Source: an optimization exercise on an open RTL-to-GDS flow (aim: small area and a short achievable clock period). Production flows keep margins and buffers that such runs may drop. RTL that was checked went through simulation tests only; none was proved equivalent to the original. Some runs may be left out. An edit can pass the tests and still lose a function that they never use. No functional check of the RTL was part of runs 2 to 8. Power figures rest on the tool's default switching activity, not on a simulated workload.

## run.sh

```bash
#!/bin/bash
# synth_recipe.tcl (not shown) runs the flow's synth.tcl, then flattens the netlist and writes it again
# the make line also repeats each setting of config.mk as NAME=value (left out here)
make -C /OpenROAD-flow-scripts/flow DESIGN_CONFIG=/design/flow/config.mk WORK_HOME=/design/flow/orfs CLKGATE_MAP_FILE= SYNTH_SCRIPT=/design/flow/synth_recipe.tcl finish
```

## config.mk

```make
export PLATFORM = sky130hd
export DESIGN_NAME = fir_low_pass_filter
export DESIGN_NICKNAME = fir_low_pass_filter
export VERILOG_FILES = /design/flow/design.v
export SDC_FILE = /design/flow/constraint.sdc
export NUM_CORES = 4
export LEC_CHECK = 0
export CAP_MARGIN = 20
export CORE_MARGIN = 2
export CORE_UTILIZATION = 40
export SLEW_MARGIN = 20
```

## constraint.sdc

```tcl
create_clock -name core_clock -period 11.0 [get_ports {clk}]
set_input_delay 2.2000 -clock core_clock [delete_from_list [all_inputs] [get_ports {clk}]]
set_output_delay 2.2000 -clock core_clock [all_outputs]
set_load 0.01 [all_outputs]
```

## design.v

```verilog
`timescale 1ns/1ps
module fir_low_pass_filter(Data_out,
                           Data_in,
                           clk,
                           rst);
      parameter order = 32;
      parameter word_size_in = 8;
      parameter word_size_out = 2*word_size_in;
      parameter b0 = 8'd0;
      parameter b1 = 8'd2;
      parameter b2 = 8'd3;
      parameter b3 = 8'd4;
      parameter b4 = 8'd4;
      parameter b5 = 8'd2;
      parameter b6 = 8'd0;
      parameter b7 = 8'd0;
      parameter b8 = 8'd0;
      parameter b9 = 8'd0;
      parameter b10 = 8'd0;
      parameter b11 = 8'd5;
      parameter b12 = 8'd18;
      parameter b13 = 8'd32;
      parameter b14 = 8'd44;
      parameter b15 = 8'd50;
      parameter b16 = 8'd50;
      parameter b17 = 8'd44;
      parameter b18 = 8'd32;
      parameter b19 = 8'd18;
      parameter b20 = 8'd5;
      parameter b21 = 8'd0;
      parameter b22 = 8'd0;
      parameter b23 = 8'd0;
      parameter b24 = 8'd0;
      parameter b25 = 8'd0;
      parameter b26 = 8'd2;
      parameter b27 = 8'd4;
      parameter b28 = 8'd4;
      parameter b29 = 8'd3;
      parameter b30 = 8'd2;
      parameter b31 = 8'd0;
      output [word_size_out-1:0] Data_out;
      input [word_size_in-1:0] Data_in;
      input clk,rst;
      reg [word_size_in-1:0] Samples [1:order];
      integer k;
      assign Data_out = b0 * Data_in +
                        b1 * Samples[1] +
                        b2 * Samples[2] +
                        b3 * Samples[3] +
                        b4 * Samples[4] +
                        b5 * Samples[5] +
                        b6 * Samples[6] +
                        b7 * Samples[7] +
                        b8 * Samples[8] +
                        b9 * Samples[9] +
                        b10 * Samples[10] +
                        b11 * Samples[11] +
                        b12 * Samples[12] +
                        b13 * Samples[13] +
                        b14 * Samples[14] +
                        b15 * Samples[15] +
                        b16 * Samples[16] +
                        b17 * Samples[17] +
                        b18 * Samples[18] +
                        b19 * Samples[19] +
                        b20 * Samples[20] +
                        b21 * Samples[21] +
                        b22 * Samples[22] +
                        b23 * Samples[23] +
                        b24 * Samples[24] +
                        b25 * Samples[25] +
                        b26 * Samples[26] +
                        b27 * Samples[27] +
                        b28 * Samples[28] +
                        b29 * Samples[29] +
                        b30 * Samples[30] +
        				b31 * Samples[31];
      always @ (posedge clk)
        if(rst == 1)
          begin
            for(k=1;k<=order;k=k+1)
              Samples[k] <= 0;
          end
      else
        begin
          Samples[1] <= Data_in;
          for(k=2;k<=order;k=k+1)
            Samples[k] <= Samples[k-1];
        end
endmodule
```

==> results.txt, run 1 <==
* Endpoint type of the worst setup path: output port
* Port bufs at 25
* Vias in the first global route at 9556
* Worst-Margin Slew at 0.976 ns
* Gr usage total at 16.6%
* Power Sequential at 0.878 mW
* Signal inverters at 321
* Min-Delay Path Class: register to register
* Relative slew margins at 34.9%
* Seq/Total Area, Yosys at 31.6%
* FFs w/ async S/R, synth at 0%
* Top cell type's share of synthesized area at 31.6%
* Largest family of logic cells by synthesized area: adder cells
* Area grow syn2layout at 11.0%
* Final setup violation count at 0
* EDFF count, synth at 0
* Buf/Inv on CP at 6
* Post-CTS setup buffers at 0
* CP Capture Point: Data_out[13]
* Worst Path Max Fanout at 6
* Placed cell areas at 0.0160 mm2
* Adder-cell area share of the yosys netlist at 41.9%
* Number of vias per cell at 4.46
* Top cell type by total area after synthesis: dfxtp_1
* Worst Path Required at 8.80 ns
* Internal at 1.45 mW
* WS Path Type: register to output port
* Post-synthesis xor/xnor area fraction at 3.00%
* Root buf cell: clkbuf_16
* Hold Buf Count CTS at 0
* Synth Area per Inst at 10.7 um2
* Run status: complete, no violations
* Mux contribution to synthesized area at 0.0658%
* Post-Syn Area at 0.0152 mm2
* Placeable Area at 0.0376 mm2
* Comb power frac at 6.7%
* Simple-gate share of the synthesized area at 11.3%
* Design Power at 1.87 mW
* Met3 Resource Use GR at 2.41%
* Placer Congestion at 0.884
* Met1 WL at 13.9 mm
* Bufs w/o clock at 27
* Lkg Pwr at 8.09 nW
* Crit-path most repeated cell: fa_1
* Fin Setup TNS at 0 ns
run_1/metal_density.png
(2 px per um) 40 x 40 tiles, from dark purple (low) to yellow (high), scaled to the fullest tile. Values are wire area over tile area, all layers added.
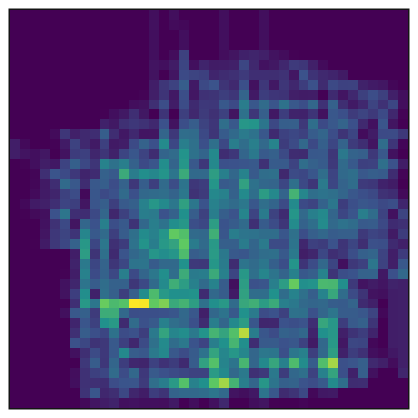
tiles over half the peak: 6.4%
fullest tile: 0.63
emptiest ninth of the die: upper left
mean over tiles: 0.12

run_1/wires.png
(2 px per um) Two of the layers only.
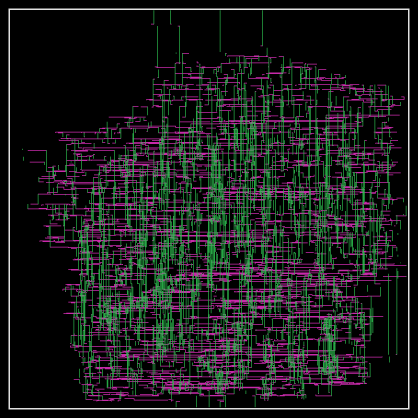
[magenta] metal 1 | wire length: 13900 um
[green] metal 2 | wire length: 14300 um

run_1/congestion.png
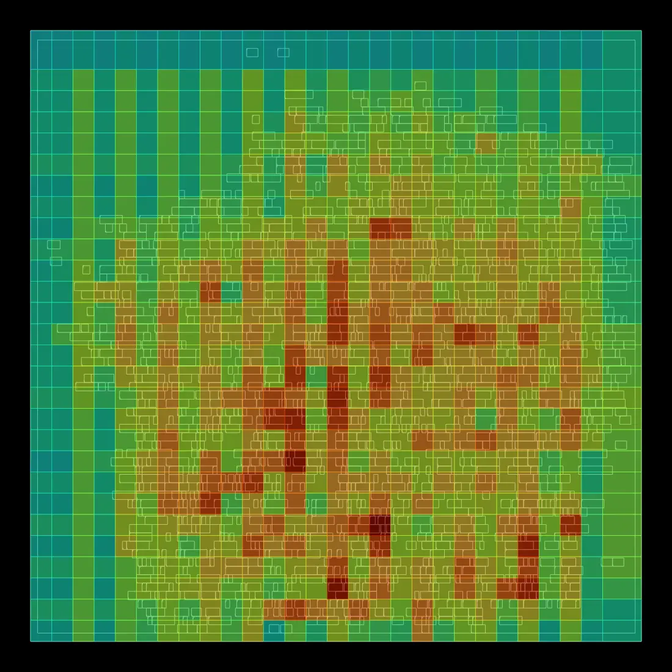
GR Util met1: 22.5%
GRT Max-Usage Layer: met2

run_1/layer_met4.png
(2 px per um)
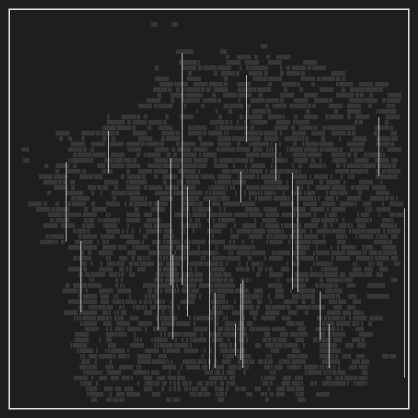
share of all routed wire: 3.3%
wire length on this layer: 1000 um
longest straight run: 116 um
final wirelength: 30.6 mm
vias post-DR: 8778

run_1/power_grid.png
(2 px per um) Pins as bars on the die edge.
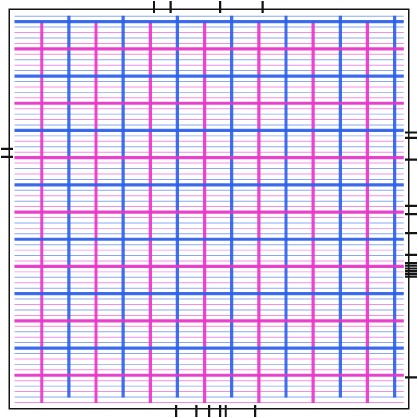

--- run 2 (changed files replaced; the others as in run 1) ---
==> design.v <==
`timescale 1ns/1ps
module fir_low_pass_filter(Data_out, Data_in, clk, rst);
  output [15:0] Data_out;
  input [7:0] Data_in;
  input clk, rst;
  reg [7:0] x1;
  reg [7:0] x2;
  reg [7:0] x3;
  reg [7:0] x4;
  reg [7:0] x5;
  reg [7:0] x6;
  reg [7:0] x7;
  reg [7:0] x8;
  reg [7:0] x9;
  reg [7:0] x10;
  reg [7:0] x11;
  reg [7:0] x12;
  reg [7:0] x13;
  reg [7:0] x14;
  reg [7:0] x15;
  reg [7:0] x16;
  reg [7:0] x17;
  reg [7:0] x18;
  reg [7:0] x19;
  reg [7:0] x20;
  reg [7:0] x21;
  reg [7:0] x22;
  reg [7:0] x23;
  reg [7:0] x24;
  reg [12:0] P4a;
  reg [12:0] P4b;
  reg [15:0] P3a;
  reg [15:0] P3b;
  reg [15:0] P2a;
  reg [15:0] P2b;
  reg [15:0] Pa;
  reg [15:0] Pb;
  reg [15:0] Q;
  reg [9:0] V;
  reg [15:0] Y;
  wire fs1, fc1;
  fir_fa u_fa1 (.a(x20[1]), .b(x22[0]), .c(x24[1]), .s(fs1), .co(fc1));
  wire fs2, fc2;
  fir_fa u_fa2 (.a(x20[2]), .b(x22[1]), .c(x24[2]), .s(fs2), .co(fc2));
  wire hs3, hc3;
  fir_ha u_ha3 (.a(~x21[1]), .b(~x23[2]), .s(hs3), .co(hc3));
  wire fs4, fc4;
  fir_fa u_fa4 (.a(x20[3]), .b(x22[2]), .c(x24[3]), .s(fs4), .co(fc4));
  wire fs5, fc5;
  fir_fa u_fa5 (.a(x21[2]), .b(x23[3]), .c(x23[4]), .s(fs5), .co(fc5));
  wire fs6, fc6;
  fir_fa u_fa6 (.a(x20[4]), .b(x22[3]), .c(x24[4]), .s(fs6), .co(fc6));
  wire fs7, fc7;
  fir_fa u_fa7 (.a(x21[3]), .b(x23[4]), .c(x23[5]), .s(fs7), .co(fc7));
  wire hs8, hc8;
  fir_ha u_ha8 (.a(~x5[3]), .b(~x5[5]), .s(hs8), .co(hc8));
  wire fs9, fc9;
  fir_fa u_fa9 (.a(x20[5]), .b(x22[4]), .c(x24[5]), .s(fs9), .co(fc9));
  wire fs10, fc10;
  fir_fa u_fa10 (.a(x21[4]), .b(x23[5]), .c(x23[6]), .s(fs10), .co(fc10));
  wire fs11, fc11;
  fir_fa u_fa11 (.a(x5[4]), .b(x5[6]), .c(x7[1]), .s(fs11), .co(fc11));
  wire fs12, fc12;
  fir_fa u_fa12 (.a(x20[6]), .b(x22[5]), .c(x24[6]), .s(fs12), .co(fc12));
  wire fs13, fc13;
  fir_fa u_fa13 (.a(x21[5]), .b(x23[6]), .c(x23[7]), .s(fs13), .co(fc13));
  wire fs14, fc14;
  fir_fa u_fa14 (.a(x5[5]), .b(x5[7]), .c(x7[2]), .s(fs14), .co(fc14));
  wire fs15, fc15;
  fir_fa u_fa15 (.a(x20[7]), .b(x22[6]), .c(x24[7]), .s(fs15), .co(fc15));
  wire fs16, fc16;
  fir_fa u_fa16 (.a(x21[6]), .b(x23[7]), .c(x5[6]), .s(fs16), .co(fc16));
  wire hs17, hc17;
  fir_ha u_ha17 (.a(x20[0]), .b(x24[0]), .s(hs17), .co(hc17));
  wire fs18, fc18;
  fir_fa u_fa18 (.a(x21[0]), .b(x23[1]), .c(x23[2]), .s(fs18), .co(fc18));
  wire hs19, hc19;
  fir_ha u_ha19 (.a(~x5[0]), .b(~x5[2]), .s(hs19), .co(hc19));
  wire fs20, fc20;
  fir_fa u_fa20 (.a(x23[3]), .b(x5[1]), .c(x5[3]), .s(fs20), .co(fc20));
  wire fs21, fc21;
  fir_fa u_fa21 (.a(hs3), .b(fc1), .c(fs2), .s(fs21), .co(fc21));
  wire fs22, fc22;
  fir_fa u_fa22 (.a(hc3), .b(fc2), .c(fs4), .s(fs22), .co(fc22));
  wire fs23, fc23;
  fir_fa u_fa23 (.a(x5[2]), .b(x5[4]), .c(fs5), .s(fs23), .co(fc23));
  wire fs24, fc24;
  fir_fa u_fa24 (.a(hs8), .b(fc4), .c(fs6), .s(fs24), .co(fc24));
  wire fs25, fc25;
  fir_fa u_fa25 (.a(x7[0]), .b(fc5), .c(fs7), .s(fs25), .co(fc25));
  wire fs26, fc26;
  fir_fa u_fa26 (.a(hc8), .b(fc6), .c(fs9), .s(fs26), .co(fc26));
  wire fs27, fc27;
  fir_fa u_fa27 (.a(fc7), .b(fs10), .c(fs11), .s(fs27), .co(fc27));
  wire fs28, fc28;
  fir_fa u_fa28 (.a(fc10), .b(fc11), .c(fs13), .s(fs28), .co(fc28));
  wire fs29, fc29;
  fir_fa u_fa29 (.a(fc9), .b(fs12), .c(~fs14), .s(fs29), .co(fc29));
  wire fs30, fc30;
  fir_fa u_fa30 (.a(x7[3]), .b(fc13), .c(fc14), .s(fs30), .co(fc30));
  wire fs31, fc31;
  fir_fa u_fa31 (.a(fc12), .b(fs15), .c(~fs16), .s(fs31), .co(fc31));
  wire fs32, fc32;
  fir_fa u_fa32 (.a(x21[7]), .b(x5[7]), .c(x7[4]), .s(fs32), .co(fc32));
  wire fs33, fc33;
  fir_fa u_fa33 (.a(x22[7]), .b(fc15), .c(~fc16), .s(fs33), .co(fc33));
  wire hs34, hc34;
  fir_ha u_ha34 (.a(~x23[0]), .b(~x23[1]), .s(hs34), .co(hc34));
  wire fs35, fc35;
  fir_fa u_fa35 (.a(hc17), .b(hs19), .c(fs1), .s(fs35), .co(fc35));
  wire fs36, fc36;
  fir_fa u_fa36 (.a(~hc19), .b(fc18), .c(fs20), .s(fs36), .co(fc36));
  wire fs37, fc37;
  fir_fa u_fa37 (.a(~fc20), .b(fc21), .c(fs22), .s(fs37), .co(fc37));
  wire fs38, fc38;
  fir_fa u_fa38 (.a(fc22), .b(~fc23), .c(fs24), .s(fs38), .co(fc38));
  wire fs39, fc39;
  fir_fa u_fa39 (.a(fc24), .b(~fc25), .c(fs26), .s(fs39), .co(fc39));
  wire fs40, fc40;
  fir_fa u_fa40 (.a(~fc26), .b(fc27), .c(fs28), .s(fs40), .co(fc40));
  wire fs41, fc41;
  fir_fa u_fa41 (.a(fc28), .b(~fc29), .c(fs30), .s(fs41), .co(fc41));
  wire fs42, fc42;
  fir_fa u_fa42 (.a(fs32), .b(fc30), .c(~fc31), .s(fs42), .co(fc42));
  wire hs43, hc43;
  fir_ha u_ha43 (.a(~x7[5]), .b(~fc32), .s(hs43), .co(hc43));
  wire hs44, hc44;
  fir_ha u_ha44 (.a(hs17), .b(hs34), .s(hs44), .co(hc44));
  wire fs45, fc45;
  fir_fa u_fa45 (.a(hc34), .b(~fs18), .c(fs35), .s(fs45), .co(fc45));
  wire fs46, fc46;
  fir_fa u_fa46 (.a(fc35), .b(fs21), .c(~fs36), .s(fs46), .co(fc46));
  wire fs47, fc47;
  fir_fa u_fa47 (.a(fc36), .b(fs23), .c(~fs37), .s(fs47), .co(fc47));
  wire fs48, fc48;
  fir_fa u_fa48 (.a(~fs25), .b(fc37), .c(fs38), .s(fs48), .co(fc48));
  wire fs49, fc49;
  fir_fa u_fa49 (.a(~fs27), .b(fc38), .c(fs39), .s(fs49), .co(fc49));
  wire fs50, fc50;
  fir_fa u_fa50 (.a(fs29), .b(fc39), .c(~fs40), .s(fs50), .co(fc50));
  wire fs51, fc51;
  fir_fa u_fa51 (.a(~fs31), .b(fc40), .c(fs41), .s(fs51), .co(fc51));
  wire fs52, fc52;
  fir_fa u_fa52 (.a(~fs33), .b(fc41), .c(fs42), .s(fs52), .co(fc52));
  wire fs53, fc53;
  fir_fa u_fa53 (.a(hs43), .b(fc33), .c(~fc42), .s(fs53), .co(fc53));
  wire hs54, hc54;
  fir_ha u_ha54 (.a(~x7[6]), .b(hc43), .s(hs54), .co(hc54));
  wire fs55, fc55;
  fir_fa u_fa55 (.a(P4a[5]), .b(x12[0]), .c(x12[2]), .s(fs55), .co(fc55));
  wire hs56, hc56;
  fir_ha u_ha56 (.a(~P4b[5]), .b(x12[3]), .s(hs56), .co(hc56));
  wire fs57, fc57;
  fir_fa u_fa57 (.a(x12[1]), .b(x12[3]), .c(x12[4]), .s(fs57), .co(fc57));
  wire fs58, fc58;
  fir_fa u_fa58 (.a(P4a[6]), .b(P4b[6]), .c(x13[1]), .s(fs58), .co(fc58));
  wire hs59, hc59;
  fir_ha u_ha59 (.a(~x9[1]), .b(~x9[3]), .s(hs59), .co(hc59));
  wire fs60, fc60;
  fir_fa u_fa60 (.a(x12[2]), .b(x12[4]), .c(x12[5]), .s(fs60), .co(fc60));
  wire fs61, fc61;
  fir_fa u_fa61 (.a(P4a[7]), .b(P4b[7]), .c(x13[2]), .s(fs61), .co(fc61));
  wire fs62, fc62;
  fir_fa u_fa62 (.a(x9[2]), .b(x9[4]), .c(x9[5]), .s(fs62), .co(fc62));
  wire fs63, fc63;
  fir_fa u_fa63 (.a(P4b[8]), .b(x12[3]), .c(x12[5]), .s(fs63), .co(fc63));
  wire fs64, fc64;
  fir_fa u_fa64 (.a(P4a[8]), .b(x13[3]), .c(x9[3]), .s(fs64), .co(fc64));
  wire fs65, fc65;
  fir_fa u_fa65 (.a(~x12[6]), .b(x9[5]), .c(x9[6]), .s(fs65), .co(fc65));
  wire fs66, fc66;
  fir_fa u_fa66 (.a(P4a[9]), .b(P4b[9]), .c(x12[4]), .s(fs66), .co(fc66));
  wire fs67, fc67;
  fir_fa u_fa67 (.a(x13[4]), .b(x9[4]), .c(x9[6]), .s(fs67), .co(fc67));
  wire fs68, fc68;
  fir_fa u_fa68 (.a(x12[6]), .b(x12[7]), .c(~x9[7]), .s(fs68), .co(fc68));
  wire fs69, fc69;
  fir_fa u_fa69 (.a(P4b[10]), .b(x12[5]), .c(x12[7]), .s(fs69), .co(fc69));
  wire fs70, fc70;
  fir_fa u_fa70 (.a(P4a[10]), .b(x13[5]), .c(x9[5]), .s(fs70), .co(fc70));
  wire hs71, hc71;
  fir_ha u_ha71 (.a(~P4a[11]), .b(~P4b[11]), .s(hs71), .co(hc71));
  wire fs72, fc72;
  fir_fa u_fa72 (.a(P4a[3]), .b(P4b[3]), .c(x9[0]), .s(fs72), .co(fc72));
  wire fs73, fc73;
  fir_fa u_fa73 (.a(P4b[4]), .b(x12[1]), .c(x12[2]), .s(fs73), .co(fc73));
  wire hs74, hc74;
  fir_ha u_ha74 (.a(~P4a[4]), .b(~x9[1]), .s(hs74), .co(hc74));
  wire fs75, fc75;
  fir_fa u_fa75 (.a(x13[0]), .b(x9[0]), .c(x9[2]), .s(fs75), .co(fc75));
  wire fs76, fc76;
  fir_fa u_fa76 (.a(~x9[3]), .b(hs56), .c(fs55), .s(fs76), .co(fc76));
  wire fs77, fc77;
  fir_fa u_fa77 (.a(hc56), .b(hs59), .c(fc55), .s(fs77), .co(fc77));
  wire fs78, fc78;
  fir_fa u_fa78 (.a(x9[4]), .b(~fs57), .c(fs58), .s(fs78), .co(fc78));
  wire fs79, fc79;
  fir_fa u_fa79 (.a(hc59), .b(fc57), .c(fs60), .s(fs79), .co(fc79));
  wire fs80, fc80;
  fir_fa u_fa80 (.a(fc58), .b(fs61), .c(fs62), .s(fs80), .co(fc80));
  wire fs81, fc81;
  fir_fa u_fa81 (.a(fc61), .b(fc62), .c(fs64), .s(fs81), .co(fc81));
  wire fs82, fc82;
  fir_fa u_fa82 (.a(fc60), .b(fs63), .c(~fs65), .s(fs82), .co(fc82));
  wire fs83, fc83;
  fir_fa u_fa83 (.a(fc63), .b(fs66), .c(fs68), .s(fs83), .co(fc83));
  wire fs84, fc84;
  fir_fa u_fa84 (.a(fc64), .b(fc65), .c(fs67), .s(fs84), .co(fc84));
  wire fs85, fc85;
  fir_fa u_fa85 (.a(fc66), .b(fc68), .c(fs69), .s(fs85), .co(fc85));
  wire fs86, fc86;
  fir_fa u_fa86 (.a(x9[7]), .b(fc67), .c(fs70), .s(fs86), .co(fc86));
  wire fs87, fc87;
  fir_fa u_fa87 (.a(x12[6]), .b(hs71), .c(fc69), .s(fs87), .co(fc87));
  wire fs88, fc88;
  fir_fa u_fa88 (.a(x13[6]), .b(x9[6]), .c(fc70), .s(fs88), .co(fc88));
  wire fs89, fc89;
  fir_fa u_fa89 (.a(P4b[12]), .b(x13[7]), .c(x9[7]), .s(fs89), .co(fc89));
  wire fs90, fc90;
  fir_fa u_fa90 (.a(P4a[12]), .b(x12[7]), .c(hc71), .s(fs90), .co(fc90));
  wire hs91, hc91;
  fir_ha u_ha91 (.a(~P4a[2]), .b(~P4b[2]), .s(hs91), .co(hc91));
  wire fs92, fc92;
  fir_fa u_fa92 (.a(x12[0]), .b(x12[1]), .c(~x9[1]), .s(fs92), .co(fc92));
  wire fs93, fc93;
  fir_fa u_fa93 (.a(x9[2]), .b(~hs74), .c(fc72), .s(fs93), .co(fc93));
  wire fs94, fc94;
  fir_fa u_fa94 (.a(hc74), .b(fc73), .c(fs76), .s(fs94), .co(fc94));
  wire fs95, fc95;
  fir_fa u_fa95 (.a(~fc75), .b(fc76), .c(fs77), .s(fs95), .co(fc95));
  wire fs96, fc96;
  fir_fa u_fa96 (.a(fc77), .b(~fc78), .c(fs79), .s(fs96), .co(fc96));
  wire fs97, fc97;
  fir_fa u_fa97 (.a(~fc79), .b(fc80), .c(fs81), .s(fs97), .co(fc97));
  wire fs98, fc98;
  fir_fa u_fa98 (.a(~fc81), .b(fc82), .c(fs83), .s(fs98), .co(fc98));
  wire fs99, fc99;
  fir_fa u_fa99 (.a(fc83), .b(~fc84), .c(fs85), .s(fs99), .co(fc99));
  wire fs100, fc100;
  fir_fa u_fa100 (.a(fc85), .b(~fc86), .c(fs87), .s(fs100), .co(fc100));
  wire fs101, fc101;
  fir_fa u_fa101 (.a(~fs89), .b(fs90), .c(fc87), .s(fs101), .co(fc101));
  wire fs102, fc102;
  fir_fa u_fa102 (.a(1'b0), .b(1'b0), .c(fc90), .s(fs102), .co(fc102));
  wire hs103, hc103;
  fir_ha u_ha103 (.a(x12[0]), .b(hs91), .s(hs103), .co(hc103));
  wire fs104, fc104;
  fir_fa u_fa104 (.a(hc91), .b(~fs72), .c(fs92), .s(fs104), .co(fc104));
  wire fs105, fc105;
  fir_fa u_fa105 (.a(fc92), .b(fs73), .c(~fs93), .s(fs105), .co(fc105));
  wire fs106, fc106;
  fir_fa u_fa106 (.a(fs75), .b(fc93), .c(~fs94), .s(fs106), .co(fc106));
  wire fs107, fc107;
  fir_fa u_fa107 (.a(~fs78), .b(fc94), .c(fs95), .s(fs107), .co(fc107));
  wire fs108, fc108;
  fir_fa u_fa108 (.a(~fs80), .b(fc95), .c(fs96), .s(fs108), .co(fc108));
  wire fs109, fc109;
  fir_fa u_fa109 (.a(fs82), .b(fc96), .c(~fs97), .s(fs109), .co(fc109));
  wire fs110, fc110;
  fir_fa u_fa110 (.a(fs84), .b(fc97), .c(~fs98), .s(fs110), .co(fc110));
  wire fs111, fc111;
  fir_fa u_fa111 (.a(~fs86), .b(fc98), .c(fs99), .s(fs111), .co(fc111));
  wire fs112, fc112;
  fir_fa u_fa112 (.a(~fs88), .b(fc99), .c(fs100), .s(fs112), .co(fc112));
  wire fs113, fc113;
  fir_fa u_fa113 (.a(~fc88), .b(fc100), .c(fs101), .s(fs113), .co(fc113));
  wire fs114, fc114;
  fir_fa u_fa114 (.a(~fc89), .b(fs102), .c(fc101), .s(fs114), .co(fc114));
  wire fs115, fc115;
  fir_fa u_fa115 (.a(1'b0), .b(1'b0), .c(fc102), .s(fs115), .co(fc115));
  wire hs116, hc116;
  fir_ha u_ha116 (.a(1'b0), .b(1'b0), .s(hs116), .co(hc116));
  wire fs117, fc117;
  fir_fa u_fa117 (.a(P3b[5]), .b(x12[0]), .c(x12[1]), .s(fs117), .co(fc117));
  wire fs118, fc118;
  fir_fa u_fa118 (.a(P3a[6]), .b(x12[1]), .c(x12[2]), .s(fs118), .co(fc118));
  wire hs119, hc119;
  fir_ha u_ha119 (.a(~P3b[6]), .b(~x11[1]), .s(hs119), .co(hc119));
  wire fs120, fc120;
  fir_fa u_fa120 (.a(x12[2]), .b(x12[3]), .c(x12[6]), .s(fs120), .co(fc120));
  wire fs121, fc121;
  fir_fa u_fa121 (.a(P3a[7]), .b(P3b[7]), .c(x11[2]), .s(fs121), .co(fc121));
  wire fs122, fc122;
  fir_fa u_fa122 (.a(x12[3]), .b(x12[4]), .c(x12[7]), .s(fs122), .co(fc122));
  wire fs123, fc123;
  fir_fa u_fa123 (.a(P3a[8]), .b(P3b[8]), .c(x11[3]), .s(fs123), .co(fc123));
  wire fs124, fc124;
  fir_fa u_fa124 (.a(P3b[9]), .b(x12[4]), .c(x12[5]), .s(fs124), .co(fc124));
  wire hs125, hc125;
  fir_ha u_ha125 (.a(P3a[10]), .b(x12[5]), .s(hs125), .co(hc125));
  wire hs126, hc126;
  fir_ha u_ha126 (.a(x12[6]), .b(x12[7]), .s(hs126), .co(hc126));
  wire fs127, fc127;
  fir_fa u_fa127 (.a(P3a[4]), .b(P3b[4]), .c(x11[0]), .s(fs127), .co(fc127));
  wire fs128, fc128;
  fir_fa u_fa128 (.a(P3a[5]), .b(x11[0]), .c(x11[1]), .s(fs128), .co(fc128));
  wire hs129, hc129;
  fir_ha u_ha129 (.a(x12[4]), .b(fs117), .s(hs129), .co(hc129));
  wire fs130, fc130;
  fir_fa u_fa130 (.a(x12[5]), .b(hs119), .c(fc117), .s(fs130), .co(fc130));
  wire fs131, fc131;
  fir_fa u_fa131 (.a(x11[2]), .b(x11[5]), .c(~fs118), .s(fs131), .co(fc131));
  wire fs132, fc132;
  fir_fa u_fa132 (.a(hc119), .b(fc118), .c(fs120), .s(fs132), .co(fc132));
  wire fs133, fc133;
  fir_fa u_fa133 (.a(x11[3]), .b(x11[6]), .c(fs121), .s(fs133), .co(fc133));
  wire fs134, fc134;
  fir_fa u_fa134 (.a(x11[4]), .b(x11[7]), .c(fc121), .s(fs134), .co(fc134));
  wire fs135, fc135;
  fir_fa u_fa135 (.a(fc120), .b(fs122), .c(~fs123), .s(fs135), .co(fc135));
  wire fs136, fc136;
  fir_fa u_fa136 (.a(P3a[9]), .b(x11[4]), .c(x11[5]), .s(fs136), .co(fc136));
  wire fs137, fc137;
  fir_fa u_fa137 (.a(fc122), .b(~fc123), .c(fs124), .s(fs137), .co(fc137));
  wire fs138, fc138;
  fir_fa u_fa138 (.a(P3b[10]), .b(x11[5]), .c(x11[6]), .s(fs138), .co(fc138));
  wire fs139, fc139;
  fir_fa u_fa139 (.a(x12[6]), .b(hs125), .c(fc124), .s(fs139), .co(fc139));
  wire fs140, fc140;
  fir_fa u_fa140 (.a(P3a[11]), .b(P3b[11]), .c(x11[6]), .s(fs140), .co(fc140));
  wire fs141, fc141;
  fir_fa u_fa141 (.a(~x11[7]), .b(hc125), .c(hs126), .s(fs141), .co(fc141));
  wire fs142, fc142;
  fir_fa u_fa142 (.a(P3a[12]), .b(P3b[12]), .c(x11[7]), .s(fs142), .co(fc142));
  wire hs143, hc143;
  fir_ha u_ha143 (.a(x12[7]), .b(hc126), .s(hs143), .co(hc143));
  wire hs144, hc144;
  fir_ha u_ha144 (.a(P3b[1]), .b(x12[0]), .s(hs144), .co(hc144));
  wire fs145, fc145;
  fir_fa u_fa145 (.a(~P3a[2]), .b(P3b[2]), .c(x11[1]), .s(fs145), .co(fc145));
  wire fs146, fc146;
  fir_fa u_fa146 (.a(P3a[3]), .b(P3b[3]), .c(x11[2]), .s(fs146), .co(fc146));
  wire fs147, fc147;
  fir_fa u_fa147 (.a(~x11[3]), .b(x12[0]), .c(x12[3]), .s(fs147), .co(fc147));
  wire fs148, fc148;
  fir_fa u_fa148 (.a(x11[4]), .b(fc127), .c(fs128), .s(fs148), .co(fc148));
  wire fs149, fc149;
  fir_fa u_fa149 (.a(~fc128), .b(hc129), .c(fs130), .s(fs149), .co(fc149));
  wire fs150, fc150;
  fir_fa u_fa150 (.a(fc130), .b(~fc131), .c(fs132), .s(fs150), .co(fc150));
  wire fs151, fc151;
  fir_fa u_fa151 (.a(~fc132), .b(fc133), .c(fs134), .s(fs151), .co(fc151));
  wire fs152, fc152;
  fir_fa u_fa152 (.a(fs136), .b(fc134), .c(~fc135), .s(fs152), .co(fc152));
  wire fs153, fc153;
  fir_fa u_fa153 (.a(fc136), .b(fs138), .c(~fc137), .s(fs153), .co(fc153));
  wire fs154, fc154;
  fir_fa u_fa154 (.a(fc138), .b(fs140), .c(~fs141), .s(fs154), .co(fc154));
  wire fs155, fc155;
  fir_fa u_fa155 (.a(fc140), .b(fs142), .c(~hs143), .s(fs155), .co(fc155));
  wire fs156, fc156;
  fir_fa u_fa156 (.a(P3a[13]), .b(P3b[13]), .c(fc142), .s(fs156), .co(fc156));
  wire hs157, hc157;
  fir_ha u_ha157 (.a(~P3a[1]), .b(~x11[0]), .s(hs157), .co(hc157));
  wire fs158, fc158;
  fir_fa u_fa158 (.a(x12[1]), .b(hc144), .c(~fs145), .s(fs158), .co(fc158));
  wire fs159, fc159;
  fir_fa u_fa159 (.a(~x12[2]), .b(fc145), .c(fs146), .s(fs159), .co(fc159));
  wire fs160, fc160;
  fir_fa u_fa160 (.a(fc146), .b(fs127), .c(~fs147), .s(fs160), .co(fc160));
  wire fs161, fc161;
  fir_fa u_fa161 (.a(fc147), .b(hs129), .c(~fs148), .s(fs161), .co(fc161));
  wire fs162, fc162;
  fir_fa u_fa162 (.a(fc148), .b(fs131), .c(~fs149), .s(fs162), .co(fc162));
  wire fs163, fc163;
  fir_fa u_fa163 (.a(~fs133), .b(fc149), .c(fs150), .s(fs163), .co(fc163));
  wire fs164, fc164;
  fir_fa u_fa164 (.a(fs135), .b(fc150), .c(~fs151), .s(fs164), .co(fc164));
  wire fs165, fc165;
  fir_fa u_fa165 (.a(~fs137), .b(fc151), .c(fs152), .s(fs165), .co(fc165));
  wire fs166, fc166;
  fir_fa u_fa166 (.a(~fs139), .b(fc152), .c(fs153), .s(fs166), .co(fc166));
  wire fs167, fc167;
  fir_fa u_fa167 (.a(~fc139), .b(fs154), .c(fc153), .s(fs167), .co(fc167));
  wire fs168, fc168;
  fir_fa u_fa168 (.a(~fc141), .b(fs155), .c(fc154), .s(fs168), .co(fc168));
  wire fs169, fc169;
  fir_fa u_fa169 (.a(~hc143), .b(fs156), .c(fc155), .s(fs169), .co(fc169));
  wire fs170, fc170;
  fir_fa u_fa170 (.a(P3a[14]), .b(P3b[14]), .c(fc156), .s(fs170), .co(fc170));
  wire hs171, hc171;
  fir_ha u_ha171 (.a(~P3a[15]), .b(~P3b[15]), .s(hs171), .co(hc171));
  wire hs172, hc172;
  fir_ha u_ha172 (.a(x16[1]), .b(x2[1]), .s(hs172), .co(hc172));
  wire fs173, fc173;
  fir_fa u_fa173 (.a(P2b[3]), .b(x16[2]), .c(x2[2]), .s(fs173), .co(fc173));
  wire fs174, fc174;
  fir_fa u_fa174 (.a(P2a[4]), .b(P2b[4]), .c(x16[0]), .s(fs174), .co(fc174));
  wire fs175, fc175;
  fir_fa u_fa175 (.a(x17[2]), .b(x17[4]), .c(x9[0]), .s(fs175), .co(fc175));
  wire fs176, fc176;
  fir_fa u_fa176 (.a(P2a[5]), .b(x16[1]), .c(x16[4]), .s(fs176), .co(fc176));
  wire fs177, fc177;
  fir_fa u_fa177 (.a(P2b[5]), .b(x17[3]), .c(x17[5]), .s(fs177), .co(fc177));
  wire hs178, hc178;
  fir_ha u_ha178 (.a(x2[4]), .b(~x9[1]), .s(hs178), .co(hc178));
  wire fs179, fc179;
  fir_fa u_fa179 (.a(P2b[6]), .b(x16[2]), .c(x16[5]), .s(fs179), .co(fc179));
  wire fs180, fc180;
  fir_fa u_fa180 (.a(P2a[6]), .b(x17[4]), .c(x17[6]), .s(fs180), .co(fc180));
  wire fs181, fc181;
  fir_fa u_fa181 (.a(~x2[5]), .b(x9[2]), .c(x9[5]), .s(fs181), .co(fc181));
  wire fs182, fc182;
  fir_fa u_fa182 (.a(P2a[7]), .b(x16[3]), .c(x16[6]), .s(fs182), .co(fc182));
  wire fs183, fc183;
  fir_fa u_fa183 (.a(P2b[7]), .b(x17[5]), .c(x17[7]), .s(fs183), .co(fc183));
  wire fs184, fc184;
  fir_fa u_fa184 (.a(~x2[6]), .b(x9[3]), .c(x9[6]), .s(fs184), .co(fc184));
  wire fs185, fc185;
  fir_fa u_fa185 (.a(x16[4]), .b(x16[7]), .c(x2[7]), .s(fs185), .co(fc185));
  wire fs186, fc186;
  fir_fa u_fa186 (.a(P2a[8]), .b(P2b[8]), .c(x17[6]), .s(fs186), .co(fc186));
  wire hs187, hc187;
  fir_ha u_ha187 (.a(~x9[4]), .b(~x9[7]), .s(hs187), .co(hc187));
  wire fs188, fc188;
  fir_fa u_fa188 (.a(P2a[9]), .b(x17[7]), .c(x9[5]), .s(fs188), .co(fc188));
  wire fs189, fc189;
  fir_fa u_fa189 (.a(P2a[1]), .b(P2b[1]), .c(x17[1]), .s(fs189), .co(fc189));
  wire fs190, fc190;
  fir_fa u_fa190 (.a(P2a[2]), .b(P2b[2]), .c(x17[0]), .s(fs190), .co(fc190));
  wire hs191, hc191;
  fir_ha u_ha191 (.a(~x17[2]), .b(~x9[1]), .s(hs191), .co(hc191));
  wire fs192, fc192;
  fir_fa u_fa192 (.a(P2a[3]), .b(x17[1]), .c(x17[3]), .s(fs192), .co(fc192));
  wire fs193, fc193;
  fir_fa u_fa193 (.a(~x9[2]), .b(hc172), .c(fs173), .s(fs193), .co(fc193));
  wire fs194, fc194;
  fir_fa u_fa194 (.a(x16[3]), .b(x2[3]), .c(fc173), .s(fs194), .co(fc194));
  wire fs195, fc195;
  fir_fa u_fa195 (.a(x9[3]), .b(~fs174), .c(fs175), .s(fs195), .co(fc195));
  wire fs196, fc196;
  fir_fa u_fa196 (.a(hs178), .b(fc174), .c(fs176), .s(fs196), .co(fc196));
  wire fs197, fc197;
  fir_fa u_fa197 (.a(x9[4]), .b(fc175), .c(fs177), .s(fs197), .co(fc197));
  wire fs198, fc198;
  fir_fa u_fa198 (.a(hc178), .b(fc176), .c(fs179), .s(fs198), .co(fc198));
  wire fs199, fc199;
  fir_fa u_fa199 (.a(fc177), .b(fs180), .c(fs181), .s(fs199), .co(fc199));
  wire fs200, fc200;
  fir_fa u_fa200 (.a(fc180), .b(fc181), .c(fs183), .s(fs200), .co(fc200));
  wire fs201, fc201;
  fir_fa u_fa201 (.a(fc179), .b(fs182), .c(~fs184), .s(fs201), .co(fc201));
  wire fs202, fc202;
  fir_fa u_fa202 (.a(hs187), .b(fc182), .c(fs185), .s(fs202), .co(fc202));
  wire fs203, fc203;
  fir_fa u_fa203 (.a(fc183), .b(fc184), .c(fs186), .s(fs203), .co(fc203));
  wire fs204, fc204;
  fir_fa u_fa204 (.a(P2b[9]), .b(x16[5]), .c(hc187), .s(fs204), .co(fc204));
  wire fs205, fc205;
  fir_fa u_fa205 (.a(~fc185), .b(fc186), .c(fs188), .s(fs205), .co(fc205));
  wire fs206, fc206;
  fir_fa u_fa206 (.a(P2a[10]), .b(P2b[10]), .c(x16[6]), .s(fs206), .co(fc206));
  wire hs207, hc207;
  fir_ha u_ha207 (.a(~x9[6]), .b(~fc188), .s(hs207), .co(hc207));
  wire fs208, fc208;
  fir_fa u_fa208 (.a(P2a[11]), .b(P2b[11]), .c(x16[7]), .s(fs208), .co(fc208));
  wire hs209, hc209;
  fir_ha u_ha209 (.a(x16[0]), .b(x2[0]), .s(hs209), .co(hc209));
  wire fs210, fc210;
  fir_fa u_fa210 (.a(hs172), .b(hs191), .c(~fc189), .s(fs210), .co(fc210));
  wire fs211, fc211;
  fir_fa u_fa211 (.a(~hc191), .b(fc190), .c(fs192), .s(fs211), .co(fc211));
  wire fs212, fc212;
  fir_fa u_fa212 (.a(~fc192), .b(fc193), .c(fs194), .s(fs212), .co(fc212));
  wire fs213, fc213;
  fir_fa u_fa213 (.a(fc194), .b(~fc195), .c(fs196), .s(fs213), .co(fc213));
  wire fs214, fc214;
  fir_fa u_fa214 (.a(fc196), .b(~fc197), .c(fs198), .s(fs214), .co(fc214));
  wire fs215, fc215;
  fir_fa u_fa215 (.a(~fc198), .b(fc199), .c(fs200), .s(fs215), .co(fc215));
  wire fs216, fc216;
  fir_fa u_fa216 (.a(~fc200), .b(fc201), .c(fs202), .s(fs216), .co(fc216));
  wire fs217, fc217;
  fir_fa u_fa217 (.a(fs204), .b(fc202), .c(~fc203), .s(fs217), .co(fc217));
  wire fs218, fc218;
  fir_fa u_fa218 (.a(fs206), .b(fc204), .c(hs207), .s(fs218), .co(fc218));
  wire fs219, fc219;
  fir_fa u_fa219 (.a(fc206), .b(fs208), .c(hc207), .s(fs219), .co(fc219));
  wire hs220, hc220;
  fir_ha u_ha220 (.a(P2a[12]), .b(P2b[12]), .s(hs220), .co(hc220));
  wire hs221, hc221;
  fir_ha u_ha221 (.a(P2a[0]), .b(P2b[0]), .s(hs221), .co(hc221));
  wire fs222, fc222;
  fir_fa u_fa222 (.a(x9[0]), .b(~hs209), .c(fs189), .s(fs222), .co(fc222));
  wire fs223, fc223;
  fir_fa u_fa223 (.a(hc209), .b(~fs190), .c(fs210), .s(fs223), .co(fc223));
  wire fs224, fc224;
  fir_fa u_fa224 (.a(fc210), .b(fs193), .c(~fs211), .s(fs224), .co(fc224));
  wire fs225, fc225;
  fir_fa u_fa225 (.a(fc211), .b(fs195), .c(~fs212), .s(fs225), .co(fc225));
  wire fs226, fc226;
  fir_fa u_fa226 (.a(~fs197), .b(fc212), .c(fs213), .s(fs226), .co(fc226));
  wire fs227, fc227;
  fir_fa u_fa227 (.a(~fs199), .b(fc213), .c(fs214), .s(fs227), .co(fc227));
  wire fs228, fc228;
  fir_fa u_fa228 (.a(fs201), .b(fc214), .c(~fs215), .s(fs228), .co(fc228));
  wire fs229, fc229;
  fir_fa u_fa229 (.a(fs203), .b(fc215), .c(~fs216), .s(fs229), .co(fc229));
  wire fs230, fc230;
  fir_fa u_fa230 (.a(~fs205), .b(fc216), .c(fs217), .s(fs230), .co(fc230));
  wire fs231, fc231;
  fir_fa u_fa231 (.a(~fc205), .b(fs218), .c(fc217), .s(fs231), .co(fc231));
  wire fs232, fc232;
  fir_fa u_fa232 (.a(~x9[7]), .b(fc218), .c(fs219), .s(fs232), .co(fc232));
  wire fs233, fc233;
  fir_fa u_fa233 (.a(hs220), .b(fc208), .c(fc219), .s(fs233), .co(fc233));
  wire fs234, fc234;
  fir_fa u_fa234 (.a(P2a[13]), .b(P2b[13]), .c(hc220), .s(fs234), .co(fc234));
  wire hs235, hc235;
  fir_ha u_ha235 (.a(P2a[14]), .b(P2b[14]), .s(hs235), .co(hc235));
  wire hs236, hc236;
  fir_ha u_ha236 (.a(~P2a[15]), .b(P2b[15]), .s(hs236), .co(hc236));
  wire hs237, hc237;
  fir_ha u_ha237 (.a(Pa[2]), .b(x2[0]), .s(hs237), .co(hc237));
  wire fs238, fc238;
  fir_fa u_fa238 (.a(Pa[3]), .b(Pb[3]), .c(x1[1]), .s(fs238), .co(fc238));
  wire fs239, fc239;
  fir_fa u_fa239 (.a(Pa[4]), .b(~Pb[4]), .c(x1[2]), .s(fs239), .co(fc239));
  wire fs240, fc240;
  fir_fa u_fa240 (.a(~Pa[5]), .b(Pb[5]), .c(x1[3]), .s(fs240), .co(fc240));
  wire fs241, fc241;
  fir_fa u_fa241 (.a(Pa[6]), .b(Pb[6]), .c(x1[4]), .s(fs241), .co(fc241));
  wire fs242, fc242;
  fir_fa u_fa242 (.a(Pa[7]), .b(Pb[7]), .c(x1[5]), .s(fs242), .co(fc242));
  wire fs243, fc243;
  fir_fa u_fa243 (.a(Pa[8]), .b(~Pb[8]), .c(x1[6]), .s(fs243), .co(fc243));
  wire fs244, fc244;
  fir_fa u_fa244 (.a(~Pa[9]), .b(Pb[9]), .c(x1[7]), .s(fs244), .co(fc244));
  wire hs245, hc245;
  fir_ha u_ha245 (.a(~Pb[2]), .b(~x1[0]), .s(hs245), .co(hc245));
  wire fs246, fc246;
  fir_fa u_fa246 (.a(x2[1]), .b(hc237), .c(~fs238), .s(fs246), .co(fc246));
  wire fs247, fc247;
  fir_fa u_fa247 (.a(~x2[2]), .b(fc238), .c(fs239), .s(fs247), .co(fc247));
  wire fs248, fc248;
  fir_fa u_fa248 (.a(~x2[3]), .b(fc239), .c(fs240), .s(fs248), .co(fc248));
  wire fs249, fc249;
  fir_fa u_fa249 (.a(~x2[4]), .b(fc240), .c(fs241), .s(fs249), .co(fc249));
  wire fs250, fc250;
  fir_fa u_fa250 (.a(~x2[5]), .b(fc241), .c(fs242), .s(fs250), .co(fc250));
  wire fs251, fc251;
  fir_fa u_fa251 (.a(~x2[6]), .b(fc242), .c(fs243), .s(fs251), .co(fc251));
  wire fs252, fc252;
  fir_fa u_fa252 (.a(~x2[7]), .b(fc243), .c(fs244), .s(fs252), .co(fc252));
  wire fs253, fc253;
  fir_fa u_fa253 (.a(Pa[10]), .b(Pb[10]), .c(fc244), .s(fs253), .co(fc253));
  wire hs254, hc254;
  fir_ha u_ha254 (.a(~Pa[11]), .b(~Pb[11]), .s(hs254), .co(hc254));
  wire hs255, hc255;
  fir_ha u_ha255 (.a(~Pa[12]), .b(~Pb[12]), .s(hs255), .co(hc255));
  wire hs256, hc256;
  fir_ha u_ha256 (.a(~Pa[13]), .b(~Pb[13]), .s(hs256), .co(hc256));
  wire hs257, hc257;
  fir_ha u_ha257 (.a(~Pa[14]), .b(~Pb[14]), .s(hs257), .co(hc257));
  wire hs258, hc258;
  fir_ha u_ha258 (.a(~Pa[15]), .b(~Pb[15]), .s(hs258), .co(hc258));
  wire [15:0] Q_sum;
  fir_add16 u_Q_add (.a({hc257, hc256, hc255, hc254, hs254, ~fc252, ~fc251, ~fc250, ~fc249, ~fc248, ~fc247, fc246, hc245, hs237, ~Pa[1], Pa[0]}), .b({hs258, hs257, hs256, hs255, ~fc253, ~fs253, ~fs252, ~fs251, ~fs250, ~fs249, ~fs248, ~fs247, fs246, hs245, Pb[1], ~Pb[0]}), .s(Q_sum));
  wire [9:0] V_n;
  fir_mul3 u_v (.d(Data_in), .v(V_n));
  wire [15:0] R;
  fir_add16 u_r_add (.a(Q), .b({6'd0, V}), .s(R));
  wire [15:0] Y_n;
  fir_addy u_y_add (.r(R), .d(Data_in), .y(Y_n));
  always @(posedge clk) begin
    if (rst) begin
      x1 <= 8'hff;
      x2 <= 8'h00;
      x3 <= 8'hff;
      x4 <= 8'h00;
      x5 <= 8'hff;
      x6 <= 8'h00;
      x7 <= 8'hff;
      x8 <= 8'h00;
      x9 <= 8'hff;
      x10 <= 8'h00;
      x11 <= 8'hff;
      x12 <= 8'h00;
      x13 <= 8'hff;
      x14 <= 8'h00;
      x15 <= 8'hff;
      x16 <= 8'h00;
      x17 <= 8'hff;
      x18 <= 8'h00;
      x19 <= 8'hff;
      x20 <= 8'h00;
      x21 <= 8'hff;
      x22 <= 8'h00;
      x23 <= 8'hff;
      x24 <= 8'h00;
      P4a[0] <= 1'b0;
      P4a[1] <= 1'b0;
      P4a[2] <= 1'b1;
      P4a[3] <= 1'b1;
      P4a[4] <= 1'b1;
      P4a[5] <= 1'b0;
      P4a[6] <= 1'b1;
      P4a[7] <= 1'b1;
      P4a[8] <= 1'b1;
      P4a[9] <= 1'b0;
      P4a[10] <= 1'b1;
      P4a[11] <= 1'b1;
      P4a[12] <= 1'b0;
      P4b[0] <= 1'b0;
      P4b[1] <= 1'b1;
      P4b[2] <= 1'b1;
      P4b[3] <= 1'b1;
      P4b[4] <= 1'b0;
      P4b[5] <= 1'b1;
      P4b[6] <= 1'b1;
      P4b[7] <= 1'b1;
      P4b[8] <= 1'b0;
      P4b[9] <= 1'b0;
      P4b[10] <= 1'b0;
      P4b[11] <= 1'b1;
      P4b[12] <= 1'b1;
      P3a[0] <= 1'b1;
      P3a[1] <= 1'b1;
      P3a[2] <= 1'b0;
      P3a[3] <= 1'b1;
      P3a[4] <= 1'b1;
      P3a[5] <= 1'b1;
      P3a[6] <= 1'b0;
      P3a[7] <= 1'b1;
      P3a[8] <= 1'b1;
      P3a[9] <= 1'b1;
      P3a[10] <= 1'b0;
      P3a[11] <= 1'b1;
      P3a[12] <= 1'b1;
      P3a[13] <= 1'b1;
      P3a[14] <= 1'b1;
      P3a[15] <= 1'b1;
      P3b[0] <= 1'b1;
      P3b[1] <= 1'b0;
      P3b[2] <= 1'b1;
      P3b[3] <= 1'b1;
      P3b[4] <= 1'b1;
      P3b[5] <= 1'b0;
      P3b[6] <= 1'b1;
      P3b[7] <= 1'b1;
      P3b[8] <= 1'b1;
      P3b[9] <= 1'b0;
      P3b[10] <= 1'b1;
      P3b[11] <= 1'b1;
      P3b[12] <= 1'b1;
      P3b[13] <= 1'b1;
      P3b[14] <= 1'b1;
      P3b[15] <= 1'b1;
      P2a[0] <= 1'b0;
      P2a[1] <= 1'b1;
      P2a[2] <= 1'b1;
      P2a[3] <= 1'b1;
      P2a[4] <= 1'b0;
      P2a[5] <= 1'b0;
      P2a[6] <= 1'b1;
      P2a[7] <= 1'b0;
      P2a[8] <= 1'b1;
      P2a[9] <= 1'b1;
      P2a[10] <= 1'b0;
      P2a[11] <= 1'b0;
      P2a[12] <= 1'b0;
      P2a[13] <= 1'b0;
      P2a[14] <= 1'b0;
      P2a[15] <= 1'b1;
      P2b[0] <= 1'b0;
      P2b[1] <= 1'b1;
      P2b[2] <= 1'b1;
      P2b[3] <= 1'b0;
      P2b[4] <= 1'b0;
      P2b[5] <= 1'b1;
      P2b[6] <= 1'b0;
      P2b[7] <= 1'b1;
      P2b[8] <= 1'b1;
      P2b[9] <= 1'b0;
      P2b[10] <= 1'b0;
      P2b[11] <= 1'b0;
      P2b[12] <= 1'b0;
      P2b[13] <= 1'b0;
      P2b[14] <= 1'b0;
      P2b[15] <= 1'b0;
      Pa[0] <= 1'b0;
      Pa[1] <= 1'b1;
      Pa[2] <= 1'b0;
      Pa[3] <= 1'b1;
      Pa[4] <= 1'b1;
      Pa[5] <= 1'b0;
      Pa[6] <= 1'b1;
      Pa[7] <= 1'b1;
      Pa[8] <= 1'b1;
      Pa[9] <= 1'b0;
      Pa[10] <= 1'b1;
      Pa[11] <= 1'b1;
      Pa[12] <= 1'b1;
      Pa[13] <= 1'b1;
      Pa[14] <= 1'b1;
      Pa[15] <= 1'b1;
      Pb[0] <= 1'b1;
      Pb[1] <= 1'b0;
      Pb[2] <= 1'b1;
      Pb[3] <= 1'b1;
      Pb[4] <= 1'b0;
      Pb[5] <= 1'b1;
      Pb[6] <= 1'b1;
      Pb[7] <= 1'b1;
      Pb[8] <= 1'b0;
      Pb[9] <= 1'b1;
      Pb[10] <= 1'b1;
      Pb[11] <= 1'b1;
      Pb[12] <= 1'b1;
      Pb[13] <= 1'b1;
      Pb[14] <= 1'b1;
      Pb[15] <= 1'b1;
      Q[0] <= 1'b0;
      Q[1] <= 1'b0;
      Q[2] <= 1'b0;
      Q[3] <= 1'b0;
      Q[4] <= 1'b0;
      Q[5] <= 1'b0;
      Q[6] <= 1'b0;
      Q[7] <= 1'b0;
      Q[8] <= 1'b0;
      Q[9] <= 1'b0;
      Q[10] <= 1'b0;
      Q[11] <= 1'b0;
      Q[12] <= 1'b0;
      Q[13] <= 1'b0;
      Q[14] <= 1'b0;
      Q[15] <= 1'b0;
      V[0] <= 1'b0;
      V[1] <= 1'b0;
      V[2] <= 1'b0;
      V[3] <= 1'b0;
      V[4] <= 1'b0;
      V[5] <= 1'b0;
      V[6] <= 1'b0;
      V[7] <= 1'b0;
      V[8] <= 1'b0;
      V[9] <= 1'b0;
      Y[0] <= 1'b0;
      Y[1] <= 1'b0;
      Y[2] <= 1'b0;
      Y[3] <= 1'b0;
      Y[4] <= 1'b0;
      Y[5] <= 1'b0;
      Y[6] <= 1'b0;
      Y[7] <= 1'b0;
      Y[8] <= 1'b0;
      Y[9] <= 1'b0;
      Y[10] <= 1'b0;
      Y[11] <= 1'b0;
      Y[12] <= 1'b0;
      Y[13] <= 1'b0;
      Y[14] <= 1'b0;
      Y[15] <= 1'b0;
    end else begin
      x1 <= ~Data_in;
      x2 <= ~x1;
      x3 <= ~x2;
      x4 <= ~x3;
      x5 <= ~x4;
      x6 <= ~x5;
      x7 <= ~x6;
      x8 <= ~x7;
      x9 <= ~x8;
      x10 <= ~x9;
      x11 <= ~x10;
      x12 <= ~x11;
      x13 <= ~x12;
      x14 <= ~x13;
      x15 <= ~x14;
      x16 <= ~x15;
      x17 <= ~x16;
      x18 <= ~x17;
      x19 <= ~x18;
      x20 <= ~x19;
      x21 <= ~x20;
      x22 <= ~x21;
      x23 <= ~x22;
      x24 <= ~x23;
      P4a[0] <= ~x23[0];
      P4a[1] <= ~x5[1];
      P4a[2] <= ~hc44;
      P4a[3] <= ~fc45;
      P4a[4] <= ~fc46;
      P4a[5] <= ~fc47;
      P4a[6] <= ~fc48;
      P4a[7] <= ~fc49;
      P4a[8] <= ~fc50;
      P4a[9] <= ~fc51;
      P4a[10] <= ~fs53;
      P4a[11] <= ~hs54;
      P4a[12] <= ~x7[7];
      P4b[0] <= ~x5[0];
      P4b[1] <= ~hs44;
      P4b[2] <= ~fs45;
      P4b[3] <= ~fs46;
      P4b[4] <= ~fs47;
      P4b[5] <= ~fs48;
      P4b[6] <= ~fs49;
      P4b[7] <= ~fs50;
      P4b[8] <= ~fs51;
      P4b[9] <= ~fs52;
      P4b[10] <= ~fc52;
      P4b[11] <= ~fc53;
      P4b[12] <= ~hc54;
      P3a[0] <= ~P4a[0];
      P3a[1] <= ~P4a[1];
      P3a[2] <= ~x9[0];
      P3a[3] <= ~hc103;
      P3a[4] <= ~fc104;
      P3a[5] <= ~fc105;
      P3a[6] <= ~fc106;
      P3a[7] <= ~fc107;
      P3a[8] <= ~fc108;
      P3a[9] <= ~fc109;
      P3a[10] <= ~fc110;
      P3a[11] <= ~fc111;
      P3a[12] <= ~fs113;
      P3a[13] <= ~fc113;
      P3a[14] <= ~fs115;
      P3a[15] <= ~hs116;
      P3b[0] <= ~P4b[0];
      P3b[1] <= ~P4b[1];
      P3b[2] <= ~hs103;
      P3b[3] <= ~fs104;
      P3b[4] <= ~fs105;
      P3b[5] <= ~fs106;
      P3b[6] <= ~fs107;
      P3b[7] <= ~fs108;
      P3b[8] <= ~fs109;
      P3b[9] <= ~fs110;
      P3b[10] <= ~fs111;
      P3b[11] <= ~fs112;
      P3b[12] <= ~fc112;
      P3b[13] <= ~fs114;
      P3b[14] <= ~fc114;
      P3b[15] <= ~fc115;
      P2a[0] <= ~P3a[0];
      P2a[1] <= ~hs144;
      P2a[2] <= ~hc157;
      P2a[3] <= ~fc158;
      P2a[4] <= ~fc159;
      P2a[5] <= ~fc160;
      P2a[6] <= ~fc161;
      P2a[7] <= ~fc162;
      P2a[8] <= ~fc163;
      P2a[9] <= ~fc164;
      P2a[10] <= ~fc165;
      P2a[11] <= ~fs167;
      P2a[12] <= ~fs168;
      P2a[13] <= ~fs169;
      P2a[14] <= ~fs170;
      P2a[15] <= ~hs171;
      P2b[0] <= ~P3b[0];
      P2b[1] <= ~hs157;
      P2b[2] <= ~fs158;
      P2b[3] <= ~fs159;
      P2b[4] <= ~fs160;
      P2b[5] <= ~fs161;
      P2b[6] <= ~fs162;
      P2b[7] <= ~fs163;
      P2b[8] <= ~fs164;
      P2b[9] <= ~fs165;
      P2b[10] <= ~fs166;
      P2b[11] <= ~fc166;
      P2b[12] <= ~fc167;
      P2b[13] <= ~fc168;
      P2b[14] <= ~fc169;
      P2b[15] <= ~fc170;
      Pa[0] <= ~x17[0];
      Pa[1] <= ~hc221;
      Pa[2] <= ~fc222;
      Pa[3] <= ~fc223;
      Pa[4] <= ~fc224;
      Pa[5] <= ~fc225;
      Pa[6] <= ~fc226;
      Pa[7] <= ~fc227;
      Pa[8] <= ~fc228;
      Pa[9] <= ~fc229;
      Pa[10] <= ~fs231;
      Pa[11] <= ~fs232;
      Pa[12] <= ~fc232;
      Pa[13] <= ~fs234;
      Pa[14] <= ~hs235;
      Pa[15] <= ~hc235;
      Pb[0] <= ~hs221;
      Pb[1] <= ~fs222;
      Pb[2] <= ~fs223;
      Pb[3] <= ~fs224;
      Pb[4] <= ~fs225;
      Pb[5] <= ~fs226;
      Pb[6] <= ~fs227;
      Pb[7] <= ~fs228;
      Pb[8] <= ~fs229;
      Pb[9] <= ~fs230;
      Pb[10] <= ~fc230;
      Pb[11] <= ~fc231;
      Pb[12] <= ~fs233;
      Pb[13] <= ~fc233;
      Pb[14] <= ~fc234;
      Pb[15] <= ~hs236;
      Q[0] <= Q_sum[0];
      Q[1] <= Q_sum[1];
      Q[2] <= Q_sum[2];
      Q[3] <= Q_sum[3];
      Q[4] <= Q_sum[4];
      Q[5] <= Q_sum[5];
      Q[6] <= Q_sum[6];
      Q[7] <= Q_sum[7];
      Q[8] <= Q_sum[8];
      Q[9] <= Q_sum[9];
      Q[10] <= Q_sum[10];
      Q[11] <= Q_sum[11];
      Q[12] <= Q_sum[12];
      Q[13] <= Q_sum[13];
      Q[14] <= Q_sum[14];
      Q[15] <= Q_sum[15];
      V[0] <= V_n[0];
      V[1] <= V_n[1];
      V[2] <= V_n[2];
      V[3] <= V_n[3];
      V[4] <= V_n[4];
      V[5] <= V_n[5];
      V[6] <= V_n[6];
      V[7] <= V_n[7];
      V[8] <= V_n[8];
      V[9] <= V_n[9];
      Y[0] <= Y_n[0];
      Y[1] <= Y_n[1];
      Y[2] <= Y_n[2];
      Y[3] <= Y_n[3];
      Y[4] <= Y_n[4];
      Y[5] <= Y_n[5];
      Y[6] <= Y_n[6];
      Y[7] <= Y_n[7];
      Y[8] <= Y_n[8];
      Y[9] <= Y_n[9];
      Y[10] <= Y_n[10];
      Y[11] <= Y_n[11];
      Y[12] <= Y_n[12];
      Y[13] <= Y_n[13];
      Y[14] <= Y_n[14];
      Y[15] <= Y_n[15];
    end
  end
  assign Data_out = Y;
endmodule
module fir_fa(a, b, c, s, co);
  input a, b, c;
  output s, co;
  assign s = a ^ b ^ c;
  assign co = (a & b) | (a & c) | (b & c);
endmodule
module fir_ha(a, b, s, co);
  input a, b;
  output s, co;
  assign s = a ^ b;
  assign co = a & b;
endmodule
module fir_add16(a, b, s);
  input [15:0] a, b;
  output [15:0] s;
  assign s = a + b;
endmodule
module fir_mul3(d, v);
  input [7:0] d;
  output [9:0] v;
  assign v = {2'd0, d} + {1'd0, d, 1'b0};
endmodule
module fir_addy(r, d, y);
  input [15:0] r;
  input [7:0] d;
  output [15:0] y;
  assign y = r + {7'd0, d, 1'b0};
endmodule
==> config.mk <==
export PLATFORM = sky130hd
export DESIGN_NAME = fir_low_pass_filter
export DESIGN_NICKNAME = fir_low_pass_filter
export VERILOG_FILES = /design/flow/design.v
export SDC_FILE = /design/flow/constraint.sdc
export NUM_CORES = 4
export LEC_CHECK = 0
export CAP_MARGIN = 20
export CORE_MARGIN = 2
export CORE_UTILIZATION = 40
export SLEW_MARGIN = 20
export SYNTH_HIERARCHICAL = 1
run_2/power_grid.png
(2 px per um) Pins as bars on the die edge.
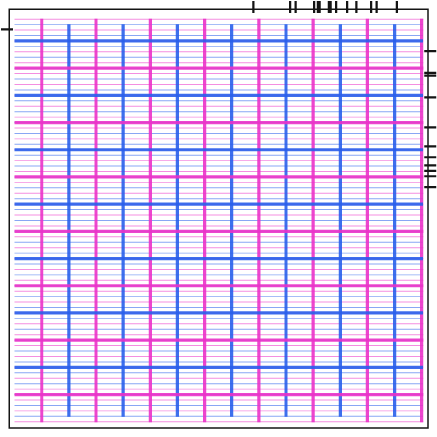
[magenta] VSS
[blue] VDD
met1 rails: 75
rows: 74
met4 straps: 15
met5 straps: 14
signal pins: 26

==> run 2 against run 1 <==
  * Die area rose by 9.9%
  * Still clean on timing, DRC and antenna
  * Area after synthesis rose by 10%
  * Clock skew rose by 0.0025 ns
  * Critical path type is now input pin to register
  * Worst setup slack improved by 6.5 ns
==> results.txt, run 2 <==
* Run status: complete, no violations
* WS Path Type: input pin to register
* Design Power at 2.86 mW
* Comb power frac at 9.1%
* Post-synthesis xor/xnor area fraction at 2.46%
* Seq pwr share at 45.5%
* Top cell type by total area after synthesis: dfxtp_1
* Worst-Margin Slew at 0.795 ns
* Met1 WL at 14.1 mm
* Area grow syn2layout at 12.4%
* TritonCTS Buffers at 38
* CP Capture Point: Y[15]
* Setup crit start: Data_in[0]
* Port bufs at 25
* Pre-Repair DR Iteration Count at 5
* EDFF count, synth at 0
* Max IR drop VDD at 0.110 mV
* Cell variety after synth at 46
* Endpoint type of the worst setup path: register
* Number of vias per cell at 4.54
* Root buf cell: clkbuf_16
* Seq/Total Area, Yosys at 41.5%
* Mux contribution to synthesized area at 0.120%
* Power Sequential at 1.30 mW
* GR Util met1 at 20.4%
* Placeable Area at 0.0411 mm2
* Placer Congestion at 0.821
* Largest family of logic cells by synthesized area: adder cells
* Lkg Pwr at 8.34 nW
* GRT Max-Usage Layer: met2
* Clkbuf count at 60
* Met3 Resource Use GR at 2.51%
* Buf/Inv on CP at 2
* Num sequential at 347
* Simple-gate share of the synthesized area at 13.4%
* Internal at 2.21 mW
* Final setup violation count at 0
* Post-Layout Cell Count at 2049
* CTS sink cnt at 347
* Post-CTS setup buffers at 0
* Dpl cells at 1982
* Hold Buf Count CTS at 0
* Top cell type's share of synthesized area at 41.5%
* Worst Path Required at 11.39 ns
* Signal inverters at 176
* Gr usage total at 14.6%
* Bufs w/o clock at 27
* Fin Setup TNS at 0 ns
* FFs w/ async S/R, synth at 0%
* Placed cell areas at 0.0175 mm2
* Vias in the first global route at 10200
* Adder-cell area share of the yosys netlist at 33.0%
* Synth Area per Inst at 11.5 um2
* Synth Area in Compound Gates at 4.23%
* Predominant post-synthesis flop cell: dfxtp_1
* Post-Syn Area at 0.0167 mm2
* Min-Delay Path Class: register to register
* Relative slew margins at 47.0%
* Commonest cells after routing, fill and taps aside: 347 x dfxtp_1, 222 x fa_1, 176 x inv_1
run_2/layer_met4.png
(2 px per um)
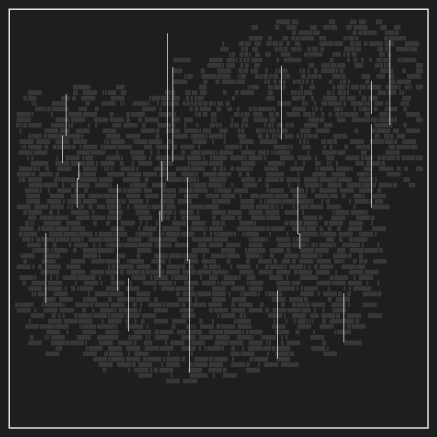
share of all routed wire: 2.3%
wire length on this layer: 679 um
main direction: vertical
longest straight run: 73.4 um
final wirelength: 29.3 mm
vias post-DR: 9296

run_2/congestion.png
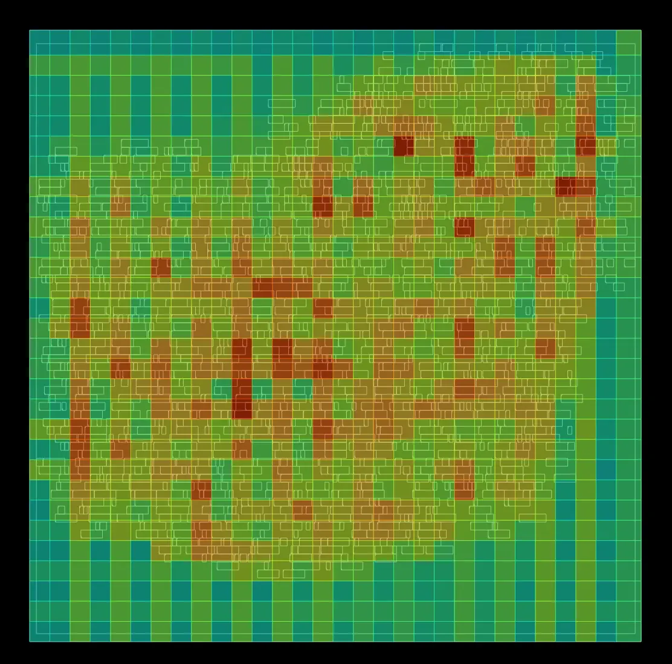

==> run 3: too many edits to list; what changed since run 2 <==
design.v: 975 -> 987 lines; modules unchanged: 5
  fir_low_pass_filter: edited, 946 -> 953 lines
  fir_inv: new, 5 lines
==> module fir_inv as of run 3 <==
module fir_inv(a, y);
  input a;
  output y;
  assign y = ~a;
endmodule
==> flow/run.sh (new file) <==
#!/bin/bash
set -euo pipefail
export BUFFER_PORTS_ARGS="-buffer_cell sky130_fd_sc_hd__buf_4"
bash standard.sh finish > layout.log 2>&1
==> standard.sh (new file) <==
#!/bin/bash
# synth_recipe.tcl (not shown) runs the flow's synth.tcl, then flattens the netlist and writes it again
# the make line also repeats each setting of config.mk as NAME=value (left out here)
make -C /OpenROAD-flow-scripts/flow DESIGN_CONFIG=/design/flow/config.mk WORK_HOME=/design/flow/orfs CLKGATE_MAP_FILE= SYNTH_SCRIPT=/design/flow/synth_recipe.tcl "${@:-finish}"
--- a/config.mk
+++ b/config.mk
@@ -9,4 +9,5 @@
 export CORE_MARGIN = 2
 export CORE_UTILIZATION = 40
+export CTS_BUF_LIST = sky130_fd_sc_hd__clkbuf_4 sky130_fd_sc_hd__clkbuf_8
 export SLEW_MARGIN = 20
 export SYNTH_HIERARCHICAL = 1
removed: run.sh
run_3/congestion.png
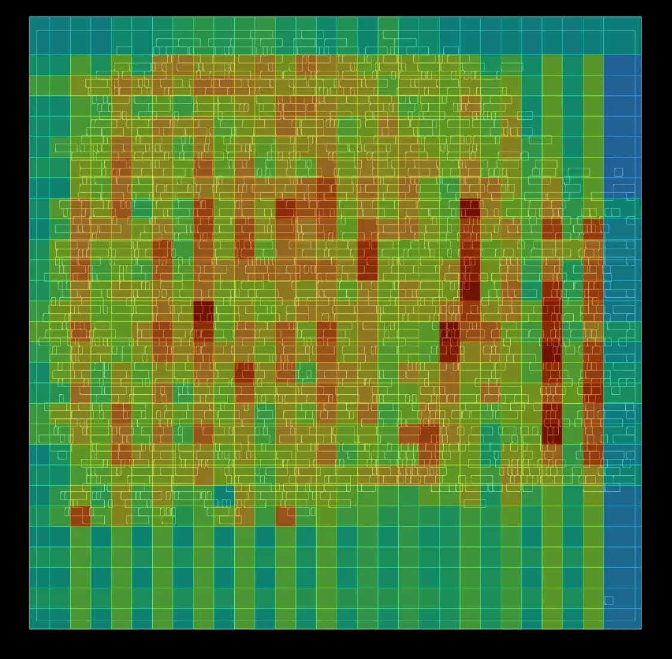
WL/cell: 14.3 um
GR Util met1: 19.0%
gr usage total: 14.6%
met3 Resource Use GR: 2.76%

run_3/wires.png
(2 px per um) Two of the layers only.
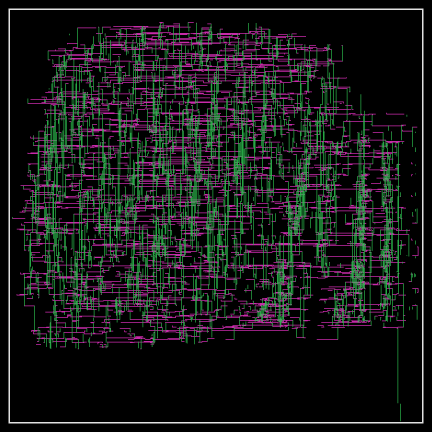
[green] metal 2 | wire length: 13800 um
[magenta] metal 1 | wire length: 13300 um
final wirelength: 28.9 mm
vias post-DR: 9170

==> run 3 against run 2 <==
  * Cell area fell by 4.1%
  * First-iteration DRC count fell by 24%
  * Synthesized cell count fell by 2.7%
  * Largest power group unchanged
  * Sequential share of layout area increased by 1.8 points
  * Sequential cell count grew 2
  * Power down 7.3%
  * Still clean on timing, DRC and antenna
  * Non-clock buffer count did not move
==> results.txt, run 3 <==
* EDFF count, synth at 0
* Number of vias per cell at 4.52
* Signal inverters at 140
* Post-synthesis xor/xnor area fraction at 2.63%
* FFs w/ async S/R, synth at 0%
* Relative slew margins at 37.9%
* Post-Layout Cell Count at 2028
* Endpoint type of the worst setup path: register
* Simple-gate share of the synthesized area at 11.1%
* Vias in the first global route at 10000
* Worst-Margin Slew at 0.931 ns
* Largest family of logic cells by synthesized area: adder cells
* Design Power at 2.65 mW
* Num sequential at 349
* Placeable Area at 0.0400 mm2
* GRT Max-Usage Layer: met2
* Lkg Pwr at 8.39 nW
* Root buf cell: clkbuf_8
* Run status: complete, no violations
* Mux contribution to synthesized area at 0.123%
* Adder-cell area share of the yosys netlist at 33.9%
* Clkbuf count at 85
* Buf/Inv on CP at 3
* Area grow syn2layout at 10.6%
* Worst Path Required at 11.46 ns
* Cell variety after synth at 42
* Predominant post-synthesis flop cell: dfxtp_1
* Met1 WL at 13.3 mm
* Final setup violation count at 0
* Setup crit start: rst
* TritonCTS Buffers at 55
* Placed cell areas at 0.0169 mm2
* CP Capture Point: P4b[1]
* CTS sink cnt at 349
* Hold Buf Count CTS at 0
* Internal at 2.01 mW
* Top cell type's share of synthesized area at 42.8%
* Fin Setup TNS at 0 ns
* Pre-Repair DR Iteration Count at 4
* Placer Congestion at 0.888
run_3/layer_met4.png
(2 px per um)
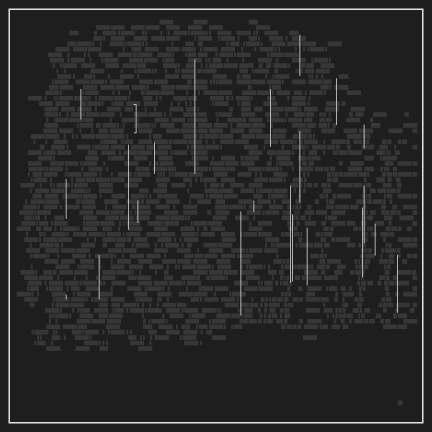

==> run 4, diff against run 3 <==
--- a/config.mk
+++ b/config.mk
@@ -8,6 +8,5 @@
 export CAP_MARGIN = 20
 export CORE_MARGIN = 2
 export CORE_UTILIZATION = 40
-export CTS_BUF_LIST = sky130_fd_sc_hd__clkbuf_4 sky130_fd_sc_hd__clkbuf_8
 export SLEW_MARGIN = 20
 export SYNTH_HIERARCHICAL = 1
run_4/layer_met4.png
(2 px per um)
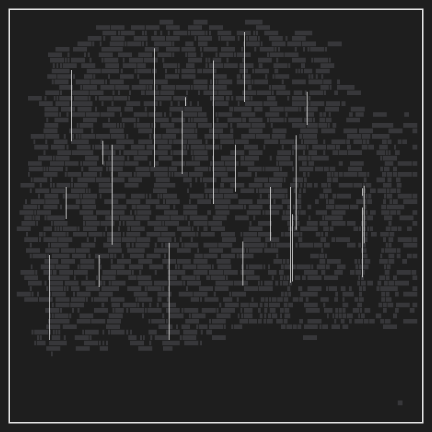
vias post-DR: 9104
final wirelength: 28.9 mm

run_4/wires.png
(2 px per um) Two of the layers only.
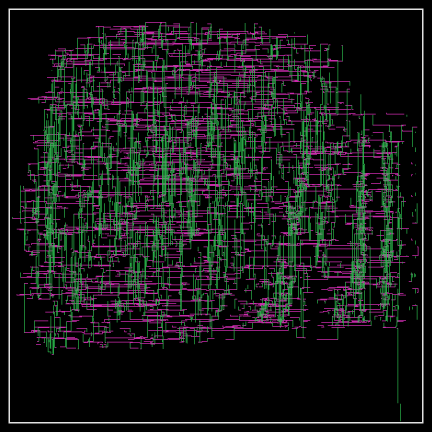
[magenta] metal 1 | wire length: 13200 um
[green] metal 2 | wire length: 14000 um
gr usage total: 14.7%
WL/cell: 14.4 um

==> run 4 against run 3 <==
  * Cell area increased by 1.6%
  * Worst hold slack gained 0.0017 ns
  * Largest cell class unchanged
  * Register-to-register slack barely moved
  * Critical path depth stayed put
  * Worst setup slack lost 0.11 ns
  * Highest routed layer unchanged
  * Via count down 0.72%
==> results.txt, run 4 <==
* WS Path Type: input pin to register
* Port bufs at 25
* Pre-Repair DR Iteration Count at 5
* Relative slew margins at 39.1%
* Post-CTS setup buffers at 0
* Bufs w/o clock at 27
* Buf/Inv on CP at 3
* Placer Congestion at 0.888
* CP Capture Point: P3a[6]
* Internal at 2.28 mW
* Worst Path Max Fanout at 112
* Hold Buf Count CTS at 0
* Post-Syn Area at 0.0163 mm2
* Max IR drop VDD at 0.121 mV
* Run status: complete, no violations
* Root buf cell: clkbuf_16
* Setup crit start: rst
* Commonest cells after routing, fill and taps aside: 349 x dfxtp_1, 222 x fa_1, 197 x nand2_1
* FFs w/ async S/R, synth at 0%
* Fin Setup TNS at 0 ns
* Clkbuf count at 48
* TritonCTS Buffers at 39
* Seq/Total Area, Yosys at 42.8%
* Design Power at 2.94 mW
* Power Sequential at 1.31 mW
* Worst-Margin Slew at 0.914 ns
* Mux contribution to synthesized area at 0.123%
run_4/congestion.png
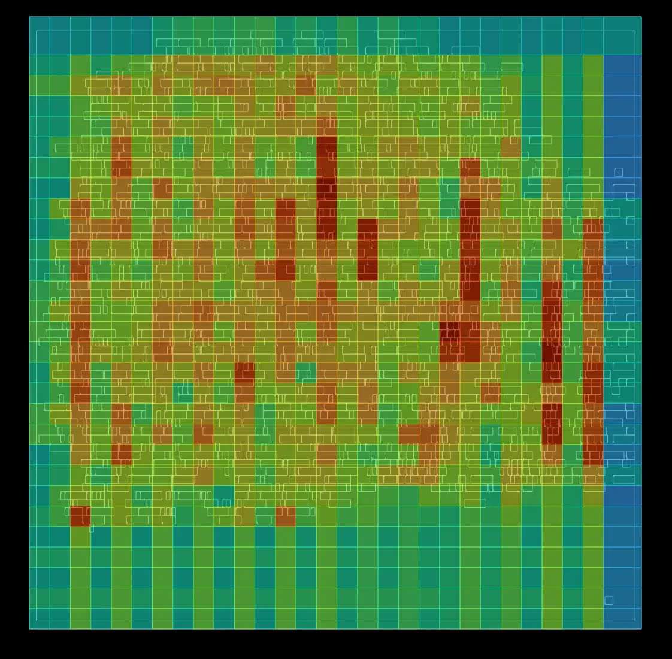

--- run 5: outline of the changes from run 4 ---
design.v: 987 -> 948 lines; modules unchanged: 6
  fir_low_pass_filter: edited, 953 -> 914 lines
--- a/config.mk
+++ b/config.mk
@@ -9,4 +9,5 @@
 export CORE_MARGIN = 2
 export CORE_UTILIZATION = 40
+export CTS_BUF_LIST = sky130_fd_sc_hd__clkbuf_4 sky130_fd_sc_hd__clkbuf_8
 export SLEW_MARGIN = 20
 export SYNTH_HIERARCHICAL = 1
run_5/congestion.png
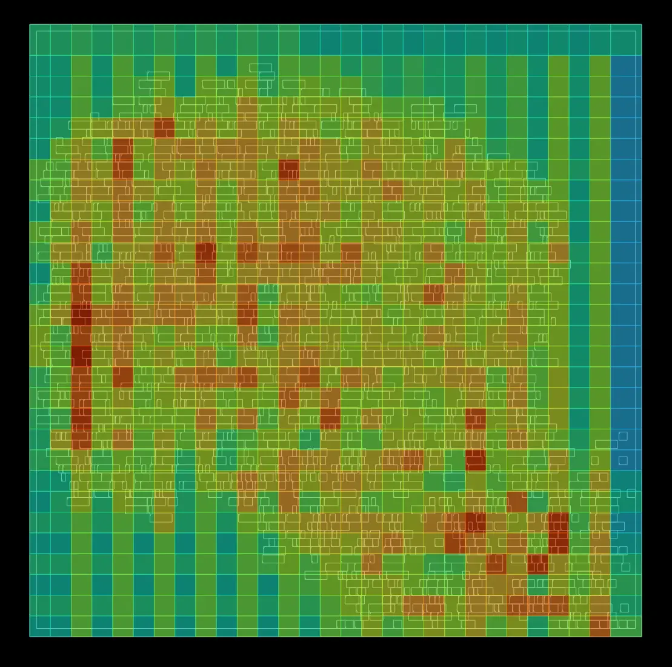
gr usage total: 15.6%
Layout Utilization: 45.0%
grt met2 use: 24.3%
WL/cell: 15.0 um
met3 Resource Use GR: 2.48%

run_5/wires.png
(2 px per um) Two of the layers only.
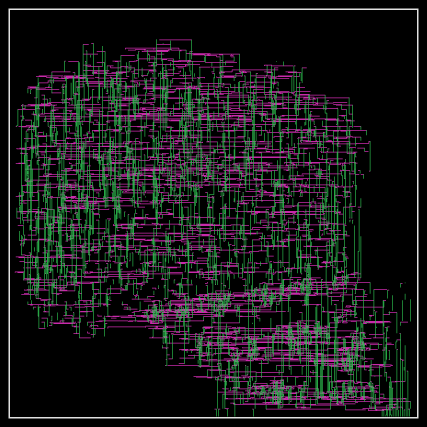
[green] metal 2 | wire length: 13700 um
[magenta] metal 1 | wire length: 14300 um

==> run 5 against run 4 <==
  * Register-to-register slack improved by 0.14 ns
  * Cell area shrank 3.0%
  * Global-route usage rose by 0.97 points
  * Sequential share of layout area fell by 0.80 points
  * Clock skew is 0.0086 ns lower
  * Area after synthesis is 2.4% lower
  * Non-clock buffer count grew 2
  * First-iteration DRC count up 32%
  * Largest power group is now sequential cells
  * Highest routed layer unchanged
==> results.txt, run 5 <==
* Max IR drop VDD at 0.107 mV
* Dpl cells at 1890
* Signal inverters at 129
* Run status: complete, no violations
* Port bufs at 25
* TritonCTS Buffers at 54
* GRT Max-Usage Layer: met2
* EDFF count, synth at 0
* Area grow syn2layout at 11.7%
* Pre-Repair DR Iteration Count at 5
* Num sequential at 331
* Relative slew margins at 42.2%
* Number of vias per cell at 4.58
* Commonest cells after routing, fill and taps aside: 329 x dfxtp_1, 221 x fa_1, 175 x nand2_1
* Largest family of logic cells by synthesized area: adder cells
* Adder-cell area share of the yosys netlist at 34.7%
* Placeable Area at 0.0395 mm2
* Post-CTS setup buffers at 0
* Bufs w/o clock at 29
* Fin Setup TNS at 0 ns
* Placer Congestion at 0.850
* CP Capture Point: Y[13]
* FFs w/ async S/R, synth at 0%
* Buf/Inv on CP at 1
* Vias in the first global route at 9607
* Worst Path Max Fanout at 4
* Cell variety after synth at 45
* Internal at 2.00 mW
* Min-Delay Path Class: register to register
* Post-Layout Cell Count at 1994
run_5/layer_met4.png
(2 px per um)
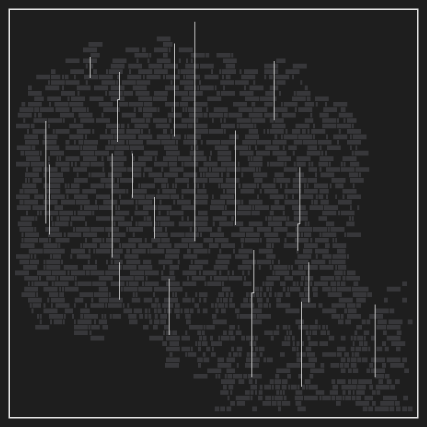

==> run 6, diff against run 5 <==
--- a/design.v
+++ b/design.v
@@ -36,7 +36,10 @@
   reg [15:0] Pb;
   reg [15:0] Q;
   reg [9:0] V;
-  reg [15:0] Y;
+  reg [8:0] Y;
+  reg [0:0] C9;
+  reg [6:0] YH0;
+  reg [6:0] YH1;
   wire hs1, hc1;
   fir_ha u_ha1 (.a(x21[2]), .b(x22[1]), .s(hs1), .co(hc1));
   wire fs2, fc2;
@@ -559,8 +562,10 @@
   fir_mul3 u_v (.d(Data_in), .v(V_n));
   wire [15:0] R;
   fir_add16 u_r_add (.a(Q), .b({6'd0, V}), .s(R));
-  wire [15:0] Y_n;
-  fir_addy u_y_add (.r(R), .d(Data_in), .y(Y_n));
+  wire [9:0] L_n;
+  fir_addlo u_lo_add (.r(R[8:0]), .d(Data_in), .y(L_n));
+  wire [6:0] H1_n;
+  fir_inc7 u_inc (.a(R[15:9]), .y(H1_n));
   wire rst_n;
   fir_inv u_rst_n (.a(rst), .y(rst_n));
   reg rq, rqn;
@@ -589,13 +594,21 @@
       Y[6] <= 1'h0;
       Y[7] <= 1'h0;
       Y[8] <= 1'h0;
-      Y[9] <= 1'h0;
-      Y[10] <= 1'h0;
-      Y[11] <= 1'h0;
-      Y[12] <= 1'h0;
-      Y[13] <= 1'h0;
-      Y[14] <= 1'h0;
-      Y[15] <= 1'h0;
+      C9[0] <= 1'h0;
+      YH0[0] <= 1'h0;
+      YH0[1] <= 1'h0;
+      YH0[2] <= 1'h0;
+      YH0[3] <= 1'h0;
+      YH0[4] <= 1'h0;
+      YH0[5] <= 1'h0;
+      YH0[6] <= 1'h0;
+      YH1[0] <= 1'h0;
+      YH1[1] <= 1'h0;
+      YH1[2] <= 1'h0;
+      YH1[3] <= 1'h0;
+      YH1[4] <= 1'h0;
+      YH1[5] <= 1'h0;
+      YH1[6] <= 1'h0;
     end else begin
       V[0] <= V_n[0];
       V[1] <= V_n[1];
@@ -607,22 +620,30 @@
       V[7] <= V_n[7];
       V[8] <= V_n[8];
       V[9] <= V_n[9];
-      Y[0] <= Y_n[0];
-      Y[1] <= Y_n[1];
-      Y[2] <= Y_n[2];
-      Y[3] <= Y_n[3];
-      Y[4] <= Y_n[4];
-      Y[5] <= Y_n[5];
-      Y[6] <= Y_n[6];
-      Y[7] <= Y_n[7];
-      Y[8] <= Y_n[8];
-      Y[9] <= Y_n[9];
-      Y[10] <= Y_n[10];
-      Y[11] <= Y_n[11];
-      Y[12] <= Y_n[12];
-      Y[13] <= Y_n[13];
-      Y[14] <= Y_n[14];
-      Y[15] <= Y_n[15];
+      Y[0] <= L_n[0];
+      Y[1] <= L_n[1];
+      Y[2] <= L_n[2];
+      Y[3] <= L_n[3];
+      Y[4] <= L_n[4];
+      Y[5] <= L_n[5];
+      Y[6] <= L_n[6];
+      Y[7] <= L_n[7];
+      Y[8] <= L_n[8];
+      C9[0] <= L_n[9];
+      YH0[0] <= R[9];
+      YH0[1] <= R[10];
+      YH0[2] <= R[11];
+      YH0[3] <= R[12];
+      YH0[4] <= R[13];
+      YH0[5] <= R[14];
+      YH0[6] <= R[15];
+      YH1[0] <= H1_n[0];
+      YH1[1] <= H1_n[1];
+      YH1[2] <= H1_n[2];
+      YH1[3] <= H1_n[3];
+      YH1[4] <= H1_n[4];
+      YH1[5] <= H1_n[5];
+      YH1[6] <= H1_n[6];
     end
   end
   always @(posedge clk) begin
@@ -911,7 +932,7 @@
       Pb[15] <= ~hs236;
     end
   end
-  assign Data_out = Y;
+  assign Data_out = {C9 ? YH1 : YH0, Y};
 endmodule
 module fir_fa(a, b, c, s, co);
   input a, b, c;
@@ -940,9 +961,14 @@
   output [9:0] v;
   assign v = {2'd0, d} + {1'd0, d, 1'b0};
 endmodule
-module fir_addy(r, d, y);
-  input [15:0] r;
+module fir_addlo(r, d, y);
+  input [8:0] r;
   input [7:0] d;
-  output [15:0] y;
-  assign y = r + {7'd0, d, 1'b0};
+  output [9:0] y;
+  assign y = {1'b0, r} + {1'b0, d, 1'b0};
+endmodule
+module fir_inc7(a, y);
+  input [6:0] a;
+  output [6:0] y;
+  assign y = a + 7'd1;
 endmodule
run_6/layer_met4.png
(2 px per um)
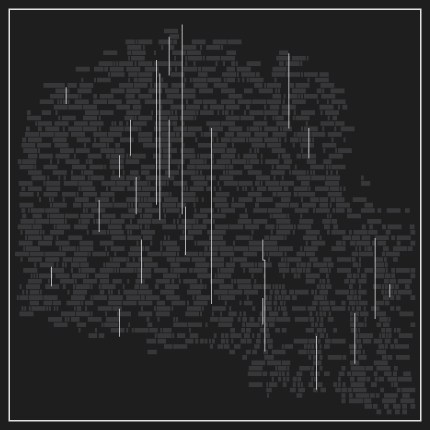
final wirelength: 29.6 mm
vias post-DR: 9239

==> run 6 against run 5 <==
  * Still clean on timing, DRC and antenna
  * Utilization up 0.11 points
  * Worst hold slack got worse by 0.0015 ns
  * Power increased by 0.50%
  * Combinational power fell by 5%
  * Sequential power up 3%
  * Critical path depth down 7
  * Critical endpoint is now Data_out[10]
==> results.txt, run 6 <==
* Run status: complete, no violations
* TritonCTS Buffers at 55
* Max IR drop VDD at 0.0886 mV
* FFs w/ async S/R, synth at 0%
* Adder-cell area share of the yosys netlist at 34.3%
* Relative slew margins at 37.6%
* Met1 WL at 13.5 mm
* Placer Congestion at 0.838
* Seq/Total Area, Yosys at 42.0%
* GR Util met1 at 20.6%
* CP Capture Point: Data_out[10]
* Predominant post-synthesis flop cell: dfxtp_1
* Fin Setup TNS at 0 ns
* Worst-Margin Slew at 0.937 ns
* Bufs w/o clock at 27
* Min-Delay Path Class: register to register
* Synth Area in Compound Gates at 4.43%
* Post-synthesis xor/xnor area fraction at 2.33%
* Mux contribution to synthesized area at 0.674%
* Worst Path Required at 8.80 ns
* Lkg Pwr at 8.07 nW
* Number of vias per cell at 4.60
* Top cell type's share of synthesized area at 42.0%
* Dpl cells at 1912
* GRT Max-Usage Layer: met2
* Hold Buf Count CTS at 0
* Cell variety after synth at 44
* Design Power at 2.63 mW
* Vias in the first global route at 9928
* Placeable Area at 0.0398 mm2
* Buf/Inv on CP at 1
* Setup crit start: C9
* Signal inverters at 132
* Commonest cells after routing, fill and taps aside: 337 x dfxtp_1, 221 x fa_1, 174 x nand2_1
* WS Path Type: register to output port
* Seq pwr share at 48.5%
* Comb power frac at 7.5%
* Post-CTS setup buffers at 0
* Largest family of logic cells by synthesized area: adder cells
* Clkbuf count at 86
run_6/congestion.png
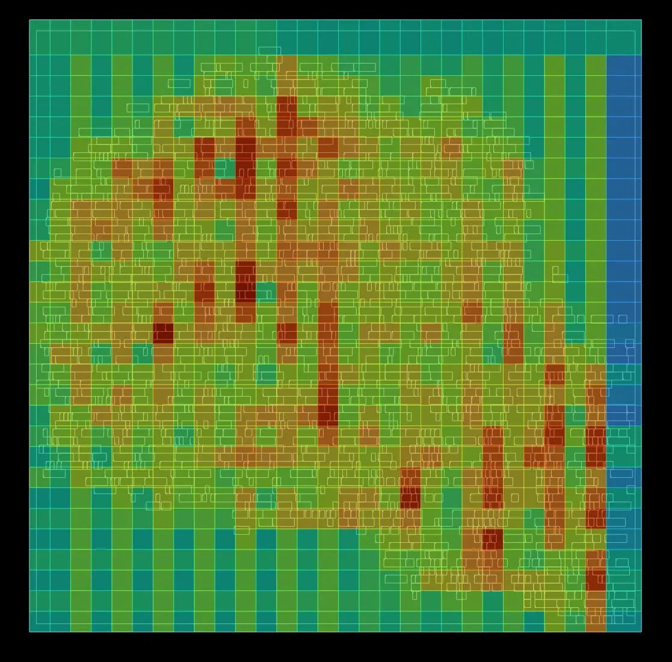
WL/cell: 14.8 um
gr usage total: 15.4%
met3 Resource Use GR: 3.48%
grt met2 use: 24.7%
Layout Utilization: 45.1%

run_6/power_grid.png
(2 px per um) Pins as bars on the die edge.
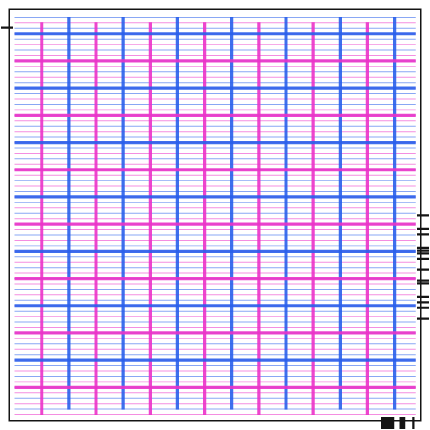

==> run 7, diff against run 6 <==
--- a/design.v
+++ b/design.v
@@ -37,9 +37,8 @@
   reg [15:0] Q;
   reg [9:0] V;
   reg [8:0] Y;
-  reg [0:0] C9;
-  reg [6:0] YH0;
-  reg [6:0] YH1;
+  reg [6:0] YH;
+  reg [6:0] T;
   wire hs1, hc1;
   fir_ha u_ha1 (.a(x21[2]), .b(x22[1]), .s(hs1), .co(hc1));
   wire fs2, fc2;
@@ -564,8 +563,8 @@
   fir_add16 u_r_add (.a(Q), .b({6'd0, V}), .s(R));
   wire [9:0] L_n;
   fir_addlo u_lo_add (.r(R[8:0]), .d(Data_in), .y(L_n));
-  wire [6:0] H1_n;
-  fir_inc7 u_inc (.a(R[15:9]), .y(H1_n));
+  wire [6:0] K;
+  fir_ones7 u_ones (.a(R[15:9]), .k(K));
   wire rst_n;
   fir_inv u_rst_n (.a(rst), .y(rst_n));
   reg rq, rqn;
@@ -594,21 +593,20 @@
       Y[6] <= 1'h0;
       Y[7] <= 1'h0;
       Y[8] <= 1'h0;
-      C9[0] <= 1'h0;
-      YH0[0] <= 1'h0;
-      YH0[1] <= 1'h0;
-      YH0[2] <= 1'h0;
-      YH0[3] <= 1'h0;
-      YH0[4] <= 1'h0;
-      YH0[5] <= 1'h0;
-      YH0[6] <= 1'h0;
-      YH1[0] <= 1'h0;
-      YH1[1] <= 1'h0;
-      YH1[2] <= 1'h0;
-      YH1[3] <= 1'h0;
-      YH1[4] <= 1'h0;
-      YH1[5] <= 1'h0;
-      YH1[6] <= 1'h0;
+      YH[0] <= 1'h0;
+      YH[1] <= 1'h0;
+      YH[2] <= 1'h0;
+      YH[3] <= 1'h0;
+      YH[4] <= 1'h0;
+      YH[5] <= 1'h0;
+      YH[6] <= 1'h0;
+      T[0] <= 1'h0;
+      T[1] <= 1'h0;
+      T[2] <= 1'h0;
+      T[3] <= 1'h0;
+      T[4] <= 1'h0;
+      T[5] <= 1'h0;
+      T[6] <= 1'h0;
     end else begin
       V[0] <= V_n[0];
       V[1] <= V_n[1];
@@ -629,21 +627,20 @@
       Y[6] <= L_n[6];
       Y[7] <= L_n[7];
       Y[8] <= L_n[8];
-      C9[0] <= L_n[9];
-      YH0[0] <= R[9];
-      YH0[1] <= R[10];
-      YH0[2] <= R[11];
-      YH0[3] <= R[12];
-      YH0[4] <= R[13];
-      YH0[5] <= R[14];
-      YH0[6] <= R[15];
-      YH1[0] <= H1_n[0];
-      YH1[1] <= H1_n[1];
-      YH1[2] <= H1_n[2];
-      YH1[3] <= H1_n[3];
-      YH1[4] <= H1_n[4];
-      YH1[5] <= H1_n[5];
-      YH1[6] <= H1_n[6];
+      YH[0] <= R[9];
+      YH[1] <= R[10];
+      YH[2] <= R[11];
+      YH[3] <= R[12];
+      YH[4] <= R[13];
+      YH[5] <= R[14];
+      YH[6] <= R[15];
+      T[0] <= (L_n[9] & K[0]);
+      T[1] <= (L_n[9] & K[1]);
+      T[2] <= (L_n[9] & K[2]);
+      T[3] <= (L_n[9] & K[3]);
+      T[4] <= (L_n[9] & K[4]);
+      T[5] <= (L_n[9] & K[5]);
+      T[6] <= (L_n[9] & K[6]);
     end
   end
   always @(posedge clk) begin
@@ -932,7 +929,7 @@
       Pb[15] <= ~hs236;
     end
   end
-  assign Data_out = {C9 ? YH1 : YH0, Y};
+  assign Data_out = {YH ^ T, Y};
 endmodule
 module fir_fa(a, b, c, s, co);
   input a, b, c;
@@ -967,6 +964,11 @@
   output [9:0] y;
   assign y = {1'b0, r} + {1'b0, d, 1'b0};
 endmodule
+module fir_ones7(a, k);
+  input [6:0] a;
+  output [6:0] k;
+  assign k = {&a[5:0], &a[4:0], &a[3:0], &a[2:0], &a[1:0], a[0], 1'b1};
+endmodule
 module fir_inc7(a, y);
   input [6:0] a;
   output [6:0] y;
--- a/config.mk
+++ b/config.mk
@@ -8,6 +8,8 @@
 export CAP_MARGIN = 20
 export CORE_MARGIN = 2
 export CORE_UTILIZATION = 40
-export CTS_BUF_LIST = sky130_fd_sc_hd__clkbuf_4 sky130_fd_sc_hd__clkbuf_8
+export CTS_BUF_LIST = sky130_fd_sc_hd__clkbuf_8 sky130_fd_sc_hd__clkbuf_16
+export CTS_CLUSTER_DIAMETER = 80
+export CTS_CLUSTER_SIZE = 32
 export SLEW_MARGIN = 20
 export SYNTH_HIERARCHICAL = 1
run_7/power_grid.png
(2 px per um) Pins as bars on the die edge.
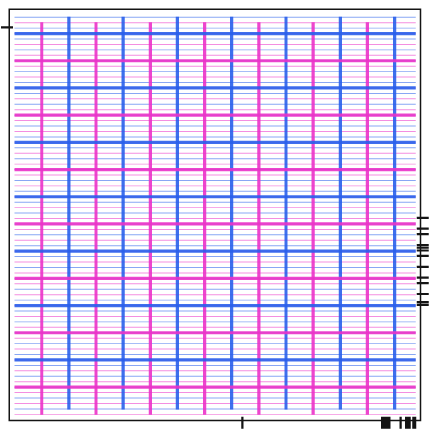
[magenta] VSS
[blue] VDD
met4 straps: 14
rows: 73
Die Width: 205 um
chip height: 205 um
Max IR drop VDD: 0.138 mV
Placeable Area: 0.0398 mm2

run_7/congestion.png
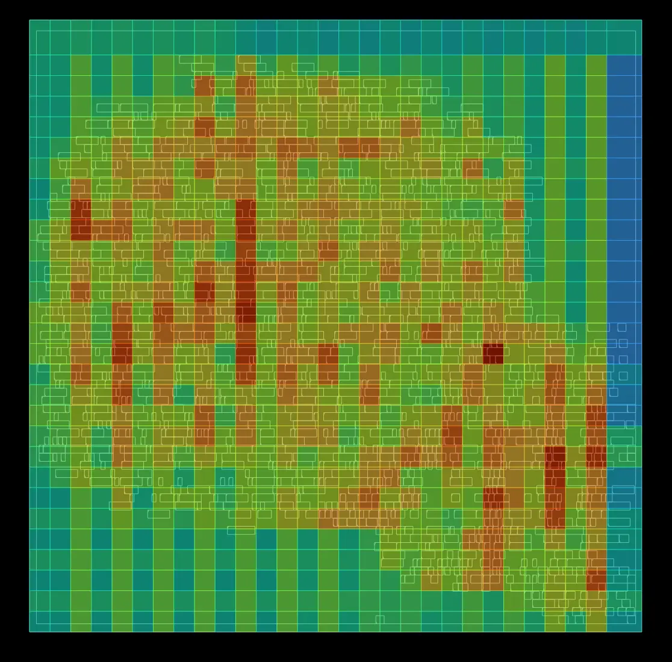
gr usage total: 14.8%
grt met2 use: 24.7%
GR Util met1: 20.7%

==> run 7 against run 6 <==
  * Still clean
  * Routed wire length down 2.0%
  * Critical path depth up 5
  * Die area is essentially flat
  * Clock power is 21% lower
  * Sequential cell count fell by 1
  * Critical path type is now input pin to register
  * Highest routed layer unchanged
==> results.txt, run 7 <==
* Lkg Pwr at 7.87 nW
* Placer Congestion at 0.869
* Buf/Inv on CP at 1
* Bufs w/o clock at 27
* Power Sequential at 1.26 mW
* Mux contribution to synthesized area at 0.248%
* Vias post-DR at 9064
* Post-CTS setup buffers at 0
* Num sequential at 338
* Adder-cell area share of the yosys netlist at 34.2%
* Seq pwr share at 53.1%
* Worst-Margin Slew at 1.01 ns
* Cell variety after synth at 48
* Commonest cells after routing, fill and taps aside: 336 x dfxtp_1, 221 x fa_1, 174 x nand2_1
* Seq/Total Area, Yosys at 41.9%
* Relative slew margins at 32.9%
* CP Capture Point: T[0]
* CTS sink cnt at 338
* Min-Delay Path Class: register to register
* Layout Utilization at 44.0%
* Run status: complete, no violations
* Largest family of logic cells by synthesized area: adder cells
* GRT Max-Usage Layer: met2
* Root buf cell: clkbuf_16
* Met3 Resource Use GR at 1.94%
* Final setup violation count at 0
* Top cell type's share of synthesized area at 41.9%
run_7/layer_met4.png
(2 px per um)
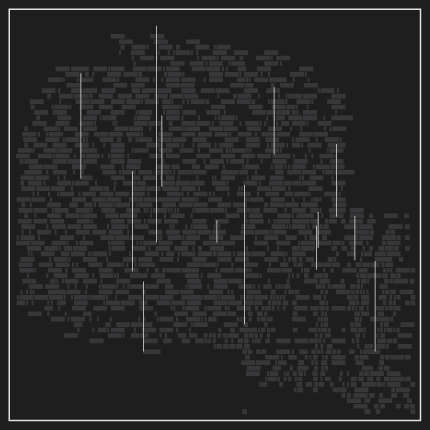

## Run 8: large edit since run 7, in outline
design.v: 976 -> 989 lines; modules unchanged: 8
  fir_low_pass_filter: edited, 932 -> 930 lines
  fir_han: new, 6 lines
  fir_addlot: new, 9 lines
==> module fir_addlot as of run 8 <==
module fir_addlot(r, d, k, y, t);
  input [8:0] r;
  input [7:0] d;
  input [6:0] k;
  output [9:0] y;
  output [6:0] t;
  assign y = {1'b0, r} + {1'b0, d, 1'b0};
  assign t = {7{y[9]}} & k;
endmodule
==> module fir_han as of run 8 <==
module fir_han(a, b, s, co);
  input a, b;
  output s, co;
  assign s = a ^ b;
  assign co = ~(a | b);
endmodule
run_8/layer_met4.png
(2 px per um)
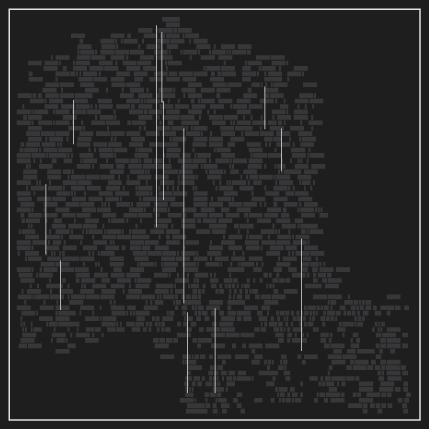
longest straight run: 101 um
nets with wire on the layer: 6
share of all routed wire: 1.8%
main direction: vertical

run_8/metal_density.png
(2 px per um) 20 x 20 tiles, from dark purple (low) to yellow (high), scaled to the fullest tile. Values are wire area over tile area, all layers added.
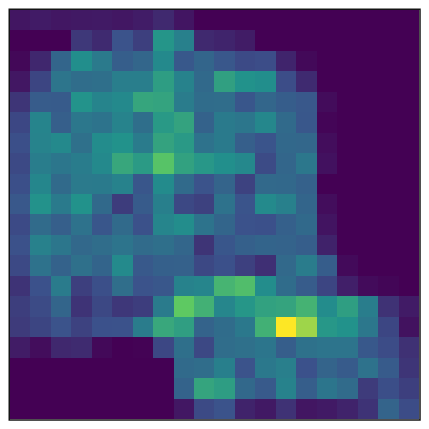
tiles over half the peak: 9.2%
mean over tiles: 0.11
emptiest ninth of the die: upper right
nearly empty tiles: 24%
fullest tile: 0.44
final wirelength: 29.3 mm
WL/cell: 15.1 um

==> run 8 against run 7 <==
  * Still clean
  * Area after synthesis is 0.26% lower
  * Maximum frequency decreased by 2.8%
  * Worst setup slack lost 0.099 ns
  * Power decreased by 4.1%
  * Global-route usage about the same
  * First-iteration DRC count up 11%
==> results.txt, run 8 <==
* Buf/Inv on CP at 1
* Placed cell areas at 0.0167 mm2
* Chip height at 205 um
* Num sequential at 338
* Bufs w/o clock at 27
* Adder-cell area share of the yosys netlist at 34.2%
* Largest family of logic cells by synthesized area: adder cells
* Post-Layout Cell Count at 1937
* Port bufs at 25
* Mux contribution to synthesized area at 0.249%
* Met1 WL at 14.0 mm
* Met3 Resource Use GR at 1.46%
* Top cell type by total area after synthesis: dfxtp_1
* Grt met2 use at 23.8%
* GR Util met1 at 21.4%
* Predominant post-synthesis flop cell: dfxtp_1
* EDFF count, synth at 0
* Worst Path Max Fanout at 7
* Area grow syn2layout at 7.80%
* WS Path Type: input pin to register
* FFs w/ async S/R, synth at 0%
* Run status: complete, no violations
* Layout Utilization at 43.7%
* Signal inverters at 132
* Synth Area per Inst at 11.6 um2
* Vias post-DR at 8885
* GRT Max-Usage Layer: met2
* Seq/Total Area, Yosys at 42.0%
* Vias in the first global route at 8968
* Number of vias per cell at 4.59
* Post-Syn Area at 0.0161 mm2
* Die Width at 205 um

-- re-timing with driven ports --
The results above use ideal ports. As a check the final layouts listed here were re-extracted and re-timed, cells and wires unchanged. Step 1 (the two cells are an assumption about what drives the block):
set clk [get_ports {clk}]
set_driving_cell -lib_cell sky130_fd_sc_hd__clkbuf_16 $clk
set_driving_cell -lib_cell sky130_fd_sc_hd__buf_2 [delete_from_list [all_inputs] $clk]
Step 2 moves the port delays by t, midway between the first and last clock arrival at a register: inputs arrive t later, outputs are due t later. That takes back most of the time a late clock gives input paths. Slacks: ideal ports / drivers / drivers and shift; pairs: ideal ports / drivers.
| run | shift t [ns] | slack for setup (ns) | worst slew at a driven data input, ns | pins driven straight from the clock port |
|---|---|---|---|---|
| run 1 | 0.570 | 0.407 / 0.357 / 0.926 | 0.04 | 1 |
| run 2 | 0.566 | 6.950 / 6.964 / 6.398 | 0.05 | 1 |
| run 3 | 0.647 | 7.285 / 7.300 / 6.653 | 0.04 | 1 |
| run 4 | 0.581 | 7.173 / 7.197 / 6.615 | 0.04 | 1 |
| run 5 | 0.640 | 7.374 / 7.404 / 6.764 | 0.04 | 1 |
| run 6 | 0.663 | 7.132 / 7.083 / 7.157 | 0.05 | 1 |
| run 7 | 0.591 | 7.548 / 7.529 / 6.990 | 0.04 | 1 |
| run 8 | 0.571 | 7.449 / 7.483 / 6.912 | 0.04 | 1 |
After both steps setup and hold are still met in every run listed. For run 3, which loses most, drivers alone change the setup slack by +0.015 ns; drivers and shift together by -0.632 ns.
